This design comes from an exercise in tuning for small area, a short achievable clock period and few clock cycles per item on the open sky130 flow, not from production work.
RTL that was checked went through simulation tests only; none was proved equivalent to the original.
Not every run is shown, and edits may drop behaviour that the tests do not exercise.
The RTL of runs 2 and 8 to 10 was laid out without a check of its function.
Power and IR drop assume default switching activity.

$ cat flow/design.v
`timescale 1ns/100ps
module cache_controller (
    input clock,
    input reset,
    input read,
    input write,
    input [7:0] address,
    input [7:0] writedata,
    input mem_BUSY,
    input [31:0] mem_readdata,
    output [7:0] readdata,
    output reg mem_read, mem_write,
    output reg BUSY,
    output reg [5:0] mem_address,
    output reg [31:0] mem_writedata
);
    reg cache_VALID [7:0];
    reg cache_DIRTY [7:0];
    reg [2:0] cache_TAG [7:0];
    reg [31:0] cache_DATA [7:0];
    integer i;
    wire VALID, DIRTY;
    wire [2:0] TAG;
    reg [31:0] DATA;
    wire compare;
    wire HIT;
    reg read_write_comb;
    parameter IDLE = 2'b00, MEM_READ = 2'b01, MEM_WRITE = 2'b10, CACHE_UPDATE = 2'b11;
    reg [1:0] state, next_state;
    always @ (read, write)
    begin
        if (read || write) begin
            read_write_comb = 1'b1;
        end else begin
            read_write_comb = 1'b0;
        end
    end
    always @ (posedge clock)
    begin
        if (HIT) begin
            BUSY <= 1'b0;
        end else begin
            BUSY <= read_write_comb;
        end
    end
    always @ (*)
    begin
        DATA = cache_DATA[address[4:2]];
    end
    assign VALID = cache_VALID[address[4:2]];
    assign DIRTY = cache_DIRTY[address[4:2]];
    assign TAG = cache_TAG[address[4:2]];
    assign compare = (TAG == address[7:5]) ? 1'b1 : 1'b0;
    assign HIT = compare && VALID;
    assign readdata = ((address[1:0] == 2'b01) && read && HIT) ? DATA[15:8] :
                      ((address[1:0] == 2'b10) && read && HIT) ? DATA[23:16] :
                      ((address[1:0] == 2'b11) && read && HIT) ? DATA[31:24] : DATA[7:0];
    always @ (posedge clock)
    begin
        if (reset) begin
            for (i = 0; i < 8; i = i + 1) begin
                cache_VALID[i] <= 1'd0;
                cache_DIRTY[i] <= 1'd0;
            end
        end else begin
            if (HIT && write) begin
                cache_DIRTY[address[4:2]] <= 1'b1;
                if (address[1:0] == 2'b00) begin
                    cache_DATA[address[4:2]][7:0] <= writedata;
                end else if (address[1:0] == 2'b01) begin
                    cache_DATA[address[4:2]][15:8] <= writedata;
                end else if (address[1:0] == 2'b10) begin
                    cache_DATA[address[4:2]][23:16] <= writedata;
                end else if (address[1:0] == 2'b11) begin
                    cache_DATA[address[4:2]][31:24] <= writedata;
                end
            end else if (state == CACHE_UPDATE) begin
                cache_DATA[address[4:2]] <= mem_readdata;
                cache_TAG[address[4:2]] <= address[7:5];
                cache_VALID[address[4:2]] <= 1'b1;
                cache_DIRTY[address[4:2]] <= 1'b0;
            end
        end
    end
    always @(*)
    begin
        case (state)
            IDLE:
                if ((read || write) && !DIRTY && !HIT)
                    next_state = MEM_READ;
                else if ((read || write) && DIRTY && !HIT)
                    next_state = MEM_WRITE;
                else
                    next_state = IDLE;
            MEM_READ:
                if (mem_BUSY)
                    next_state = MEM_READ;
                else
                    next_state = CACHE_UPDATE;
            MEM_WRITE:
                if (mem_BUSY)
                    next_state = MEM_WRITE;
                else
                    next_state = MEM_READ;
            CACHE_UPDATE:
                next_state = IDLE;
        endcase
    end
    always @(*) begin
        case(state)
            IDLE:
            begin
                mem_read = 0;
                mem_write = 0;
                mem_address = 6'd0;
                mem_writedata = 32'd0;
            end
            MEM_READ:
            begin
                mem_read = 1;
                mem_write = 0;
                mem_address = {address[7:2]};
                mem_writedata = 32'd0;
            end
            MEM_WRITE:
            begin
                mem_read = 0;
                mem_write = 1;
                mem_address = {TAG, address[4:2]};
                mem_writedata = DATA;
            end
            CACHE_UPDATE:
            begin
                mem_read = 0;
                mem_write = 0;
                mem_address = 6'd0;
                mem_writedata = 32'd0;
            end
        endcase
    end
    always @(posedge clock or posedge reset) begin
        if (reset)
            state <= IDLE;
        else
            state <= next_state;
    end
endmodule
$ cat flow/run.sh
#!/bin/bash
# synth_recipe.tcl (not shown) runs the flow's synth.tcl, then flattens the netlist and writes it again
# the make line also repeats each setting of config.mk as NAME=value (left out here)
make -C /OpenROAD-flow-scripts/flow DESIGN_CONFIG=/design/flow/config.mk WORK_HOME=/design/flow/orfs CLKGATE_MAP_FILE= SYNTH_SCRIPT=/design/flow/synth_recipe.tcl finish
$ cat flow/config.mk
export PLATFORM = sky130hd
export DESIGN_NAME = cache_controller
export DESIGN_NICKNAME = cache_controller
export VERILOG_FILES = /design/flow/design.v
export SDC_FILE = /design/flow/constraint.sdc
export NUM_CORES = 4
export LEC_CHECK = 0
export CAP_MARGIN = 20
export CORE_MARGIN = 2
export CORE_UTILIZATION = 40
export PLACE_DENSITY = 0.6
export SLEW_MARGIN = 20
$ cat flow/constraint.sdc
create_clock -name core_clock -period 6.0 [get_ports {clock}]
set_input_delay 1.2000 -clock core_clock [delete_from_list [all_inputs] [get_ports {clock}]]
set_output_delay 1.2000 -clock core_clock [all_outputs]
set_load 0.01 [all_outputs]
==> impl_metrics.json, run 1 <==
{
  "core_area_mm2": 0.03131,
  "start_util": 0.4028,
  "dp_slack_ps": 510.6,
  "min_period_ps": 5504,
  "fin_nets": 1011,
  "mostFrequentLayoutCells": "288 x edfxtp_1, 102 x nor2_1, 98 x clkdlybuf4s50_1",
  "ir_drop_v": 0.0002007,
  "maxSlewViolCount": 0,
  "synth.area.top_cells": "edfxtp_1 69%, mux4_2 3.7%, nor2_1 3.0%, a21o_1 2.4%, mux2i_1 2.3%",
  "clkSinkCount": 299,
  "maxSlewHeadroom": 0.2114,
  "grt_pass1_vias": 7792,
  "fillers": 2697,
  "io_pins": 102,
  "worst_slew_pin_slew_ps": 1179,
  "cts_tree": "done",
  "drt-met1-wl_um": 15710,
  "placed_area_mm2": 0.01420,
  "max_freq_mhz": 181.7,
  "p_comb_w": 0.000908,
  "synth_area_leader_cell": "edfxtp_1",
  "p_clk_w": 0.00194,
  "drt-pass1-iter-count": 6,
  "ys_warn_count": 1,
  "syn_to_final_growth_pct": 20.86,
  "cp_max_fo": 30,
  "dieArea_mm2": 0.03297,
  "holdWs_ps": 444.2,
  "outcome": "finished clean",
  "met3WireLength_um": 3106,
  "synth_cell_types": 53,
  "synth-simple-area-share": 0.07717,
  "cp-start-kind": "input port",
  "dp_hpwl_um": 25520,
  "syn_area_mm2": 0.01261,
  "synth_xor_area_frac": 0.001389,
  "rsz0062_at_grt": "no",
  "path_class": "in2out",
  "drv_cap": 0,
  "p_per_area_mw_per_mm2": 347.7,
  "via_per_inst": 5.868,
  "synth_edf_count": 288,
  "worstPathRequired_ps": 4800,
  "drt_iter0_drc": 1043,
  "cp.arrival_ps": 4300,
  "stdcell_count": 1383
}
Testbench counts for the RTL of run 1, summed over its fixed seeds: cycles 19,812, requests 4,800.
## run 1: final timing paths
kind                       slack, ps       startpoint                end  depth (start not counted)
hold reg to reg                  440   cache_VALID[5]     cache_VALID[5]                          1
setup / recovery                 500       address[3]        readdata[5]                          9
hold / removal                   440   cache_VALID[5]     cache_VALID[5]                          1
setup reg to reg                2410  cache_TAG[3][0]  cache_DATA[6][30]                          7
max in group asynchronous       4450            reset           state[0]                          2
min in group asynchronous       1230            reset           state[1]                          2
## run 1: cell type report
cell class	instances	area, µm²	share of cell area
clock buffers	31	733.2	0.04810
multi-input cells	482	3501	0.2296
flip-flops and latches	299	8879	0.5824
clock inverters	23	292.8	0.01921
inverters	6	22.52	0.001477
repair buffers	140	1314	0.08618
well taps	402	503.0	0.03299
## run 1: flip-flops by register name, indices dropped and copies added, names as in the netlist
signal and count:
BUSY 1, cache_DATA 256, cache_DIRTY 8, cache_TAG 24, cache_VALID 8, state 2
## run 1: critical path, stage by stage
cell,delay (ps)
buf_4,350
buf_4,510
mux2_2,390
a221o_1,310
a222oi_1,550
nor2_1,100
o21ai_0,200
o211ai_1,170
clkdlybuf4s50_1,510
## run 1: metal layers
layer,track usage,vias up
li1,-,3527
met5,0,-
met4,0.09203,0
met2,0.3421,445
met1,0.3125,4059
met3,0.04412,85
## run 1: Yosys cell counts (all sizes together), types with 2 or more instances
| library cell | number |
|---|---|
| a21o | 41 |
| nand3 | 11 |
| or2 | 2 |
| buf | 25 |
| nand2b | 6 |
| o211ai | 8 |
| a211oi | 3 |
| inv | 5 |
| clkbuf | 23 |
| dfrtp | 2 |
| and3 | 8 |
| nand2 | 26 |
| a31o | 2 |
| edfxtp | 288 |
| a221o | 7 |
| nor2b | 12 |
| nor3 | 7 |
| nor2 | 108 |
| o2bb2ai | 2 |
| o221ai | 6 |
| mux2 | 18 |
| o21ai | 28 |
| a31oi | 3 |
| a22o | 12 |
| dfxtp | 9 |
| nand4 | 3 |
| a211o | 5 |
| xor2 | 2 |
| mux2i | 29 |
| a221oi | 20 |
| o21a | 3 |
| o31a | 3 |
| and2 | 24 |
| mux4 | 22 |
| a21oi | 19 |
| o221a | 2 |
| a22oi | 33 |
| o22ai | 2 |
## run 1: kinds of logic after synthesis
kind of cell / count (synthesis)
AO/OA/AOI/OAI: 202
XOR/XNOR: 2
buffers and inverters: 54
flip-flops: 299
multiplexers: 69
AND/OR/NAND/NOR: 209
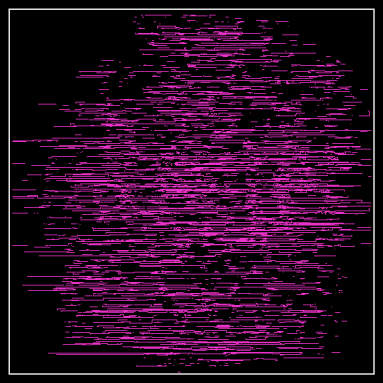
run_1/met1.png
(2 px per µm)
share of all routed wire = 42%
main direction = horizontal
longest straight run = 72.2 µm
Routed Wire Length: 37010 µm
GRT met1 Usage: 0.3125

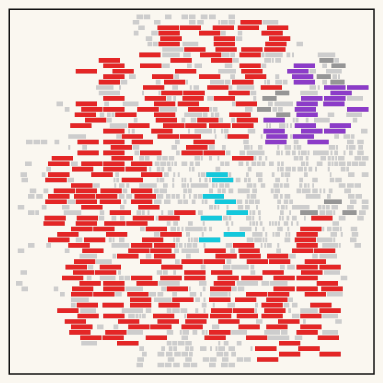
run_1/registers.png
(2 px per µm) Other sequential cells in the stronger grey, the rest of the logic in the fainter grey.
cache_DATA -> red  # placed flops 256
cache_TAG -> purple  # placed flops 24, where north-east
cache_DIRTY -> cyan  # placed flops 8, where centre
not coloured = 11
fin util: 0.4869
Power Sequential: 0.00246 W
sequential fraction of total cell area: 0.5824

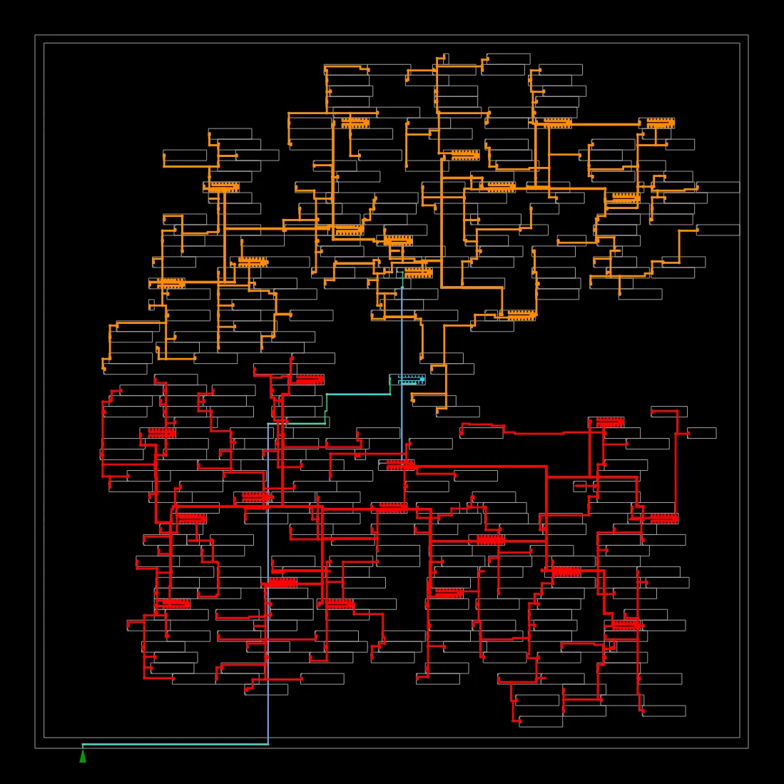
run_1/cts_layout.png
H-Tree Depth: 1
total CTS buffers: 29
root buf cell: clkbuf_16
Seq cells: 299

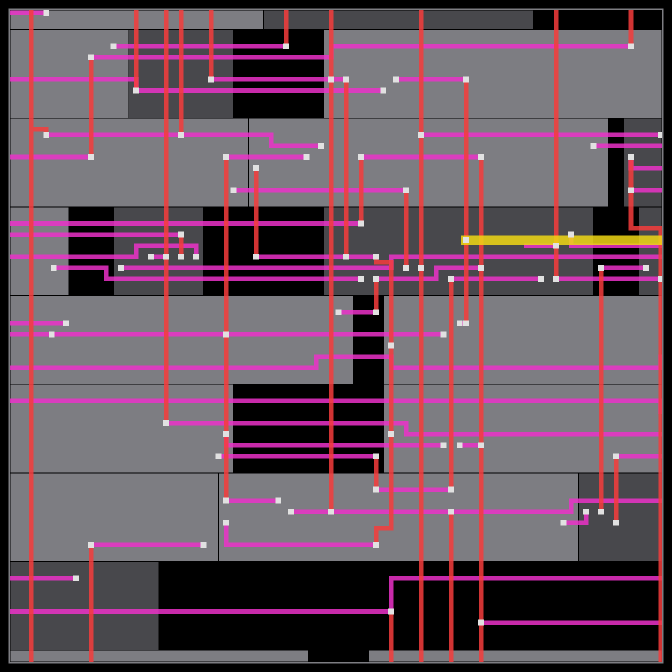
run_1/zoom.png
Region (35, 35) to (55, 55) µm. Cells in grey, sequential cells in the stronger grey; small squares are vias.
met1 -> magenta
met3 -> yellow
met2 -> red
most frequent = edfxtp_1 (9)
cells with their middle in the window = 14
netlist names of flops here include = cache_DATA (9)
sequential cells in the window = 9

==> run 2, diff against run 1 <==
==> flow/design.v (replaced) <==
`timescale 1ns/100ps
module cache_controller (
    input clock,
    input reset,
    input read,
    input write,
    input [7:0] address,
    input [7:0] writedata,
    input mem_BUSY,
    input [31:0] mem_readdata,
    output [7:0] readdata,
    output reg mem_read, mem_write,
    output reg BUSY,
    output reg [5:0] mem_address,
    output [31:0] mem_writedata
);
    reg        cache_VALID [7:0];
    reg        cache_DIRTY [7:0];
    reg [2:0]  cache_TAG   [7:0];
    reg [31:0] cache_DATA  [7:0];
    integer i;
    wire [2:0] idx = address[4:2];
    wire       req = read | write;
    wire       VALID = cache_VALID[idx];
    wire       DIRTY = cache_DIRTY[idx];
    wire [2:0] TAG   = cache_TAG[idx];
    wire       HIT   = VALID && (TAG == address[7:5]);
    reg done;
    wire idle = !(mem_read | mem_write | done);
    wire [2:0] lidx = mem_address[2:0];
    reg  [1:0] bsel;
    wire [31:0] LINE = cache_DATA[lidx];
    assign mem_writedata = LINE;
    assign readdata = (bsel == 2'd0) ? LINE[7:0] :
                      (bsel == 2'd1) ? LINE[15:8] :
                      (bsel == 2'd2) ? LINE[23:16] : LINE[31:24];
    wire miss_clean = idle && req && !HIT && !(VALID && DIRTY);
    wire miss_dirty = idle && req && !HIT && VALID && DIRTY;
    always @(posedge clock or posedge reset) begin
        if (reset) begin
            mem_read  <= 1'b0;
            mem_write <= 1'b0;
            done      <= 1'b0;
        end else begin
            mem_read  <= miss_clean | (mem_write & !mem_BUSY) | (mem_read & mem_BUSY);
            mem_write <= miss_dirty | (mem_write & mem_BUSY);
            done      <= (idle & req & HIT) | (mem_read & !mem_BUSY);
        end
    end
    always @(posedge clock) begin
        BUSY <= mem_read ? mem_BUSY : !(idle & HIT);
        bsel <= address[1:0];
        mem_address[2:0] <= idx;
        mem_address[5:3] <= ((idle & VALID & DIRTY) | (mem_write & mem_BUSY)) ? TAG : address[7:5];
    end
    always @(posedge clock) begin
        if (reset) begin
            for (i = 0; i < 8; i = i + 1) begin
                cache_VALID[i] <= 1'b0;
                cache_DIRTY[i] <= 1'b0;
            end
        end else if (mem_read) begin
            cache_VALID[lidx] <= 1'b1;
            cache_DIRTY[lidx] <= 1'b0;
            cache_TAG[lidx]   <= address[7:5];
        end else if (done && write) begin
            cache_DIRTY[lidx] <= 1'b1;
        end
    end
    always @(posedge clock) begin
        if (mem_read) begin
            cache_DATA[lidx] <= mem_readdata;
        end else if (done && write) begin
            case (bsel)
                2'd0: cache_DATA[lidx][7:0]   <= writedata;
                2'd1: cache_DATA[lidx][15:8]  <= writedata;
                2'd2: cache_DATA[lidx][23:16] <= writedata;
                default: cache_DATA[lidx][31:24] <= writedata;
            endcase
        end
    end
endmodule
--- a/flow/config.mk
+++ b/flow/config.mk
@@ -11,2 +11,3 @@
 export PLACE_DENSITY = 0.6
+export SETUP_SLACK_MARGIN = 3.5
 export SLEW_MARGIN = 20
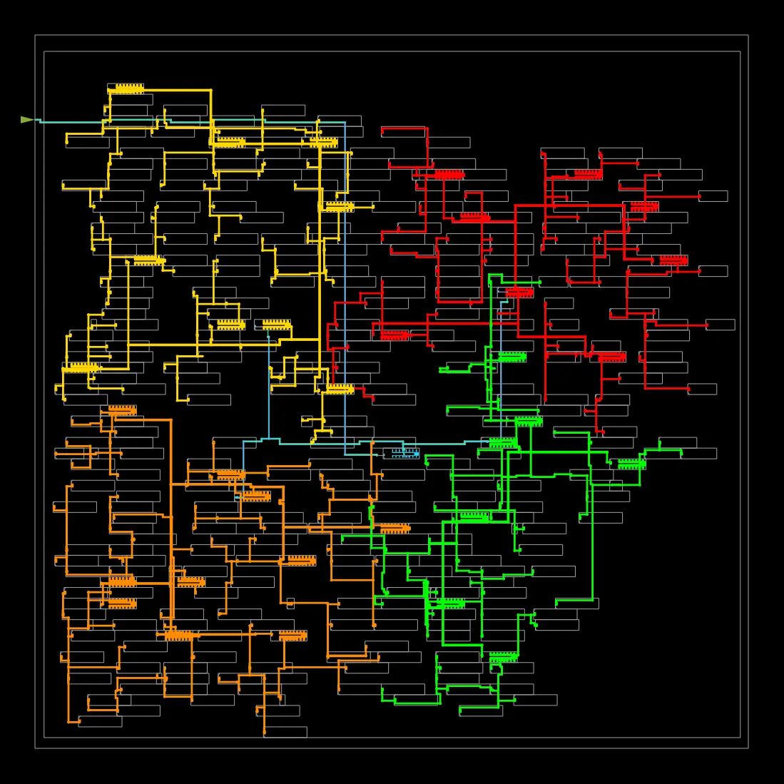
run_2/cts_layout.png
clk sinks: 308
Seq cells: 308
H-Tree Depth: 2
total CTS buffers: 35

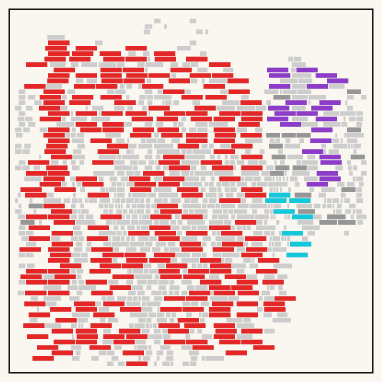
run_2/registers.png
(2 px per µm) Other sequential cells in the stronger grey, the rest of the logic in the fainter grey.
cache_TAG -> purple  # placed flops 24
cache_DIRTY -> cyan  # placed flops 8, where east
cache_DATA -> red  # placed flops 256
not coloured = 20
Seq. cell area: 0.009076 mm²
Power Sequential: 0.00254 W
sequential fraction of total cell area: 0.5078

==> impl_metrics.json, run 2 <==
{
  "cp_max_fo": 8,
  "mostFrequentLayoutCells": "288 x edfxtp_1, 93 x buf_4, 60 x buf_6",
  "cp.depth": 9,
  "grt_pass1_vias": 8418,
  "maxSlewViolCount": 0,
  "drv_cap": 0,
  "start_util": 0.4074,
  "ctsRootBufferMaster": "clkbuf_16",
  "crit_buf_inv": 4,
  "ys_warn_count": 1,
  "cp_common_cell": "buf_6",
  "min_period_ps": 3802,
  "cp.arrival_ps": 2600,
  "crit_slowest_cell": "dfxtp_4",
  "crit_path_start": "mem_address[2]",
  "p_per_area_mw_per_mm2": 307.1,
  "largest_reg_flops": 256,
  "cts_tree": "done",
  "synth_edf_count": 288,
  "via_per_inst": 6.015,
  "dieArea_mm2": 0.03275,
  "drt_iter0_drc": 1172,
  "slowest_delay_ps": 390,
  "rr_worst_depth": 7,
  "rsz0062_at_grt": "yes",
  "maxSlewHeadroom": 0.5000,
  "core_area_mm2": 0.03075,
  "dp_hpwl_um": 22750,
  "outcome": "finished clean",
  "rr_startpoint": "mem_address[1]",
  "synth_area_leader_cell": "edfxtp_1",
  "path_class": "reg2out",
  "synth_cell_types": 51,
  "synth_most_common_cell": "edfxtp_1"
}
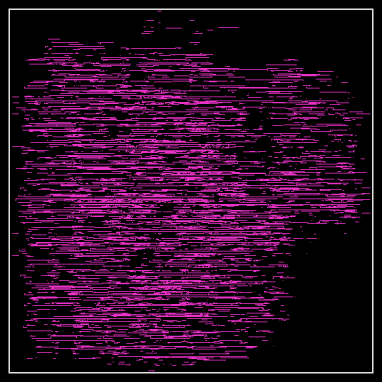
run_2/met1.png
(2 px per µm)
longest straight run = 71.8 µm
wire length on this layer = 16500 µm
share of all routed wire = 39%
nets with wire on the layer = 1013
GRT met1 Usage: 0.3341
Vias: 8685
Routed Wire Length: 42260 µm

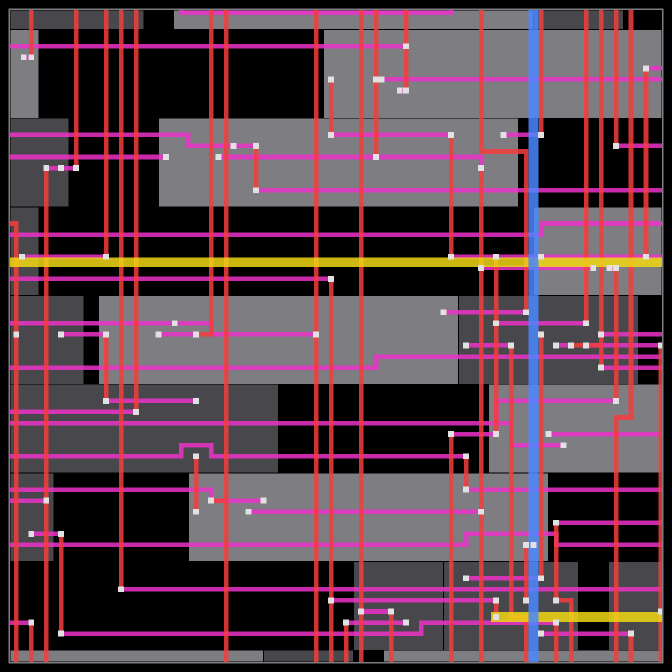
run_2/zoom.png
Region (35, 35) to (55, 55) µm. Cells in grey, sequential cells in the stronger grey; small squares are vias.
met1 -> magenta
met2 -> red
met3 -> yellow
met4 -> blue
cells with their middle in the window = 9
most frequent = edfxtp_1 (4)
sequential cells in the window = 4
netlist names of flops here include = cache_DATA (4)

-- run 2: changes by cell type after synthesis, moves of 7 or more --
| cell | change |
|---|---|
| a22o_1 | -7 |
| a22oi_1 | +8 |
| and2_1 | -17 |
| o22ai_1 | +9 |
| nor2_1 | -31 |
| mux2i_1 | -12 |
| dfxtp_1 | +8 |
| mux2_2 | +51 |
| a21oi_1 | -16 |
| a221oi_1 | +13 |
| a21o_1 | -33 |
-- run 2: final timing paths --
path | to | slack [ps]
setup / recovery | readdata[4] | 2200
hold / removal | cache_VALID[3] | 450
setup reg to reg | cache_DATA[4][20] | 3400
hold reg to reg | cache_VALID[3] | 450
max in group asynchronous | mem_read | 4820
min in group asynchronous | mem_read | 960
-- run 2: cells by family (layout without fill, tap and decap cells) --
family,after synthesis,count (layout),synth area share
DFF,308,308,0.7235
AOI/OAI and AO/OA,158,158,0.09529
and+or+nand+nor,138,141,0.05134
muxes,106,106,0.1101
buffers and inverters,53,333,0.01838
xor gates and xnor gates,2,2,0.001399
-- run 2: report_power, final --
| group | internal (W) | leakage, nW | switching (W) |
|---|---|---|---|
| combinational | 0.000386 | 3.00 | 0.000556 |
| sequential | 0.00250 | 2.80 | 0.0000422 |
| clock | 0.00114 | 0.517 | 0.000861 |
| total | 0.00403 | 6.33 | 0.00146 |
-- run 2: layout make-up --
| class | instances | area, µm² | share of cell area |
|---|---|---|---|
| repair buffers | 262 | 2796 | 0.1565 |
| multi-input cells | 407 | 4399 | 0.2462 |
| well taps | 396 | 495.5 | 0.02772 |
| clock buffers | 39 | 912.1 | 0.05104 |
| flip-flops and latches | 308 | 9076 | 0.5078 |
| clock inverters | 21 | 142.6 | 0.007981 |
| inverters | 11 | 50.05 | 0.002800 |
-- run 2: per-stage QoR --
step,setup slack [ps],utilization,hold WS (ps),instances,instance area [µm²]
2_1_floorplan,3086,-,421.0,765,12770
3_3_place_gp,1426,0.4563,430.3,1225,14030
3_5_place_dp,1405,0.4563,439.3,1225,14030
4_1_cts,2229,0.5570,452.0,1404,17130
5_1_grt,2153,0.5812,470.2,1444,17870
6_report,2198,0.5812,447.7,1444,17870
-- run 2: layer usage --
layer / track usage / wire, µm
met2: 0.3962 / 19700
met1: 0.3341 / 16470
met3: 0.05765 / 3896
met4: 0.1054 / 2191
met5: 0 / 0
==> run 3, diff against run 2 <==
--- a/flow/design.v
+++ b/flow/design.v
@@ -10,3 +10,3 @@
     input [31:0] mem_readdata,
-    output [7:0] readdata,
+    output reg [7:0] readdata,
     output reg mem_read, mem_write,
@@ -14,3 +14,3 @@
     output reg [5:0] mem_address,
-    output [31:0] mem_writedata
+    output reg [31:0] mem_writedata
 );
@@ -23,6 +23,7 @@
     wire       req = read | write;
-    wire       VALID = cache_VALID[idx];
-    wire       DIRTY = cache_DIRTY[idx];
-    wire [2:0] TAG   = cache_TAG[idx];
-    wire       HIT   = VALID && (TAG == address[7:5]);
+    wire        VALID = cache_VALID[idx];
+    wire        DIRTY = cache_DIRTY[idx];
+    wire [2:0]  TAG   = cache_TAG[idx];
+    wire [31:0] DATA  = cache_DATA[idx];
+    wire        HIT   = VALID && (TAG == address[7:5]);
     reg done;
@@ -30,8 +31,12 @@
     wire [2:0] lidx = mem_address[2:0];
-    reg  [1:0] bsel;
-    wire [31:0] LINE = cache_DATA[lidx];
-    assign mem_writedata = LINE;
-    assign readdata = (bsel == 2'd0) ? LINE[7:0] :
-                      (bsel == 2'd1) ? LINE[15:8] :
-                      (bsel == 2'd2) ? LINE[23:16] : LINE[31:24];
+    wire [31:0] cache_byte_src = DATA;
+    reg  [7:0]  cache_byte, mem_byte;
+    always @(*) begin
+        case (address[1:0])
+            2'd0: begin cache_byte = DATA[7:0];   mem_byte = mem_readdata[7:0];   end
+            2'd1: begin cache_byte = DATA[15:8];  mem_byte = mem_readdata[15:8];  end
+            2'd2: begin cache_byte = DATA[23:16]; mem_byte = mem_readdata[23:16]; end
+            default: begin cache_byte = DATA[31:24]; mem_byte = mem_readdata[31:24]; end
+        endcase
+    end
     wire miss_clean = idle && req && !HIT && !(VALID && DIRTY);
@@ -51,3 +56,4 @@
         BUSY <= mem_read ? mem_BUSY : !(idle & HIT);
-        bsel <= address[1:0];
+        readdata <= mem_read ? mem_byte : cache_byte;
+        mem_writedata <= DATA;
         mem_address[2:0] <= idx;
@@ -73,3 +79,3 @@
         end else if (done && write) begin
-            case (bsel)
+            case (address[1:0])
                 2'd0: cache_DATA[lidx][7:0]   <= writedata;
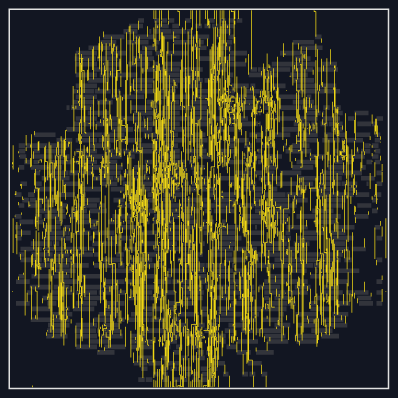
run_3/met2.png
(2 px per µm)
wire length on this layer = 16500 µm
longest straight run = 105 µm
Routed Wire Length: 34110 µm
Vias: 7538

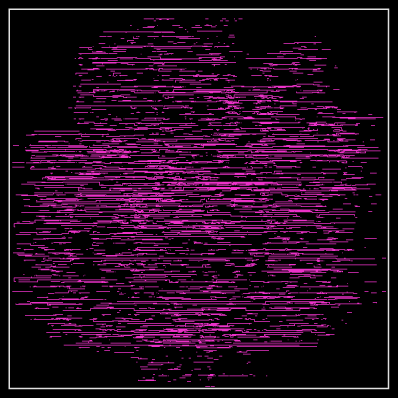
run_3/met1.png
(2 px per µm)
main direction = horizontal
share of all routed wire = 44%
nets with wire on the layer = 891
longest straight run = 92.9 µm
GRT met1 Usage: 0.2680

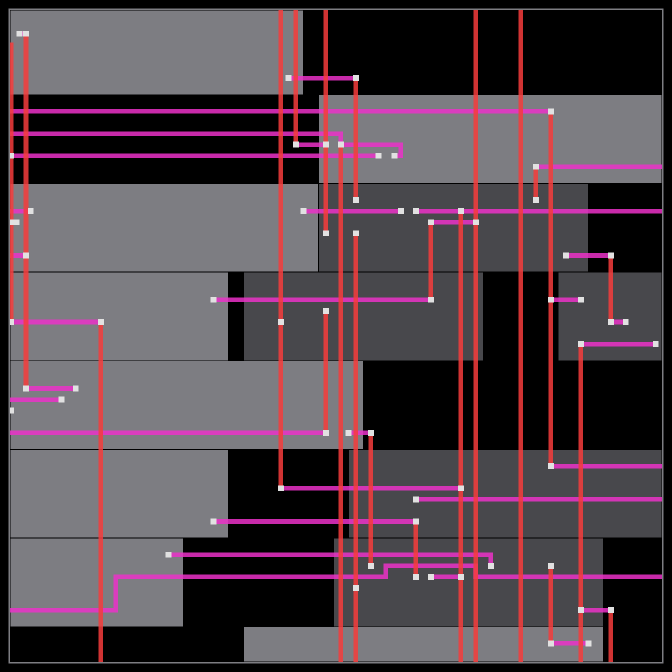
run_3/zoom.png
Region (37, 37) to (57, 57) µm. Cells in grey, sequential cells in the stronger grey; small squares are vias.
met1 -> magenta
met2 -> red
sequential cells in the window = 6
most frequent = edfxtp_1 (6), mux4_2 (2)
cells with their middle in the window = 11
netlist names of flops here include = cache_DATA (6)

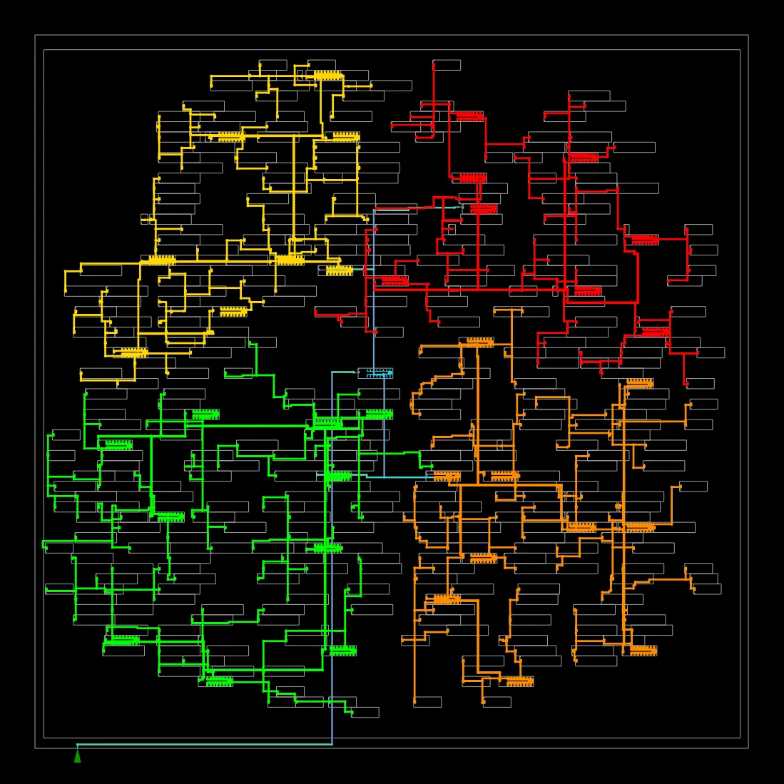
run_3/cts_layout.png
total CTS buffers: 37
clk sinks: 346
Seq cells: 346

==> impl_metrics.json, run 3 <==
{
  "synth.area.top_cells": "edfxtp_1 63%, mux4_2 12%, dfxtp_1 8.1%, mux2_2 4.4%, mux2i_1 2.2%",
  "fin_nets": 949,
  "mostFrequentLayoutCells": "288 x edfxtp_1, 70 x mux4_2, 51 x dfxtp_1, 51 x dlygate4sd2_1, 48 x mux2_2",
  "synth_common_cells": "288 x edfxtp_1, 70 x mux4_2, 63 x nor2_1",
  "via_per_inst": 5.498,
  "crit_slowest_cell": "a31oi_4",
  "stdcell_count": 1371,
  "muxShareOfSynthArea": 0.1863,
  "synth_top_family_by_area": "multiplexers",
  "max_freq_mhz": 398.6,
  "synth_compound_area_frac": 0.03039,
  "dp_slack_ps": 2197,
  "syn_to_final_growth_pct": 24.70,
  "setup_ws_ps": 3491,
  "maxSlewViolCount": 0,
  "min_period_ps": 2509,
  "holdWs_ps": 491.4,
  "outcome": "finished clean",
  "syn_area_mm2": 0.01367,
  "drt_iter0_drc": 545,
  "cp-start-kind": "input port",
  "top_layer": "met4",
  "finish.instance_area_mm2": 0.01705,
  "met3WireLength_um": 1639,
  "start_util": 0.4067,
  "ctsRootBufferMaster": "clkbuf_16",
  "synth_xor_area_frac": 0.002563,
  "largest_reg_flops": 256,
  "path_class": "in2reg",
  "clockPowerShare": 0.358,
  "synth_edf_count": 288,
  "synth-simple-area-share": 0.04274,
  "crit_path_start": "address[1]",
  "io_pins": 102,
  "synth_adder_area_share": 0,
  "route.met2.wl_um": 16470,
  "synth_cell_types": 46,
  "maxSlewHeadroom": 0.4713,
  "synth_most_common_cell": "edfxtp_1",
  "ir_drop_v": 0.0001681,
  "switching_power_w": 0.001514,
  "core_area_mm2": 0.03362,
  "cts_tree": "done",
  "cp.arrival_ps": 2710,
  "dieArea_mm2": 0.03567,
  "switching_share": 0.2582,
  "drt-met1-wl_um": 14900
}
Testbench counts for the RTL of run 3, summed over its fixed seeds: cycles 16,144, requests 4,800.
## run 3: cell count changes after synthesis, moves of 6 or more
cell	previous run	this run
a221oi_1	33	0
a22oi_1	41	0
buf_2	19	12
clkbuf_1	22	13
dfxtp_1	17	55
mux2_2	69	54
mux2i_1	17	30
mux4_2	16	70
nand2_1	23	32
nor2_1	71	63
nor2b_1	6	0
o21ai_0	31	18
## run 3: kinds of logic (layout without fill, tap and decap cells)
| family | after synthesis | in the layout |
|---|---|---|
| AO/OA/AOI/OAI | 61 | 61 |
| multiplexers | 159 | 159 |
| XOR/XNOR | 4 | 4 |
| flip-flops | 346 | 346 |
| buffers and inverters | 50 | 223 |
| AND/OR/NAND/NOR | 130 | 130 |
## run 3: path summary, 6_finish.rpt
kind	slack, ps	endpoint	cells past startpoint
min reg2reg	490	cache_VALID[2]	1
max	3490	cache_DATA[5][10]	5
max in group asynchronous	4820	mem_read	2
min in group asynchronous	960	mem_write	2
min	490	cache_VALID[2]	1
max reg2reg	3800	cache_DATA[5][5]	6
## run 3: layer usage
| layer | vias up | global-route usage |
|---|---|---|
| met5 | - | 0 |
| met3 | 62 | 0.02817 |
| met4 | 0 | 0.06941 |
| met2 | 251 | 0.3220 |
| li1 | 3275 | - |
| met1 | 3950 | 0.2680 |
## run 3: timing repair
item,4_1_cts,5_1_grt
endpoints found under the setup margin,629,200
resized for setup,131,8
buffers inserted,30,0
gates cloned,2,0
pin swaps,10,0
## run 3: cell type report
cell class | instances | area (µm²)
Inverter | 13 | 53.80
Clock inverter | 14 | 71.32
Fill cell | 2737 | 16570
Clock buffer | 52 | 1032
Sequential cell | 346 | 9829
Tap cell | 448 | 560.5
Timing Repair Buffer | 144 | 1521
Multi-Input combinational cell | 354 | 3979
## run 3: per-stage QoR
| step | total power [W] | util |
|---|---|---|
| floorplan | 0.003384 | - |
| global placement | 0.003755 | 0.4546 |
| detailed placement | 0.003761 | 0.4546 |
| CTS | 0.005900 | 0.5064 |
| global route | 0.006066 | 0.5071 |
| finish | 0.005864 | 0.5071 |
## run 3: power groups by stage
stage | Sequential [W] | Clock [W] | Combinational [W]
floorplan | 0.00293 | 0 | 0.000458
global placement | 0.00292 | 0 | 0.000835
detailed placement | 0.00292 | 0 | 0.000838
CTS | 0.00287 | 0.00213 | 0.000899
global route | 0.00288 | 0.00223 | 0.000956
finish | 0.00287 | 0.00210 | 0.000895
==> run 4, diff against run 3 <==
--- a/flow/config.mk
+++ b/flow/config.mk
@@ -11,3 +11,2 @@
 export PLACE_DENSITY = 0.6
-export SETUP_SLACK_MARGIN = 3.5
 export SLEW_MARGIN = 20
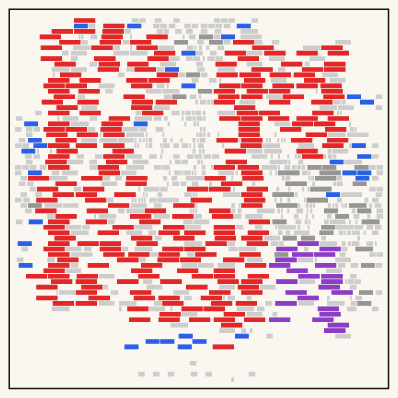
run_4/registers.png
(2 px per µm) Other sequential cells in the stronger grey, the rest of the logic in the fainter grey.
cache_DATA -> red  # placed flops 256, where widely spread
cache_TAG -> purple  # placed flops 24, where south-east
mem_writedata -> blue  # placed flops 32, where widely spread
not coloured = 34
fin util: 0.4871
sequential fraction of total cell area: 0.6000
Power Sequential: 0.00288 W
Seq. cell area: 0.009824 mm²

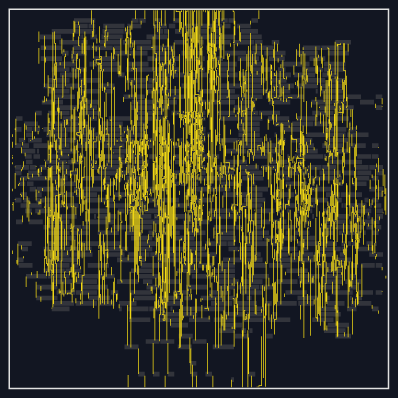
run_4/met2.png
(2 px per µm)
share of all routed wire = 47%
wire length on this layer = 15600 µm
main direction = vertical
longest straight run = 90.8 µm
Vias: 7451
Routed Wire Length: 32960 µm
met2 Usage GRT: 0.2914

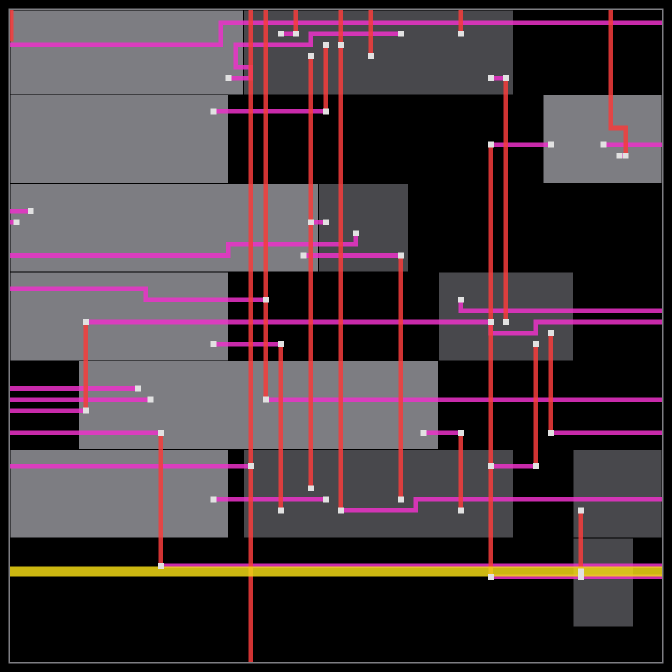
run_4/zoom.png
Region (37, 37) to (57, 57) µm. Cells in grey, sequential cells in the stronger grey; small squares are vias.
met1 -> magenta
met2 -> red
met3 -> yellow
cells with their middle in the window = 11
most frequent = edfxtp_1 (6), mux4_2 (2)
sequential cells in the window = 6
netlist names of flops here include = cache_DATA (6)

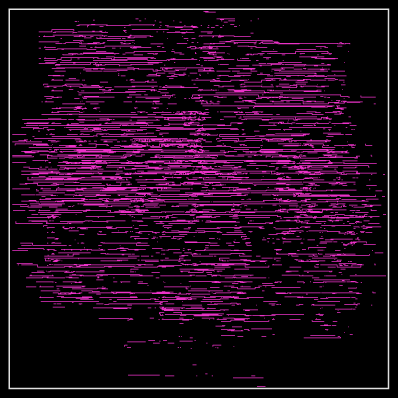
run_4/met1.png
(2 px per µm)
main direction = horizontal
wire length on this layer = 13900 µm
longest straight run = 65.8 µm
GRT met1 Usage: 0.2626

==> impl_metrics.json, run 4 <==
{
  "outcome": "finished clean",
  "rsz0062_at_grt": "no",
  "maxSlewViolCount": 0,
  "syn_area_mm2": 0.01367,
  "mostFrequentLayoutCells": "288 x edfxtp_1, 98 x clkdlybuf4s50_1, 70 x mux4_2",
  "htree_num_levels": 2,
  "synth.area.top_cells": "edfxtp_1 63%, mux4_2 12%, dfxtp_1 8.1%, mux2_2 4.4%, mux2i_1 2.2%",
  "dp_hpwl_um": 22410,
  "crit_buf_inv": 2,
  "crit_chain": "clkdlybuf4s50_1 > inv_1 > nor2_1 > a21oi_1 > nor2_1",
  "via_per_inst": 5.565,
  "p_per_area_mw_per_mm2": 369.3,
  "min_period_ps": 3839,
  "synth_common_cells": "288 x edfxtp_1, 70 x mux4_2, 63 x nor2_1",
  "dp_slack_ps": 1651,
  "cp_common_cell": "nor2_1",
  "worstPathRequired_ps": 6140,
  "synth_cell_types": 46,
  "cts_tree": "done",
  "crit_slowest_cell": "clkdlybuf4s50_1",
  "io_pins": 102,
  "multi_input_area_mm2": 0.003582,
  "post_cts_buffers": 0,
  "cp.depth": 5,
  "maxSlewHeadroom": 0.2814,
  "path_class": "in2reg",
  "rr_worst_depth": 4,
  "max_freq_mhz": 260.5,
  "largest_reg_flops": 256,
  "cp-start-kind": "input port",
  "syn_to_final_growth_pct": 19.77,
  "hold_depth": 1,
  "fin_nets": 914,
  "dieArea_mm2": 0.03567
}
run 4: changes by cell type in the layout (fill, tap and decap cells not counted), moves of 6 or more:
cell | before | now
mux2_4 | 8 | 1
dlygate4sd2_1 | 51 | 0
mux2_2 | 48 | 54
clkdlybuf4s50_1 | 46 | 98
buf_12 | 10 | 0
nor2_1 | 25 | 63
buf_4 | 26 | 7
nor2_4 | 34 | 0
run 4: layout make-up:
type,count,share of cell area
flip-flops and latches,346,0.6000
multi-input cells,354,0.2188
clock buffers,55,0.06771
repair buffers,108,0.06404
well taps,448,0.03424
clock inverters,15,0.01223
inverters,13,0.002980
run 4: worst reg2reg max path, cell delays in order, from the launching register on:
cell     delay, ps
dfrtp_1        650
inv_2          460
nand2_1        230
nor2_1         800
mux2_2         500
run 4: power breakdown:
group	internal [W]	switching, W	total (W)
clock	0.00150	0.000904	0.00240
combinational	0.000321	0.000443	0.000763
sequential	0.00281	0.0000707	0.00288
total	0.00463	0.00142	0.00605
run 4: cell families (layout without fill, tap and decap cells):
group,Yosys count,after routing,synth area share
AOI/OAI and AO/OA,61,61,0.03039
muxes,159,159,0.1863
xor gates and xnor gates,4,4,0.002563
and+or+nand+nor,130,130,0.04274
DFF,346,346,0.7187
buffers and inverters,50,191,0.01931
run 4: routing by layer:
layer  part of all wire  global-route usage  up-vias  wire length [µm]
met2               0.47              0.2914      334             15580
met3              0.072             0.03151       66              2389
met1               0.42              0.2626     3857             13930
met4              0.032             0.06370        0              1058
li1                   -                   -     3194                 -
met5                  0                   0        -                 0
run 4: path summary, 6_finish.rpt:
kind,startpoint,slack [ps],to
min,cache_VALID[0],480,cache_VALID[0]
max,address[1],2160,cache_DATA[0][27]
max in group asynchronous,reset,4700,mem_read
min reg2reg,cache_VALID[0],480,cache_VALID[0]
max reg2reg,mem_read,3090,cache_DATA[7][18]
min in group asynchronous,reset,1000,mem_write
run 4: metrics by stage:
stage | std cells | total power [W] | hold WS (ps)
after floorplan | 750 | 0.003328 | 443.7
after global placement | 1268 | 0.003687 | 461.9
after detailed placement | 1268 | 0.003695 | 469.1
after CTS | 1338 | 0.006085 | 483.7
after global routing | 1339 | 0.006252 | 505.5
final | 1339 | 0.006047 | 481.0
run_4/cts_layout.png
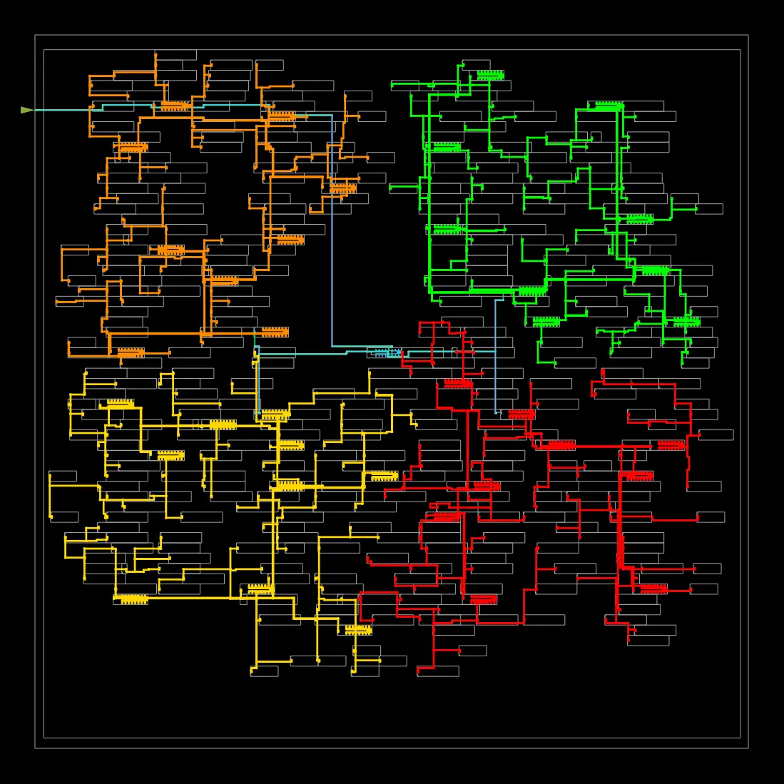

==> run 5, diff against run 4 <==
--- a/flow/design.v
+++ b/flow/design.v
@@ -31,3 +31,3 @@
     wire [2:0] lidx = mem_address[2:0];
-    wire [31:0] cache_byte_src = DATA;
+    reg  [1:0] bsel;
     reg  [7:0]  cache_byte, mem_byte;
@@ -58,2 +58,3 @@
         mem_writedata <= DATA;
+        bsel <= address[1:0];
         mem_address[2:0] <= idx;
@@ -79,3 +80,3 @@
         end else if (done && write) begin
-            case (address[1:0])
+            case (bsel)
                 2'd0: cache_DATA[lidx][7:0]   <= writedata;
--- a/flow/config.mk
+++ b/flow/config.mk
@@ -11,2 +11,3 @@
 export PLACE_DENSITY = 0.6
+export SETUP_SLACK_MARGIN = 4.0
 export SLEW_MARGIN = 20
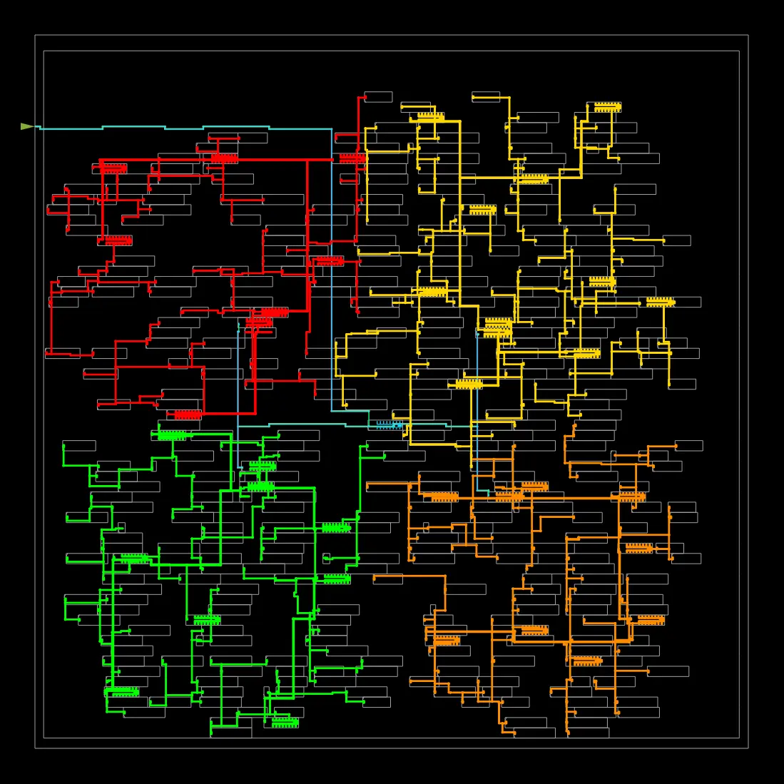
run_5/cts_layout.png
Seq cells: 348
total CTS buffers: 38
clk sinks: 348

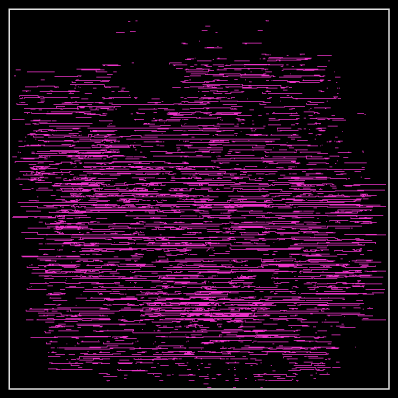
run_5/met1.png
(2 px per µm)
main direction = horizontal
nets with wire on the layer = 914
share of all routed wire = 41%
wire length on this layer = 15700 µm
Vias: 7745
Routed Wire Length: 38000 µm
GRT met1 Usage: 0.2866

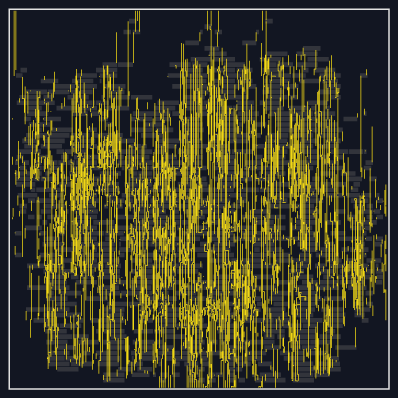
run_5/met2.png
(2 px per µm)
wire length on this layer = 19000 µm
longest straight run = 138 µm
nets with wire on the layer = 904
share of all routed wire = 50%
met2 Usage GRT: 0.3562

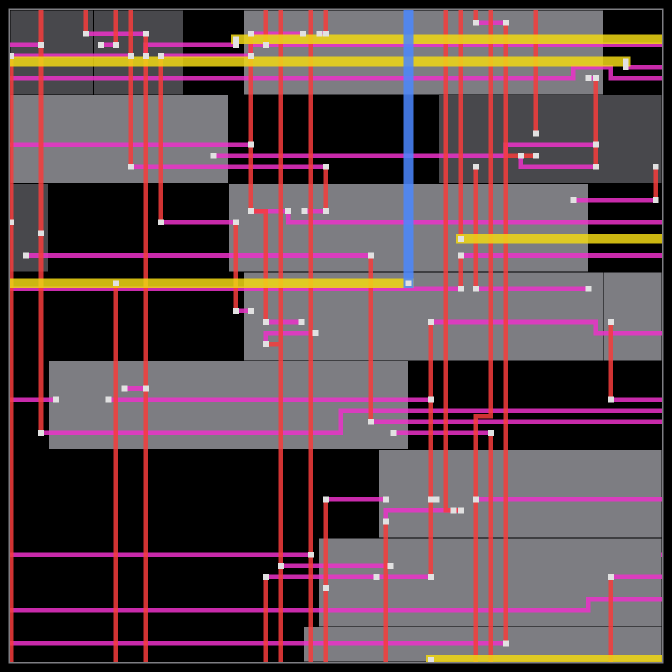
run_5/zoom.png
Region (37, 37) to (57, 57) µm. Cells in grey, sequential cells in the stronger grey; small squares are vias.
met4 -> blue
met1 -> magenta
met3 -> yellow
met2 -> red
netlist names of flops here include = cache_DATA (7)
most frequent = edfxtp_1 (7)
sequential cells in the window = 7
cells with their middle in the window = 11

==> impl_metrics.json, run 5 <==
{
  "grt_pass1_vias": 7950,
  "p_int_w": 0.004785,
  "max_freq_mhz": 390.9,
  "synth.area.top_cells": "edfxtp_1 63%, mux4_2 9.4%, dfxtp_1 8.3%, mux2_2 5.2%, mux4_1 3.4%",
  "synth_cell_types": 43,
  "min_period_ps": 2559,
  "slowest_delay_ps": 480,
  "seqPwrFrac": 0.449,
  "rsz0062_at_grt": "yes",
  "cp.arrival_ps": 2950,
  "ctsRootBufferMaster": "clkbuf_16",
  "synth_most_common_cell": "edfxtp_1",
  "io_pins": 102,
  "synth_edf_count": 288,
  "core_area_mm2": 0.03362,
  "htree_num_levels": 2,
  "drt-pass1-iter-count": 5,
  "outcome": "finished clean",
  "dieArea_mm2": 0.03578,
  "p_per_area_mw_per_mm2": 345.2,
  "switching_power_w": 0.001637,
  "drv_cap": 0,
  "cp_max_fo": 6,
  "largest_reg_flops": 256,
  "cts_tree": "done",
  "fin_nets": 978,
  "cp-start-kind": "input port"
}
Testbench counts for the RTL of run 5, summed over its fixed seeds: cycles 16,144, requests 4,800.
## run 5: changes by cell type in the layout (fill, tap and decap cells not counted), sizes merged, moves of 8 or more
cell	delta
buf	+140
clkdlybuf4s50	-50
mux2	+8
mux2i	-9
nand2	-20
nor2	-8
## run 5: cells by family after synthesis
| family | synth area share |
|---|---|
| multiplexers | 0.1992 |
| AND/OR/NAND/NOR | 0.03202 |
| flip-flops | 0.7193 |
| AO/OA/AOI/OAI | 0.03038 |
| buffers and inverters | 0.01788 |
| XOR/XNOR | 0.001277 |
## run 5: area by class of cell
class	instances	area, µm²	area share
Clock inverter	19	190.2	0.01023
Multi-Input combinational cell	321	4253	0.2287
Sequential cell	348	9912	0.5329
Clock buffer	51	1050	0.05644
Timing Repair Buffer	206	2590	0.1393
Tap cell	448	560.5	0.03014
Inverter	10	43.79	0.002355
## run 5: per-stage QoR
stage                     utilization  hold slack [ps]  instances  setup slack [ps]
after CTS                      0.5404            453.2       1381              3453
final                          0.5533            450.1       1403              3441
after global routing           0.5533            467.2       1403              3405
after detailed placement       0.4657            439.7       1239              1966
after floorplan                     -            421.0        712              2859
after global placement         0.4657            428.0       1239              2003
## run 5: power by group through the flow
stage,logic (W),registers (W),clock network [W]
2_1_floorplan,0.000546,0.00293,0
4_1_cts,0.00111,0.00288,0.00234
3_3_place_gp,0.000908,0.00292,0
5_1_grt,0.00129,0.00290,0.00243
3_5_place_dp,0.000927,0.00293,0
6_report,0.00123,0.00289,0.00230
## run 5: worst paths after layout
path	from	endpoint	slack, ps	cells after the start
max	address[2]	readdata[0]	3440	6
min reg2reg	cache_VALID[1]	cache_VALID[1]	450	1
max reg2reg	mem_read	cache_DATA[0][18]	3960	7
min in group asynchronous	reset	mem_write	940	2
max in group asynchronous	reset	done	4900	2
min	cache_VALID[1]	cache_VALID[1]	450	1
## run 5: repair_timing
action | CTS | global route
buffers inserted | 66 | 18
hold buffers | 0 | 0
cloned | 6 | 4
pin swaps | 28 | 4
setup endpoints to repair | 656 | 224
gates resized for setup | 332 | 46
## run 5: per-layer routing
metal,track usage,vias up,share of wire
met5,0,-,0
met4,0.05769,0,0.025
met2,0.3562,314,0.50
met1,0.2866,4060,0.41
met3,0.03411,58,0.063
li1,-,3313,-
## run 5: critical path: cells and delay by family
family,cells,cell delay [ps]
buffers and inverters,2,250
muxes,4,1490
==> run 6, diff against run 5 <==
--- a/flow/config.mk
+++ b/flow/config.mk
@@ -9,4 +9,5 @@
 export CORE_MARGIN = 2
-export CORE_UTILIZATION = 40
-export PLACE_DENSITY = 0.6
+export CORE_UTILIZATION = 55
+export CTS_BUF_LIST = sky130_fd_sc_hd__clkbuf_4 sky130_fd_sc_hd__clkbuf_8
+export PLACE_DENSITY = 0.7
 export SETUP_SLACK_MARGIN = 4.0
==> impl_metrics.json, run 6 <==
{
  "cp_max_fo": 6,
  "rr_startpoint": "mem_read",
  "holdWs_ps": 450.8,
  "slowest_delay_ps": 480,
  "setup_ws_ps": 3374,
  "core_area_mm2": 0.02439,
  "via_per_inst": 6.152,
  "drv_cap": 0,
  "ir_drop_v": 0.0002241,
  "synth.area.top_cells": "edfxtp_1 63%, mux4_2 9.4%, dfxtp_1 8.3%, mux2_2 5.2%, mux4_1 3.4%",
  "ys_warn_count": 1,
  "synth_area_leader_cell": "edfxtp_1",
  "worst_slew_pin_slew_ps": 746.8,
  "crit_chain": "buf_16 > buf_12 > buf_16 > mux4_2 > mux2_4 > mux4_2 > mux2_4",
  "dieArea_mm2": 0.02621,
  "path_class": "in2reg",
  "largest_reg_flops": 256,
  "synth_cell_types": 43,
  "maxSlewHeadroom": 0.5021,
  "maxSlewViolCount": 0,
  "htree_num_levels": 2,
  "crit_slowest_cell": "mux4_2",
  "finish.instance_area_mm2": 0.01768,
  "mostFrequentLayoutCells": "288 x edfxtp_1, 68 x mux4_2, 60 x clkbuf_8",
  "synth_common_cells": "288 x edfxtp_1, 63 x mux2_2, 57 x dfxtp_1, 57 x mux4_2, 55 x nor2_1",
  "synth_edf_count": 288,
  "multi_input_area_mm2": 0.004279,
  "dp_slack_ps": 2245,
  "syn_area_mm2": 0.01371,
  "outcome": "finished clean"
}
==> run 6: cell types whose count changed in the layout (fill, tap and decap cells not counted), moves of 8 or more <==
| cell | delta |
|---|---|
| clkbuf_4 | +15 |
| buf_12 | -16 |
| buf_2 | +8 |
| dfxtp_2 | -8 |
| clkbuf_1 | -8 |
| clkbuf_8 | +55 |
| clkbuf_16 | -40 |
==> run 6: worst paths after layout <==
check / endpoint / slack [ps] / depth (start not counted)
max in group asynchronous: mem_read / 4880 / 2
worst max-delay path: readdata[0] / 3370 / 7
worst min-delay path: cache_VALID[0] / 450 / 1
worst max register to register: readdata[5] / 3920 / 5
worst min register to register: cache_VALID[0] / 450 / 1
min in group asynchronous: mem_write / 910 / 2
==> run 6: metal layers <==
layer	track usage	share of wire	vias up
met5	0	0	-
li1	-	-	3289
met3	0.06461	0.10	78
met4	0.08970	0.029	0
met2	0.4217	0.47	448
met1	0.3872	0.40	4047
==> run 6: metrics by stage <==
stage	total power (W)	cells
detailed placement	0.003836	1111
global placement	0.003806	1111
floorplan	0.003479	712
CTS	0.005822	1244
global route	0.006111	1278
finish	0.005928	1278
==> run 6: repair_timing <==
item,CTS,global route
endpoints found under the setup margin,656,379
buffers inserted,29,32
gates cloned,5,2
pin swaps,11,19
hold buffers,0,0
gates resized for setup,288,47
==> run 6: report_power, final <==
group | leakage (nW) | switching (W) | total, W | internal [W]
Combinational | 2.52 | 0.000608 | 0.00109 | 0.000477
Sequential | 3.14 | 0.0000621 | 0.00289 | 0.00282
Clock | 0.571 | 0.000904 | 0.00196 | 0.00105
Total | 6.23 | 0.00157 | 0.00593 | 0.00435
==> run 6: logic make-up after synthesis <==
| family | synth area share |
|---|---|
| muxes | 0.1992 |
| xor gates and xnor gates | 0.001277 |
| DFF | 0.7193 |
| buffers and inverters | 0.01788 |
| AOI/OAI and AO/OA | 0.03038 |
| and+or+nand+nor | 0.03202 |
==> run 6: area by class of cell <==
class / instances / area share
inverter: 10 / 0.002478
clock inverter: 24 / 0.007716
sequential: 348 / 0.5605
timing repair buffer: 176 / 0.1112
tap: 324 / 0.02293
multi-input combinational: 321 / 0.2421
clock buffer: 75 / 0.05309
==> run 6: critical path: cells and delay by family <==
family / cells / cell delay [ps]
multiplexers: 4 / 1510
buffers and inverters: 3 / 380
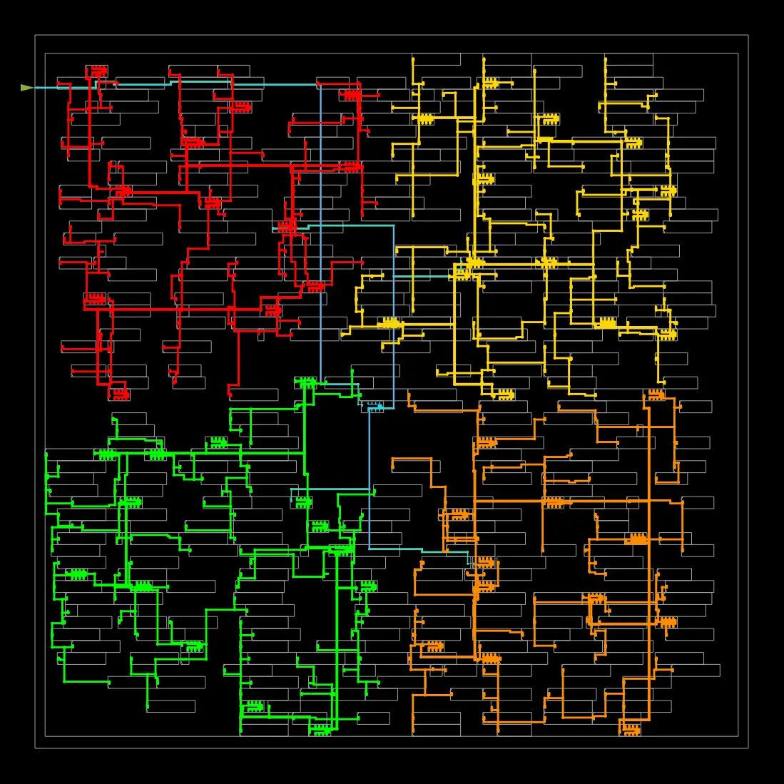
run_6/cts_layout.png
total CTS buffers: 53
root buf cell: clkbuf_8

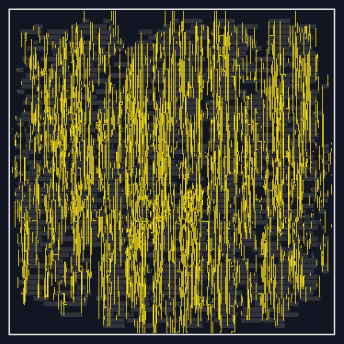
run_6/met2.png
(2 px per µm)
share of all routed wire = 47%
wire length on this layer = 16800 µm
longest straight run = 68.7 µm
main direction = vertical
nets with wire on the layer = 904
met2 Usage GRT: 0.4217
Vias: 7862
Routed Wire Length: 35600 µm

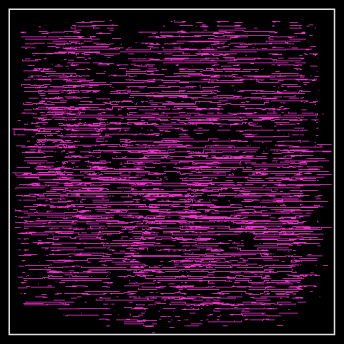
run_6/met1.png
(2 px per µm)
share of all routed wire = 40%
nets with wire on the layer = 893
GRT met1 Usage: 0.3872

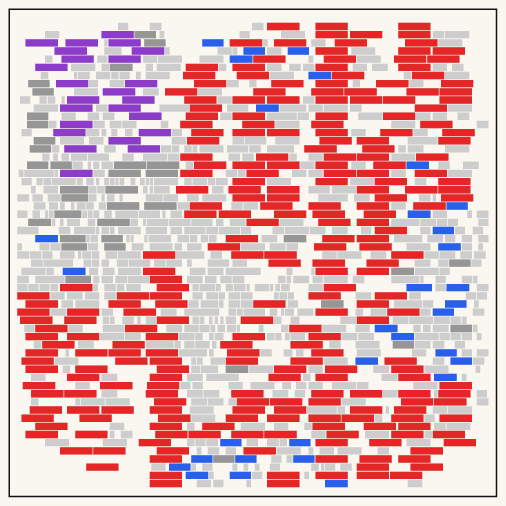
run_6/registers.png
(3 px per µm) Other sequential cells in the stronger grey, the rest of the logic in the fainter grey.
cache_TAG -> purple  # placed flops 24, where north-west
cache_DATA -> red  # placed flops 256, where widely spread
mem_writedata -> blue  # placed flops 32
not coloured = 36
sequential fraction of total cell area: 0.5605
fin util: 0.7247
Power Sequential: 0.00289 W
Seq. cell area: 0.009907 mm²

==> run 7, diff against run 6 <==
--- a/flow/config.mk
+++ b/flow/config.mk
@@ -9,6 +9,8 @@
 export CORE_MARGIN = 2
-export CORE_UTILIZATION = 55
-export CTS_BUF_LIST = sky130_fd_sc_hd__clkbuf_4 sky130_fd_sc_hd__clkbuf_8
-export PLACE_DENSITY = 0.7
-export SETUP_SLACK_MARGIN = 4.0
+export CORE_UTILIZATION = 60
+export CTS_BUF_LIST = sky130_fd_sc_hd__clkbuf_8
+export CTS_CLUSTER_DIAMETER = 50
+export CTS_CLUSTER_SIZE = 15
+export PLACE_DENSITY = 0.75
+export SETUP_SLACK_MARGIN = 3.5
 export SLEW_MARGIN = 20
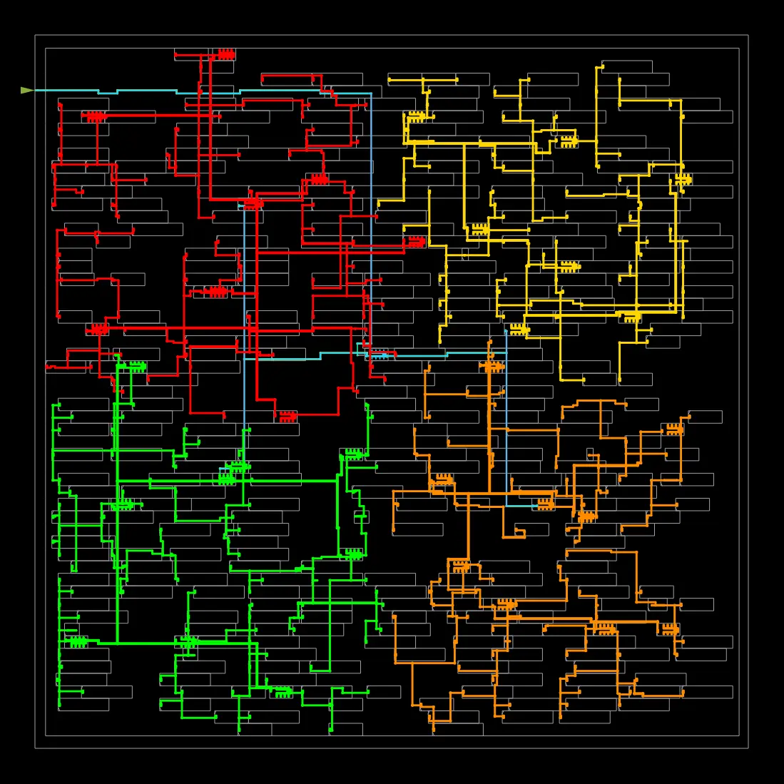
run_7/cts_layout.png
total CTS buffers: 34

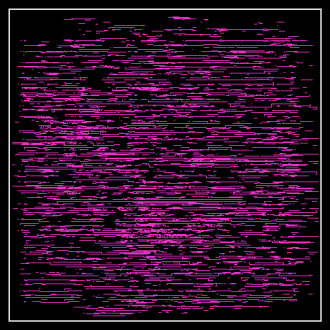
run_7/met1.png
(2 px per µm)
nets with wire on the layer = 848
longest straight run = 69.5 µm
Vias: 7540
GRT met1 Usage: 0.3812
Routed Wire Length: 34370 µm

==> impl_metrics.json, run 7 <==
{
  "max_freq_mhz": 392.0,
  "synth_common_cells": "288 x edfxtp_1, 63 x mux2_2, 57 x dfxtp_1, 57 x mux4_2, 55 x nor2_1",
  "top_layer": "met4",
  "synth_cell_types": 43,
  "path_class": "in2reg",
  "cp.depth": 6,
  "ir_drop_v": 0.0002800,
  "cts_tree": "done",
  "route.met2.wl_um": 16860,
  "synth_most_common_cell": "edfxtp_1",
  "finish.instance_area_mm2": 0.01664,
  "outcome": "finished clean",
  "slowest_delay_ps": 570,
  "htree_num_levels": 2,
  "dp_slack_ps": 2136,
  "crit_path_end": "readdata[2]",
  "worstPathRequired_ps": 6430,
  "min_period_ps": 2551,
  "crit_path_start": "address[2]",
  "fin_nets": 907,
  "syn_to_final_growth_pct": 21.30,
  "drt-met1-wl_um": 13130,
  "start_util": 0.6076,
  "rsz0062_at_grt": "no",
  "cp.arrival_ps": 2980,
  "drt-pass1-iter-count": 6,
  "dp_hpwl_um": 21380,
  "worst_slew_pin_slew_ps": 775.6,
  "io_pins": 102,
  "largest_reg_flops": 256,
  "core_area_mm2": 0.02257,
  "via_per_inst": 6.478,
  "cp-start-kind": "input port",
  "syn_area_mm2": 0.01371,
  "ctsRootBufferMaster": "clkbuf_8",
  "p_per_area_mw_per_mm2": 323.1,
  "placed_area_mm2": 0.01496
}
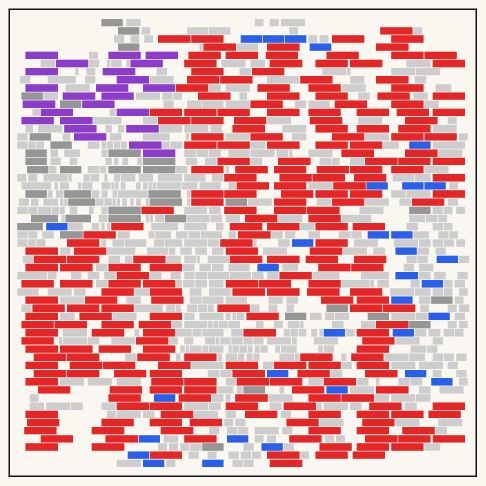
run_7/registers.png
(3 px per µm) Other sequential cells in the stronger grey, the rest of the logic in the fainter grey.
cache_DATA -> red  # placed flops 256, where widely spread
mem_writedata -> blue  # placed flops 32, where widely spread
cache_TAG -> purple  # placed flops 24, where north-west
Power Sequential: 0.00287 W
sequential fraction of total cell area: 0.5936

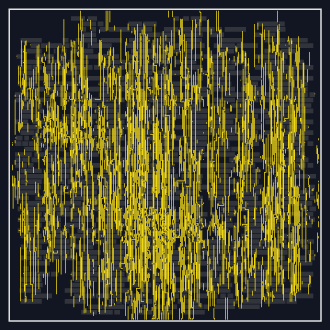
run_7/met2.png
(2 px per µm)
main direction = vertical
longest straight run = 65.3 µm
met2 Usage GRT: 0.4392

run 7: cell types whose count changed in the layout (fill, tap and decap cells not counted), sizes merged, moves of 14 or more:
cell | before | now
buf | 124 | 38
dlygate4sd2 | 0 | 48
clkbuf | 78 | 40
clkinv | 21 | 6
inv | 9 | 23
run 7: routing by layer:
layer / up-vias / GRT usage
met4: 0 / 0.09961
li1: 3157 / -
met5: - / 0
met1: 3839 / 0.3812
met2: 449 / 0.4392
met3: 95 / 0.05599
run 7: how the worst min path moves through the flow:
stage               depth (start not counted)             end      startpoint  slack, ps
global route                                1  cache_VALID[6]  cache_VALID[6]        480
detailed placement                          1  cache_VALID[4]  cache_VALID[4]        440
CTS                                         1  cache_VALID[4]  cache_VALID[4]        460
global placement                            1  cache_VALID[6]  cache_VALID[6]        430
finish                                      1  cache_VALID[5]  cache_VALID[5]        460
floorplan                                   1  cache_VALID[4]  cache_VALID[4]        420
run 7: cell type report:
cell class | count | area [µm²]
sequential | 348 | 9874
fill | 1312 | 5936
multi-input combinational | 321 | 3993
timing repair buffer | 139 | 1642
clock buffer | 37 | 509.2
tap | 285 | 356.6
clock inverter | 24 | 219.0
inverter | 10 | 42.54
run 7: metrics by stage:
| stage | hold slack, ps | instances |
|---|---|---|
| 2_1_floorplan | 421.0 | 712 |
| 3_5_place_dp | 438.4 | 1076 |
| 4_1_cts | 460.0 | 1143 |
| 5_1_grt | 481.9 | 1164 |
| 6_report | 460.0 | 1164 |
| 3_3_place_gp | 428.5 | 1076 |
run 7: kinds of logic (layout without fill, tap and decap cells):
| logic type | after synthesis | count (layout) | synth area share |
|---|---|---|---|
| muxes | 163 | 163 | 0.1992 |
| buffers and inverters | 43 | 210 | 0.01788 |
| and+or+nand+nor | 93 | 93 | 0.03202 |
| xor gates and xnor gates | 2 | 2 | 0.001277 |
| AOI/OAI and AO/OA | 63 | 63 | 0.03038 |
| DFF | 348 | 348 | 0.7193 |
run 7: report_power, final:
part / total [W] / internal, W / leakage (nW) / switching [W]
logic: 0.000935 / 0.000372 / 2.16 / 0.000563
clock network: 0.00157 / 0.000727 / 0.407 / 0.000844
registers: 0.00287 / 0.00281 / 3.14 / 0.0000570
total: 0.00537 / 0.00391 / 5.71 / 0.00146
==> run 8, diff against run 7 <==
--- a/flow/design.v
+++ b/flow/design.v
@@ -10,3 +10,3 @@
     input [31:0] mem_readdata,
-    output reg [7:0] readdata,
+    output [7:0] readdata,
     output reg mem_read, mem_write,
@@ -31,12 +31,7 @@
     wire [2:0] lidx = mem_address[2:0];
-    reg  [1:0] bsel;
-    reg  [7:0]  cache_byte, mem_byte;
-    always @(*) begin
-        case (address[1:0])
-            2'd0: begin cache_byte = DATA[7:0];   mem_byte = mem_readdata[7:0];   end
-            2'd1: begin cache_byte = DATA[15:8];  mem_byte = mem_readdata[15:8];  end
-            2'd2: begin cache_byte = DATA[23:16]; mem_byte = mem_readdata[23:16]; end
-            default: begin cache_byte = DATA[31:24]; mem_byte = mem_readdata[31:24]; end
-        endcase
-    end
+    reg  [3:0] bsel;
+    assign readdata = ({8{bsel[0]}} & mem_writedata[7:0])   |
+                      ({8{bsel[1]}} & mem_writedata[15:8])  |
+                      ({8{bsel[2]}} & mem_writedata[23:16]) |
+                      ({8{bsel[3]}} & mem_writedata[31:24]);
     wire miss_clean = idle && req && !HIT && !(VALID && DIRTY);
@@ -56,5 +51,4 @@
         BUSY <= mem_read ? mem_BUSY : !(idle & HIT);
-        readdata <= mem_read ? mem_byte : cache_byte;
-        mem_writedata <= DATA;
-        bsel <= address[1:0];
+        mem_writedata <= mem_read ? mem_readdata : DATA;
+        bsel <= 4'b0001 << address[1:0];
         mem_address[2:0] <= idx;
@@ -80,8 +74,6 @@
         end else if (done && write) begin
-            case (bsel)
-                2'd0: cache_DATA[lidx][7:0]   <= writedata;
-                2'd1: cache_DATA[lidx][15:8]  <= writedata;
-                2'd2: cache_DATA[lidx][23:16] <= writedata;
-                default: cache_DATA[lidx][31:24] <= writedata;
-            endcase
+            if (bsel[0]) cache_DATA[lidx][7:0]   <= writedata;
+            if (bsel[1]) cache_DATA[lidx][15:8]  <= writedata;
+            if (bsel[2]) cache_DATA[lidx][23:16] <= writedata;
+            if (bsel[3]) cache_DATA[lidx][31:24] <= writedata;
         end
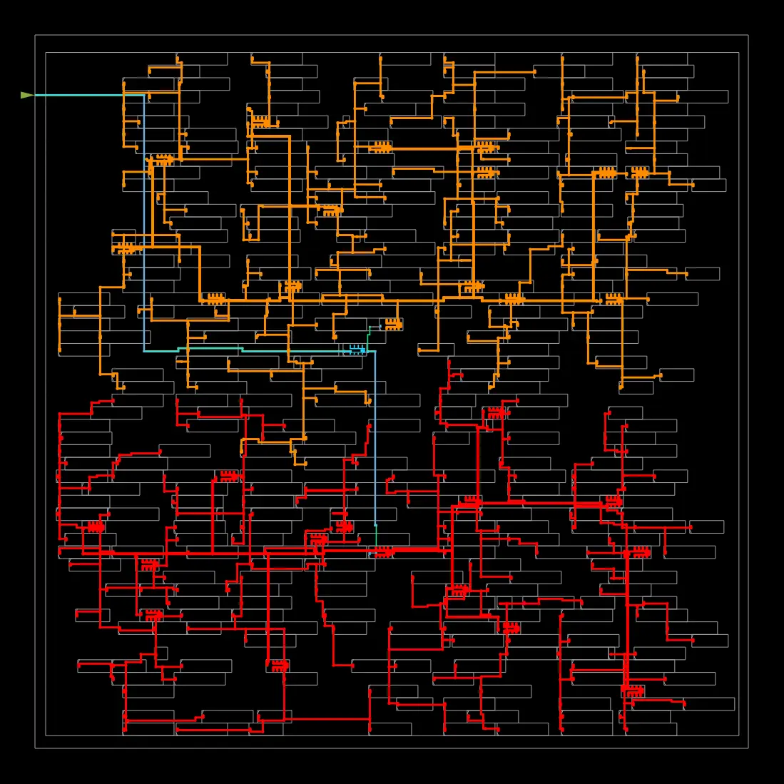
run_8/cts_layout.png
total CTS buffers: 31
clk sinks: 342
H-Tree Depth: 1
Seq cells: 342

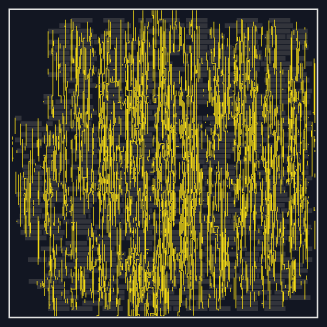
run_8/met2.png
(2 px per µm)
share of all routed wire = 50%
wire length on this layer = 15200 µm
main direction = vertical
longest straight run = 54.1 µm
nets with wire on the layer = 804
met2 Usage GRT: 0.4449
Vias: 7220
Routed Wire Length: 30700 µm

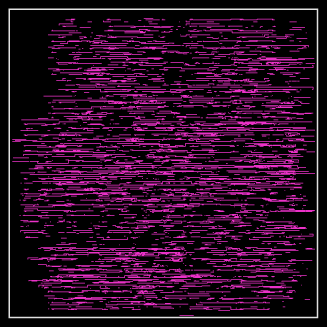
run_8/met1.png
(2 px per µm)
main direction = horizontal
nets with wire on the layer = 842
share of all routed wire = 39%
wire length on this layer = 12100 µm
GRT met1 Usage: 0.3571

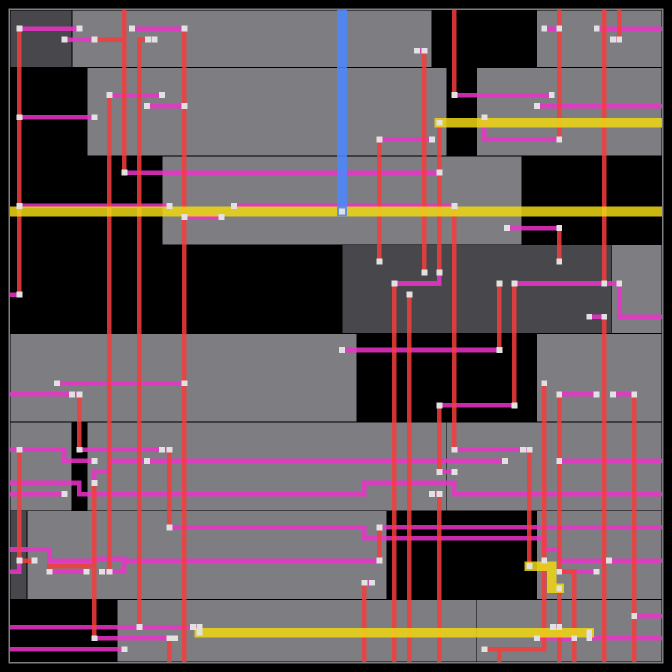
run_8/zoom.png
Region (28, 28) to (48, 48) µm. Cells in grey, sequential cells in the stronger grey; small squares are vias.
met2 -> red
met4 -> blue
met1 -> magenta
met3 -> yellow
cells with their middle in the window = 12
sequential cells in the window = 10
netlist names of flops here include = cache_TAG (9), cache_DATA (1)
most frequent = edfxtp_1 (10), mux4_2 (1), mux2i_1 (1)

==> impl_metrics.json, run 8 <==
{
  "outcome": "finished clean",
  "syn_to_final_growth_pct": 17.33,
  "cp.arrival_ps": 1610,
  "met3WireLength_um": 2780,
  "top_layer": "met4",
  "maxSlewHeadroom": 0.4761,
  "fillers": 1327,
  "finish.instance_area_mm2": 0.01571,
  "ctsRootBufferMaster": "clkbuf_8",
  "synth_cell_types": 34,
  "start_util": 0.6115,
  "grt_pass1_vias": 7454,
  "worstPathRequired_ps": 4800,
  "dp.cells": 1082,
  "holdBufCountCts": 0,
  "synth.area.top_cells": "edfxtp_1 65%, mux4_2 12%, dfxtp_1 7.6%, mux2_2 2.9%, mux2i_1 2.9%",
  "rsz0062_at_grt": "yes",
  "maxSlewViolCount": 0,
  "synth_common_cells": "288 x edfxtp_1, 72 x mux4_2, 55 x nor2_1",
  "drt-pass1-iter-count": 6,
  "total_power_w": 0.005375,
  "path_class": "reg2out",
  "route.met2.wl_um": 15210,
  "worst_slew_pin_slew_ps": 783.5,
  "synth_most_common_cell": "edfxtp_1",
  "drt-met1-wl_um": 12060,
  "dieArea_mm2": 0.02352,
  "synth_area_leader_cell": "edfxtp_1",
  "drt_iter0_drc": 589,
  "fin_nets": 905,
  "p_per_area_mw_per_mm2": 342.3,
  "cts_tree": "done",
  "stdcell_count": 1156,
  "synth_edf_count": 288,
  "via_per_inst": 6.246,
  "drv_cap": 0,
  "core_area_mm2": 0.02189,
  "cp_max_fo": 4,
  "io_pins": 102,
  "final_util": 0.7174,
  "ys_warn_count": 1,
  "max_freq_mhz": 355.7,
  "cp-start-kind": "register",
  "min_period_ps": 2811,
  "syn_area_mm2": 0.01339
}
==> run 8: timing repair <==
item | CTS | global route
hold endpoints to repair | 0 | 0
setup buffers | 16 | 0
gates resized for setup | 184 | 5
pin swaps | 12 | 6
gates cloned | 1 | 0
endpoints found under the setup margin | 624 | 14
==> run 8: kinds of logic after synthesis <==
logic type | share of synthesized area
DFF | 0.7280
buffers and inverters | 0.01355
muxes | 0.1831
and+or+nand+nor | 0.03720
xor gates and xnor gates | 0.001309
AOI/OAI and AO/OA | 0.03683
==> run 8: path summary, 6_finish.rpt <==
kind / start / endpoint / slack (ps) / cells after the start
worst max register to register: mem_read / cache_DATA[0][24] / 3680 / 4
min in group asynchronous: reset / mem_read / 910 / 2
max in group asynchronous: reset / mem_read / 4840 / 2
worst max-delay path: bsel[3] / readdata[6] / 3190 / 4
worst min register to register: cache_VALID[5] / cache_VALID[5] / 460 / 1
worst min-delay path: cache_VALID[5] / cache_VALID[5] / 460 / 1
==> run 8: routing by layer <==
metal	up-vias	track usage
met5	-	0
met1	3705	0.3571
met4	0	0.06204
li1	3131	-
met2	335	0.4449
met3	49	0.04990
==> run 8: metrics by stage <==
| step | hold WS [ps] | setup WS [ps] |
|---|---|---|
| global placement | 431.3 | 2126 |
| detailed placement | 437.2 | 2080 |
| CTS | 457.0 | 3195 |
| floorplan | 421.0 | 3297 |
| finish | 457.1 | 3189 |
| global route | 465.6 | 3144 |
==> run 8: power breakdown <==
part / internal (W) / switching [W]
sequential: 0.00284 / 0.000152
combinational: 0.000371 / 0.000585
clock: 0.000667 / 0.000759
==> run 8: layout make-up <==
class / count / area, µm² / share of cell area
clock buffers: 34 / 467.9 / 0.02980
clock inverters: 23 / 207.7 / 0.01322
inverters: 6 / 23.77 / 0.001514
multi-input cells: 349 / 3679 / 0.2342
flip-flops and latches: 342 / 9786 / 0.6231
well taps: 280 / 350.3 / 0.02231
repair buffers: 122 / 1191 / 0.07584
==> run 8: worst max-delay path: stages, from the launching register on <==
cell and delay (ps):
dfxtp_4 380, buf_12 130, a22oi_2 280, nand2_1 120
buf_2 150
==> run 9, diff against run 8 <==
--- a/flow/config.mk
+++ b/flow/config.mk
@@ -10,5 +10,5 @@
 export CORE_UTILIZATION = 60
-export CTS_BUF_LIST = sky130_fd_sc_hd__clkbuf_8
-export CTS_CLUSTER_DIAMETER = 50
-export CTS_CLUSTER_SIZE = 15
+export CTS_BUF_LIST = sky130_fd_sc_hd__clkbuf_16
+export CTS_CLUSTER_DIAMETER = 60
+export CTS_CLUSTER_SIZE = 25
 export PLACE_DENSITY = 0.75
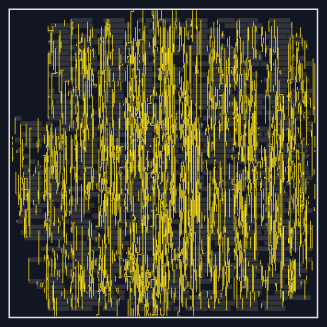
run_9/met2.png
(2 px per µm)
longest straight run = 83.6 µm
share of all routed wire = 49%
met2 Usage GRT: 0.4358
Vias: 7260
Routed Wire Length: 31070 µm

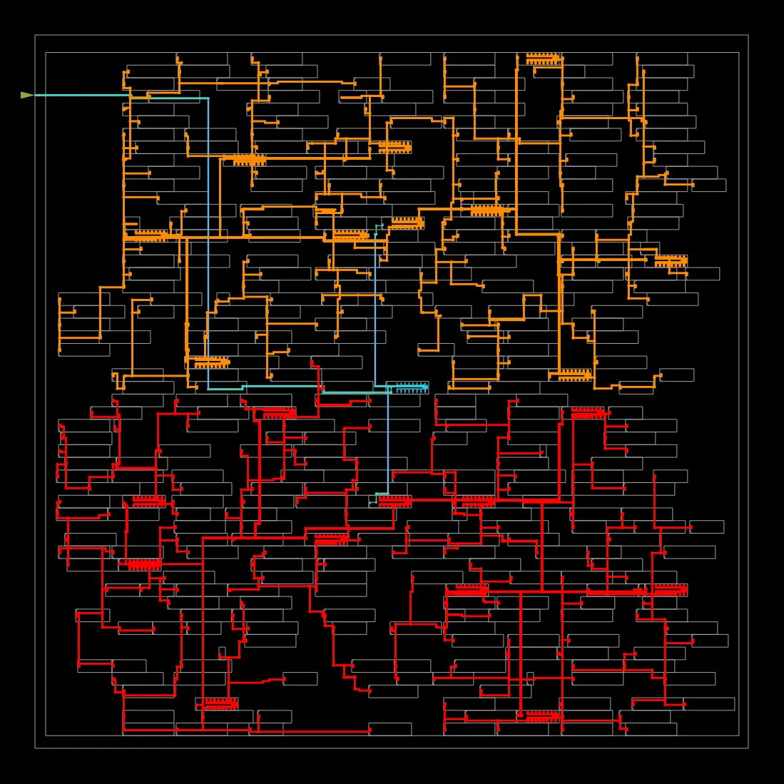
run_9/cts_layout.png
root buf cell: clkbuf_16
total CTS buffers: 22

==> impl_metrics.json, run 9 <==
{
  "route.met2.wl_um": 15300,
  "rr_worst_depth": 4,
  "synth_area_leader_cell": "edfxtp_1",
  "top_layer": "met4",
  "start_util": 0.6115,
  "ir_drop_v": 0.0001941,
  "syn_to_final_growth_pct": 18.88,
  "htree_num_levels": 1,
  "busiest_layer": "met2",
  "grt_pass1_vias": 7367,
  "maxSlewViolCount": 0,
  "syn_area_mm2": 0.01339,
  "rsz0062_at_grt": "yes",
  "via_per_inst": 6.346,
  "synth_most_common_cell": "edfxtp_1",
  "largest_reg_flops": 256,
  "rr_startpoint": "mem_read",
  "use_met3": 0.05132,
  "p_per_area_mw_per_mm2": 348.6,
  "global_route.usage.met1": 0.3712,
  "io_pins": 102,
  "synth_cell_types": 34,
  "mostFrequentLayoutCells": "288 x edfxtp_1, 72 x mux4_2, 48 x clkdlybuf4s50_1",
  "worst_slew_pin_slew_ps": 697.9,
  "dieArea_mm2": 0.02352,
  "fin_nets": 901,
  "drt_iter0_drc": 695,
  "synth_edf_count": 288,
  "min_period_ps": 2770,
  "met3WireLength_um": 3099,
  "core_area_mm2": 0.02189,
  "clkSinkCount": 342,
  "drt-pass1-iter-count": 5,
  "synth.area.top_cells": "edfxtp_1 65%, mux4_2 12%, dfxtp_1 7.6%, mux2_2 2.9%, mux2i_1 2.9%",
  "max_freq_mhz": 361.0,
  "outcome": "finished clean",
  "drt-met1-wl_um": 12050,
  "drv_cap": 0
}
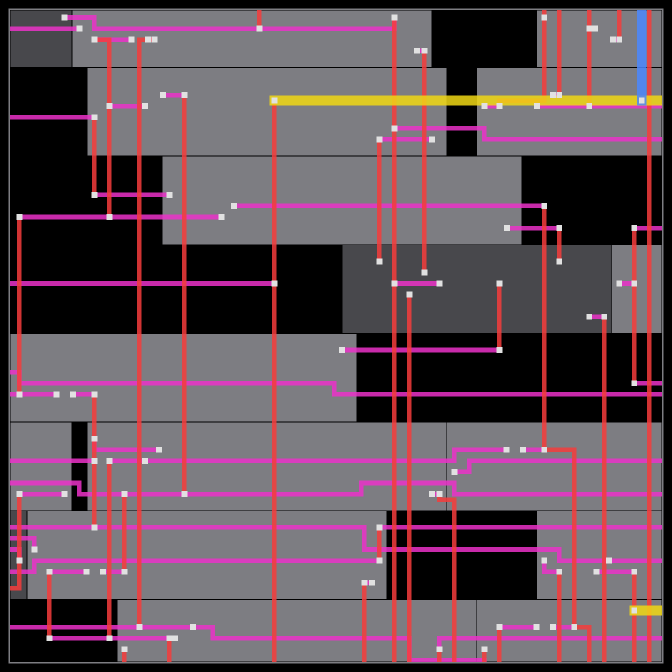
run_9/zoom.png
Region (28, 28) to (48, 48) µm. Cells in grey, sequential cells in the stronger grey; small squares are vias.
met1 -> magenta
met4 -> blue
met3 -> yellow
met2 -> red
netlist names of flops here include = cache_TAG (9), cache_DATA (1)
most frequent = edfxtp_1 (10), mux4_2 (1), mux2i_1 (1)
sequential cells in the window = 10
cells with their middle in the window = 12

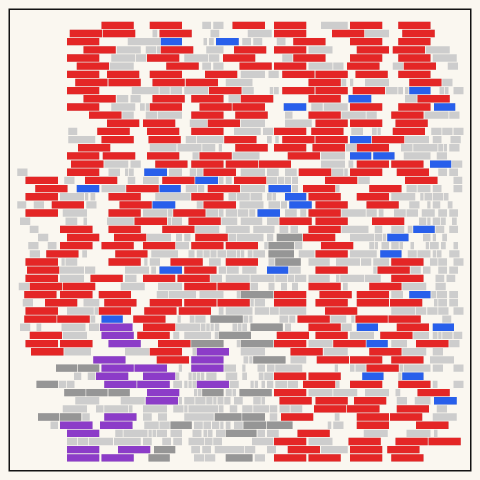
run_9/registers.png
(3 px per µm) Other sequential cells in the stronger grey, the rest of the logic in the fainter grey.
cache_DATA -> red  # placed flops 256, where widely spread
cache_TAG -> purple  # placed flops 24, where south-west
mem_writedata -> blue  # placed flops 32
fin util: 0.7269
Power Sequential: 0.00299 W
Seq. cell area: 0.009784 mm²
sequential fraction of total cell area: 0.6149

run 9: cell counts after synthesis:
Identical to the previous run, type by type.
run 9: what timing repair did:
action                     in CTS  in global routing
cloned                          1                  1
setup endpoints to repair     624                133
buffers inserted               16                  4
pin swaps                       9                  9
gates resized for setup       177                 24
run 9: per-stage QoR:
| step | worst slack (ps) | cell area, µm² | instances | power, W |
|---|---|---|---|---|
| 5_1_grt | 3173 | 15910 | 1144 | 0.005726 |
| 3_3_place_gp | 2126 | 14620 | 1082 | 0.003942 |
| 2_1_floorplan | 3297 | 13460 | 734 | 0.003441 |
| 6_report | 3230 | 15910 | 1144 | 0.005547 |
| 3_5_place_dp | 2080 | 14620 | 1082 | 0.003974 |
| 4_1_cts | 3241 | 15750 | 1139 | 0.005539 |
run 9: cell type report:
| class | count | area, µm² | area share |
|---|---|---|---|
| tap | 280 | 350.3 | 0.02202 |
| sequential | 342 | 9784 | 0.6149 |
| inverter | 6 | 23.77 | 0.001494 |
| multi-input combinational | 349 | 3734 | 0.2346 |
| clock inverter | 16 | 143.9 | 0.009042 |
| clock buffer | 24 | 600.6 | 0.03774 |
| timing repair buffer | 127 | 1276 | 0.08020 |
run 9: logic make-up after synthesis:
| kind of cell | count (synthesis) | synth area share |
|---|---|---|
| multiplexers | 148 | 0.1831 |
| AND/OR/NAND/NOR | 121 | 0.03720 |
| XOR/XNOR | 2 | 0.001309 |
| AO/OA/AOI/OAI | 78 | 0.03683 |
| flip-flops | 342 | 0.7280 |
| buffers and inverters | 43 | 0.01355 |
run 9: report_power, final:
part           total (W)  internal [W]  switching, W
Combinational   0.000976      0.000382      0.000594
Sequential       0.00299       0.00284      0.000149
Clock            0.00158      0.000791      0.000793
run 9: worst min path at each step:
stage | to | slack, ps | cells after the start
after detailed placement | cache_VALID[1] | 440 | 1
final | cache_VALID[1] | 450 | 1
after global routing | cache_VALID[1] | 460 | 1
after global placement | cache_VALID[0] | 430 | 1
after CTS | cache_VALID[1] | 460 | 1
after floorplan | cache_VALID[4] | 420 | 1
run 9: worst max-delay path, stage by stage, from the launching register on:
cell	delay (ps)
dfxtp_4	380
buf_12	140
a22oi_2	280
nand2_1	100
buf_2	140
==> run 10, diff against run 9 <==
--- a/flow/design.v
+++ b/flow/design.v
@@ -10,3 +10,3 @@
     input [31:0] mem_readdata,
-    output [7:0] readdata,
+    output reg [7:0] readdata,
     output reg mem_read, mem_write,
@@ -20,10 +20,35 @@
     reg [31:0] cache_DATA  [7:0];
-    integer i;
+    integer i, b;
     wire [2:0] idx = address[4:2];
     wire       req = read | write;
-    wire        VALID = cache_VALID[idx];
-    wire        DIRTY = cache_DIRTY[idx];
-    wire [2:0]  TAG   = cache_TAG[idx];
-    wire [31:0] DATA  = cache_DATA[idx];
-    wire        HIT   = VALID && (TAG == address[7:5]);
+    reg [7:0] line_oh;
+    reg [3:0] byte_oh;
+    always @(*) begin
+        for (i = 0; i < 8; i = i + 1) line_oh[i] = (idx == i);
+        for (b = 0; b < 4; b = b + 1) byte_oh[b] = (address[1:0] == b);
+    end
+    reg        VALID, DIRTY, HIT;
+    reg [2:0]  TAG;
+    reg [31:0] DATA;
+    reg [7:0]  cache_byte, mem_byte;
+    always @(*) begin
+        VALID = 1'b0;
+        DIRTY = 1'b0;
+        HIT   = 1'b0;
+        TAG   = 3'd0;
+        DATA  = 32'd0;
+        for (i = 0; i < 8; i = i + 1) begin
+            VALID = VALID | (line_oh[i] & cache_VALID[i]);
+            DIRTY = DIRTY | (line_oh[i] & cache_DIRTY[i]);
+            HIT   = HIT   | (line_oh[i] & cache_VALID[i] & (cache_TAG[i] == address[7:5]));
+            TAG   = TAG   | ({3{line_oh[i]}} & cache_TAG[i]);
+            DATA  = DATA  | ({32{line_oh[i]}} & cache_DATA[i]);
+        end
+        cache_byte = 8'd0;
+        mem_byte   = 8'd0;
+        for (b = 0; b < 4; b = b + 1)
+            cache_byte = cache_byte | ({8{byte_oh[b]}} & DATA[8*b +: 8]);
+        for (b = 0; b < 4; b = b + 1)
+            mem_byte = mem_byte | ({8{byte_oh[b]}} & mem_readdata[8*b +: 8]);
+    end
     reg done;
@@ -31,7 +56,3 @@
     wire [2:0] lidx = mem_address[2:0];
-    reg  [3:0] bsel;
-    assign readdata = ({8{bsel[0]}} & mem_writedata[7:0])   |
-                      ({8{bsel[1]}} & mem_writedata[15:8])  |
-                      ({8{bsel[2]}} & mem_writedata[23:16]) |
-                      ({8{bsel[3]}} & mem_writedata[31:24]);
+    reg  [1:0] bsel;
     wire miss_clean = idle && req && !HIT && !(VALID && DIRTY);
@@ -51,4 +72,5 @@
         BUSY <= mem_read ? mem_BUSY : !(idle & HIT);
-        mem_writedata <= mem_read ? mem_readdata : DATA;
-        bsel <= 4'b0001 << address[1:0];
+        readdata <= mem_read ? mem_byte : cache_byte;
+        mem_writedata <= DATA;
+        bsel <= address[1:0];
         mem_address[2:0] <= idx;
@@ -74,6 +96,8 @@
         end else if (done && write) begin
-            if (bsel[0]) cache_DATA[lidx][7:0]   <= writedata;
-            if (bsel[1]) cache_DATA[lidx][15:8]  <= writedata;
-            if (bsel[2]) cache_DATA[lidx][23:16] <= writedata;
-            if (bsel[3]) cache_DATA[lidx][31:24] <= writedata;
+            case (bsel)
+                2'd0: cache_DATA[lidx][7:0]   <= writedata;
+                2'd1: cache_DATA[lidx][15:8]  <= writedata;
+                2'd2: cache_DATA[lidx][23:16] <= writedata;
+                default: cache_DATA[lidx][31:24] <= writedata;
+            endcase
         end
--- a/flow/config.mk
+++ b/flow/config.mk
@@ -10,7 +10,7 @@
 export CORE_UTILIZATION = 60
-export CTS_BUF_LIST = sky130_fd_sc_hd__clkbuf_16
-export CTS_CLUSTER_DIAMETER = 60
-export CTS_CLUSTER_SIZE = 25
+export CTS_BUF_LIST = sky130_fd_sc_hd__clkbuf_8
+export CTS_CLUSTER_DIAMETER = 50
+export CTS_CLUSTER_SIZE = 15
 export PLACE_DENSITY = 0.75
-export SETUP_SLACK_MARGIN = 3.5
+export SETUP_SLACK_MARGIN = 3.8
 export SLEW_MARGIN = 20
==> impl_metrics.json, run 10 <==
{
  "cts_buffers": 34,
  "syn_area_mm2": 0.01422,
  "synth_area_leader_cell": "edfxtp_1",
  "mostFrequentLayoutCells": "288 x edfxtp_1, 48 x buf_4, 43 x mux2_4, 43 x clkdlybuf4s50_1",
  "drv_cap": 0,
  "drt_iter0_drc": 1189,
  "htree_num_levels": 2,
  "register_area_mm2": 0.009911,
  "synth_cell_types": 73,
  "r2r_slack_ps": 3810,
  "core_area_mm2": 0.02333,
  "cp.depth": 7,
  "route.met2.wl_um": 20290,
  "slowest_delay_ps": 380,
  "synth_most_common_cell": "edfxtp_1",
  "synth_common_cells": "288 x edfxtp_1, 79 x mux2_2, 77 x nor2_1",
  "seq_share": 0.5398,
  "cp.arrival_ps": 2820,
  "largest_reg_flops": 256,
  "max_freq_mhz": 419.9,
  "outcome": "finished clean",
  "rr_startpoint": "mem_read",
  "multi_input_area_mm2": 0.005065,
  "crit_path_start": "address[3]",
  "buffers": 182,
  "drt-met1-wl_um": 15830,
  "p_comb_frac": 0.201,
  "dieArea_mm2": 0.02494,
  "dp_hpwl_um": 25170,
  "via_per_inst": 6.599,
  "cp_top_family": "multiplexers",
  "multi_input_cells": 487,
  "r2r_end": "readdata[1]",
  "finish.instance_area_mm2": 0.01836,
  "placed_area_mm2": 0.01590,
  "maxSlewViolCount": 0,
  "clk_share": 0.04000,
  "ys_warn_count": 1
}
[run 10: changes by cell type after synthesis, moves of 20 or more]
cell     delta
xor2_1     +21
mux2_2     +44
nor2_1     +22
o21ai_0    -25
mux4_2     -47
o22ai_1    +20
[run 10: worst min-delay path by stage]
stage / end / slack, ps / cells past startpoint / start
6_report: cache_VALID[2] / 480 / 1 / cache_VALID[2]
3_3_place_gp: cache_VALID[1] / 450 / 1 / cache_VALID[1]
3_5_place_dp: cache_VALID[7] / 460 / 1 / cache_VALID[7]
4_1_cts: cache_VALID[2] / 490 / 1 / cache_VALID[2]
5_1_grt: cache_VALID[2] / 490 / 1 / cache_VALID[2]
2_1_floorplan: cache_VALID[6] / 440 / 1 / cache_VALID[6]
[run 10: through the flow]
| step | total power (W) | utilization | worst slack (ps) | hold WS, ps | std cells |
|---|---|---|---|---|---|
| floorplan | 0.003453 | - | 3318 | 440.6 | 897 |
| global placement | 0.003809 | 0.6816 | 2196 | 452.1 | 1280 |
| detailed placement | 0.003824 | 0.6816 | 2128 | 463.8 | 1280 |
| CTS | 0.005484 | 0.7587 | 3631 | 487.1 | 1383 |
| global route | 0.005761 | 0.7869 | 3569 | 492.2 | 1414 |
| finish | 0.005630 | 0.7869 | 3618 | 481.0 | 1414 |
[run 10: repair_timing]
item | in CTS | in global routing
pin swaps | 17 | 26
resized for setup | 390 | 83
setup buffers | 29 | 30
hold buffers | 0 | 0
setup endpoints to repair | 651 | 230
gates cloned | 12 | 1
[run 10: kinds of logic (layout without fill, tap and decap cells)]
| logic type | count (synthesis) | after routing | share of synthesized area |
|---|---|---|---|
| multiplexers | 142 | 142 | 0.1358 |
| AND/OR/NAND/NOR | 179 | 179 | 0.05783 |
| flip-flops | 348 | 348 | 0.6939 |
| buffers and inverters | 62 | 260 | 0.02253 |
| XOR/XNOR | 24 | 24 | 0.01479 |
| AO/OA/AOI/OAI | 142 | 142 | 0.07516 |
[run 10: routing by layer]
metal,track usage,vias to the layer above
li1,-,3852
met1,0.4579,4671
met2,0.5381,674
met3,0.07282,134
met4,0.1429,0
met5,0,-
[run 10: power groups by stage]
stage / Clock (W) / Combinational, W / Sequential [W]
floorplan: 0 / 0.000519 / 0.00293
global placement: 0 / 0.000876 / 0.00293
detailed placement: 0 / 0.000887 / 0.00294
CTS: 0.00159 / 0.00100 / 0.00289
global route: 0.00168 / 0.00117 / 0.00291
finish: 0.00160 / 0.00113 / 0.00290
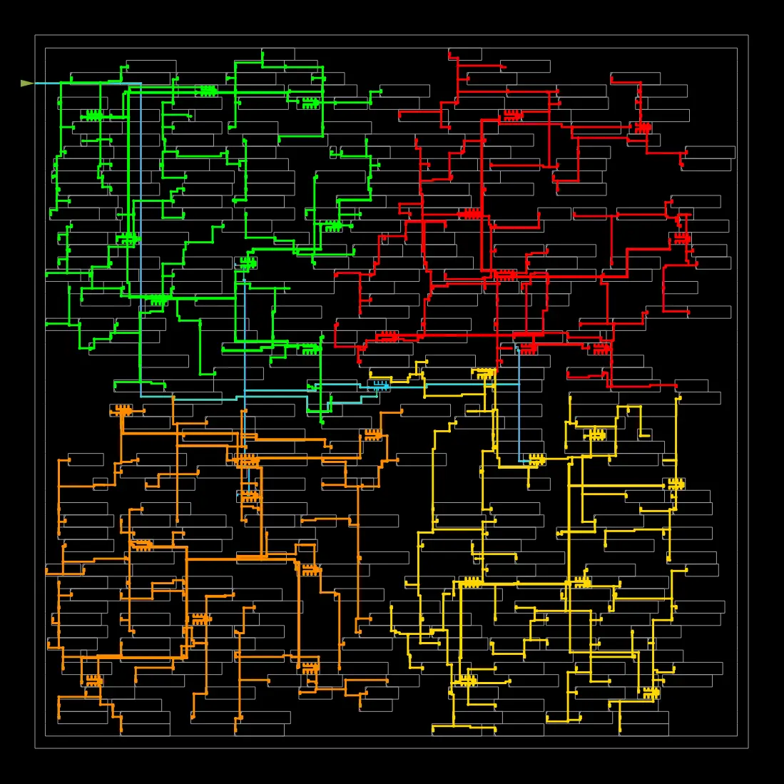
run_10/cts_layout.png
clk sinks: 348
Seq cells: 348

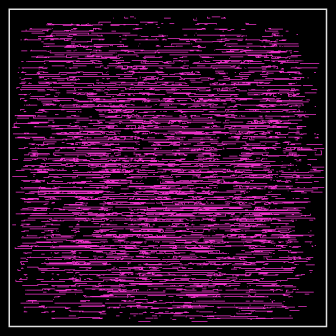
run_10/met1.png
(2 px per µm)
wire length on this layer = 15800 µm
longest straight run = 64.4 µm
share of all routed wire = 37%
GRT met1 Usage: 0.4579
Vias: 9331
Routed Wire Length: 42610 µm

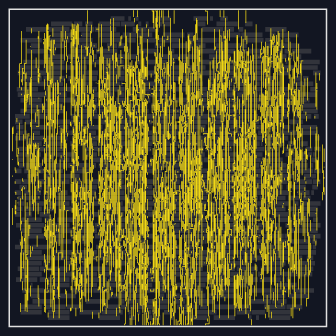
run_10/met2.png
(2 px per µm)
share of all routed wire = 48%
nets with wire on the layer = 1035
wire length on this layer = 20.3 mm
main direction = vertical
met2 Usage GRT: 0.5381

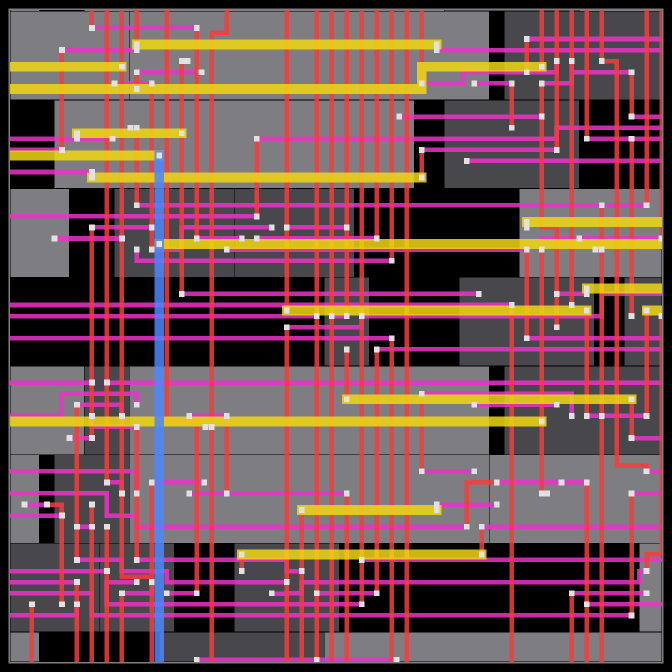
run_10/zoom.png
Region (29, 29) to (49, 49) µm. Cells in grey, sequential cells in the stronger grey; small squares are vias.
met1 -> magenta
met3 -> yellow
met4 -> blue
met2 -> red
netlist names of flops here include = cache_DATA (4)
most frequent = edfxtp_1 (4), mux2_2 (3)
cells with their middle in the window = 16
sequential cells in the window = 4

==> afterwards: timing with drivers on the ports <==
The flow's constraints put no driver on any port. The routed layouts listed below were extracted and timed again, unchanged, in two steps. Step 1 sets driving cells, clkbuf_16 on the clock port and buf_2 on the other inputs (assumed; they add their load-dependent delay and slew). Step 2, shift: input delay + t, output delay - t, t = (earliest + latest rising clock arrival at the registers) / 2. This alone moves slack from input paths to output paths. Three values: no drivers, after step 1, after step 2; two values: the first two.
| run | t (ns) | slack for setup (ns) | hold WS [ns] | worst setup path after step 2 | pins driven straight from the clock port |
|---|---|---|---|---|---|
| run 1 | 0.597 | 0.496 / 0.462 / 0.462 | 0.444 / 0.444 / 0.444 | input to output | 1 |
| run 2 | 0.567 | 2.198 / 2.146 / 2.713 | 0.448 / 0.448 / 0.448 | register to output | 1 |
| run 3 | 0.562 | 3.491 / 3.494 / 2.932 | 0.491 / 0.491 / 0.491 | input to register | 1 |
| run 4 | 0.560 | 2.161 / 2.190 / 1.630 | 0.481 / 0.481 / 0.481 | input to register | 1 |
| run 5 | 0.564 | 3.441 / 3.200 / 2.636 | 0.450 / 0.450 / 0.450 | input to register | 1 |
| run 6 | 0.622 | 3.374 / 3.278 / 2.656 | 0.451 / 0.451 / 0.451 | input to register | 1 |
| run 7 | 0.591 | 3.449 / 3.123 / 2.531 | 0.460 / 0.460 / 0.460 | input to register | 1 |
| run 8 | 0.601 | 3.189 / 3.149 / 2.838 | 0.457 / 0.457 / 0.457 | input to register | 1 |
| run 9 | 0.569 | 3.230 / 3.182 / 2.885 | 0.455 / 0.455 / 0.455 | input to register | 1 |
| run 10 | 0.601 | 3.618 / 3.475 / 2.874 | 0.481 / 0.481 / 0.481 | input to register | 1 |
After both steps every run listed still meets setup and hold. For run 7, which loses most, drivers alone change the setup slack by -0.326 ns; drivers and shift together by -0.918 ns.
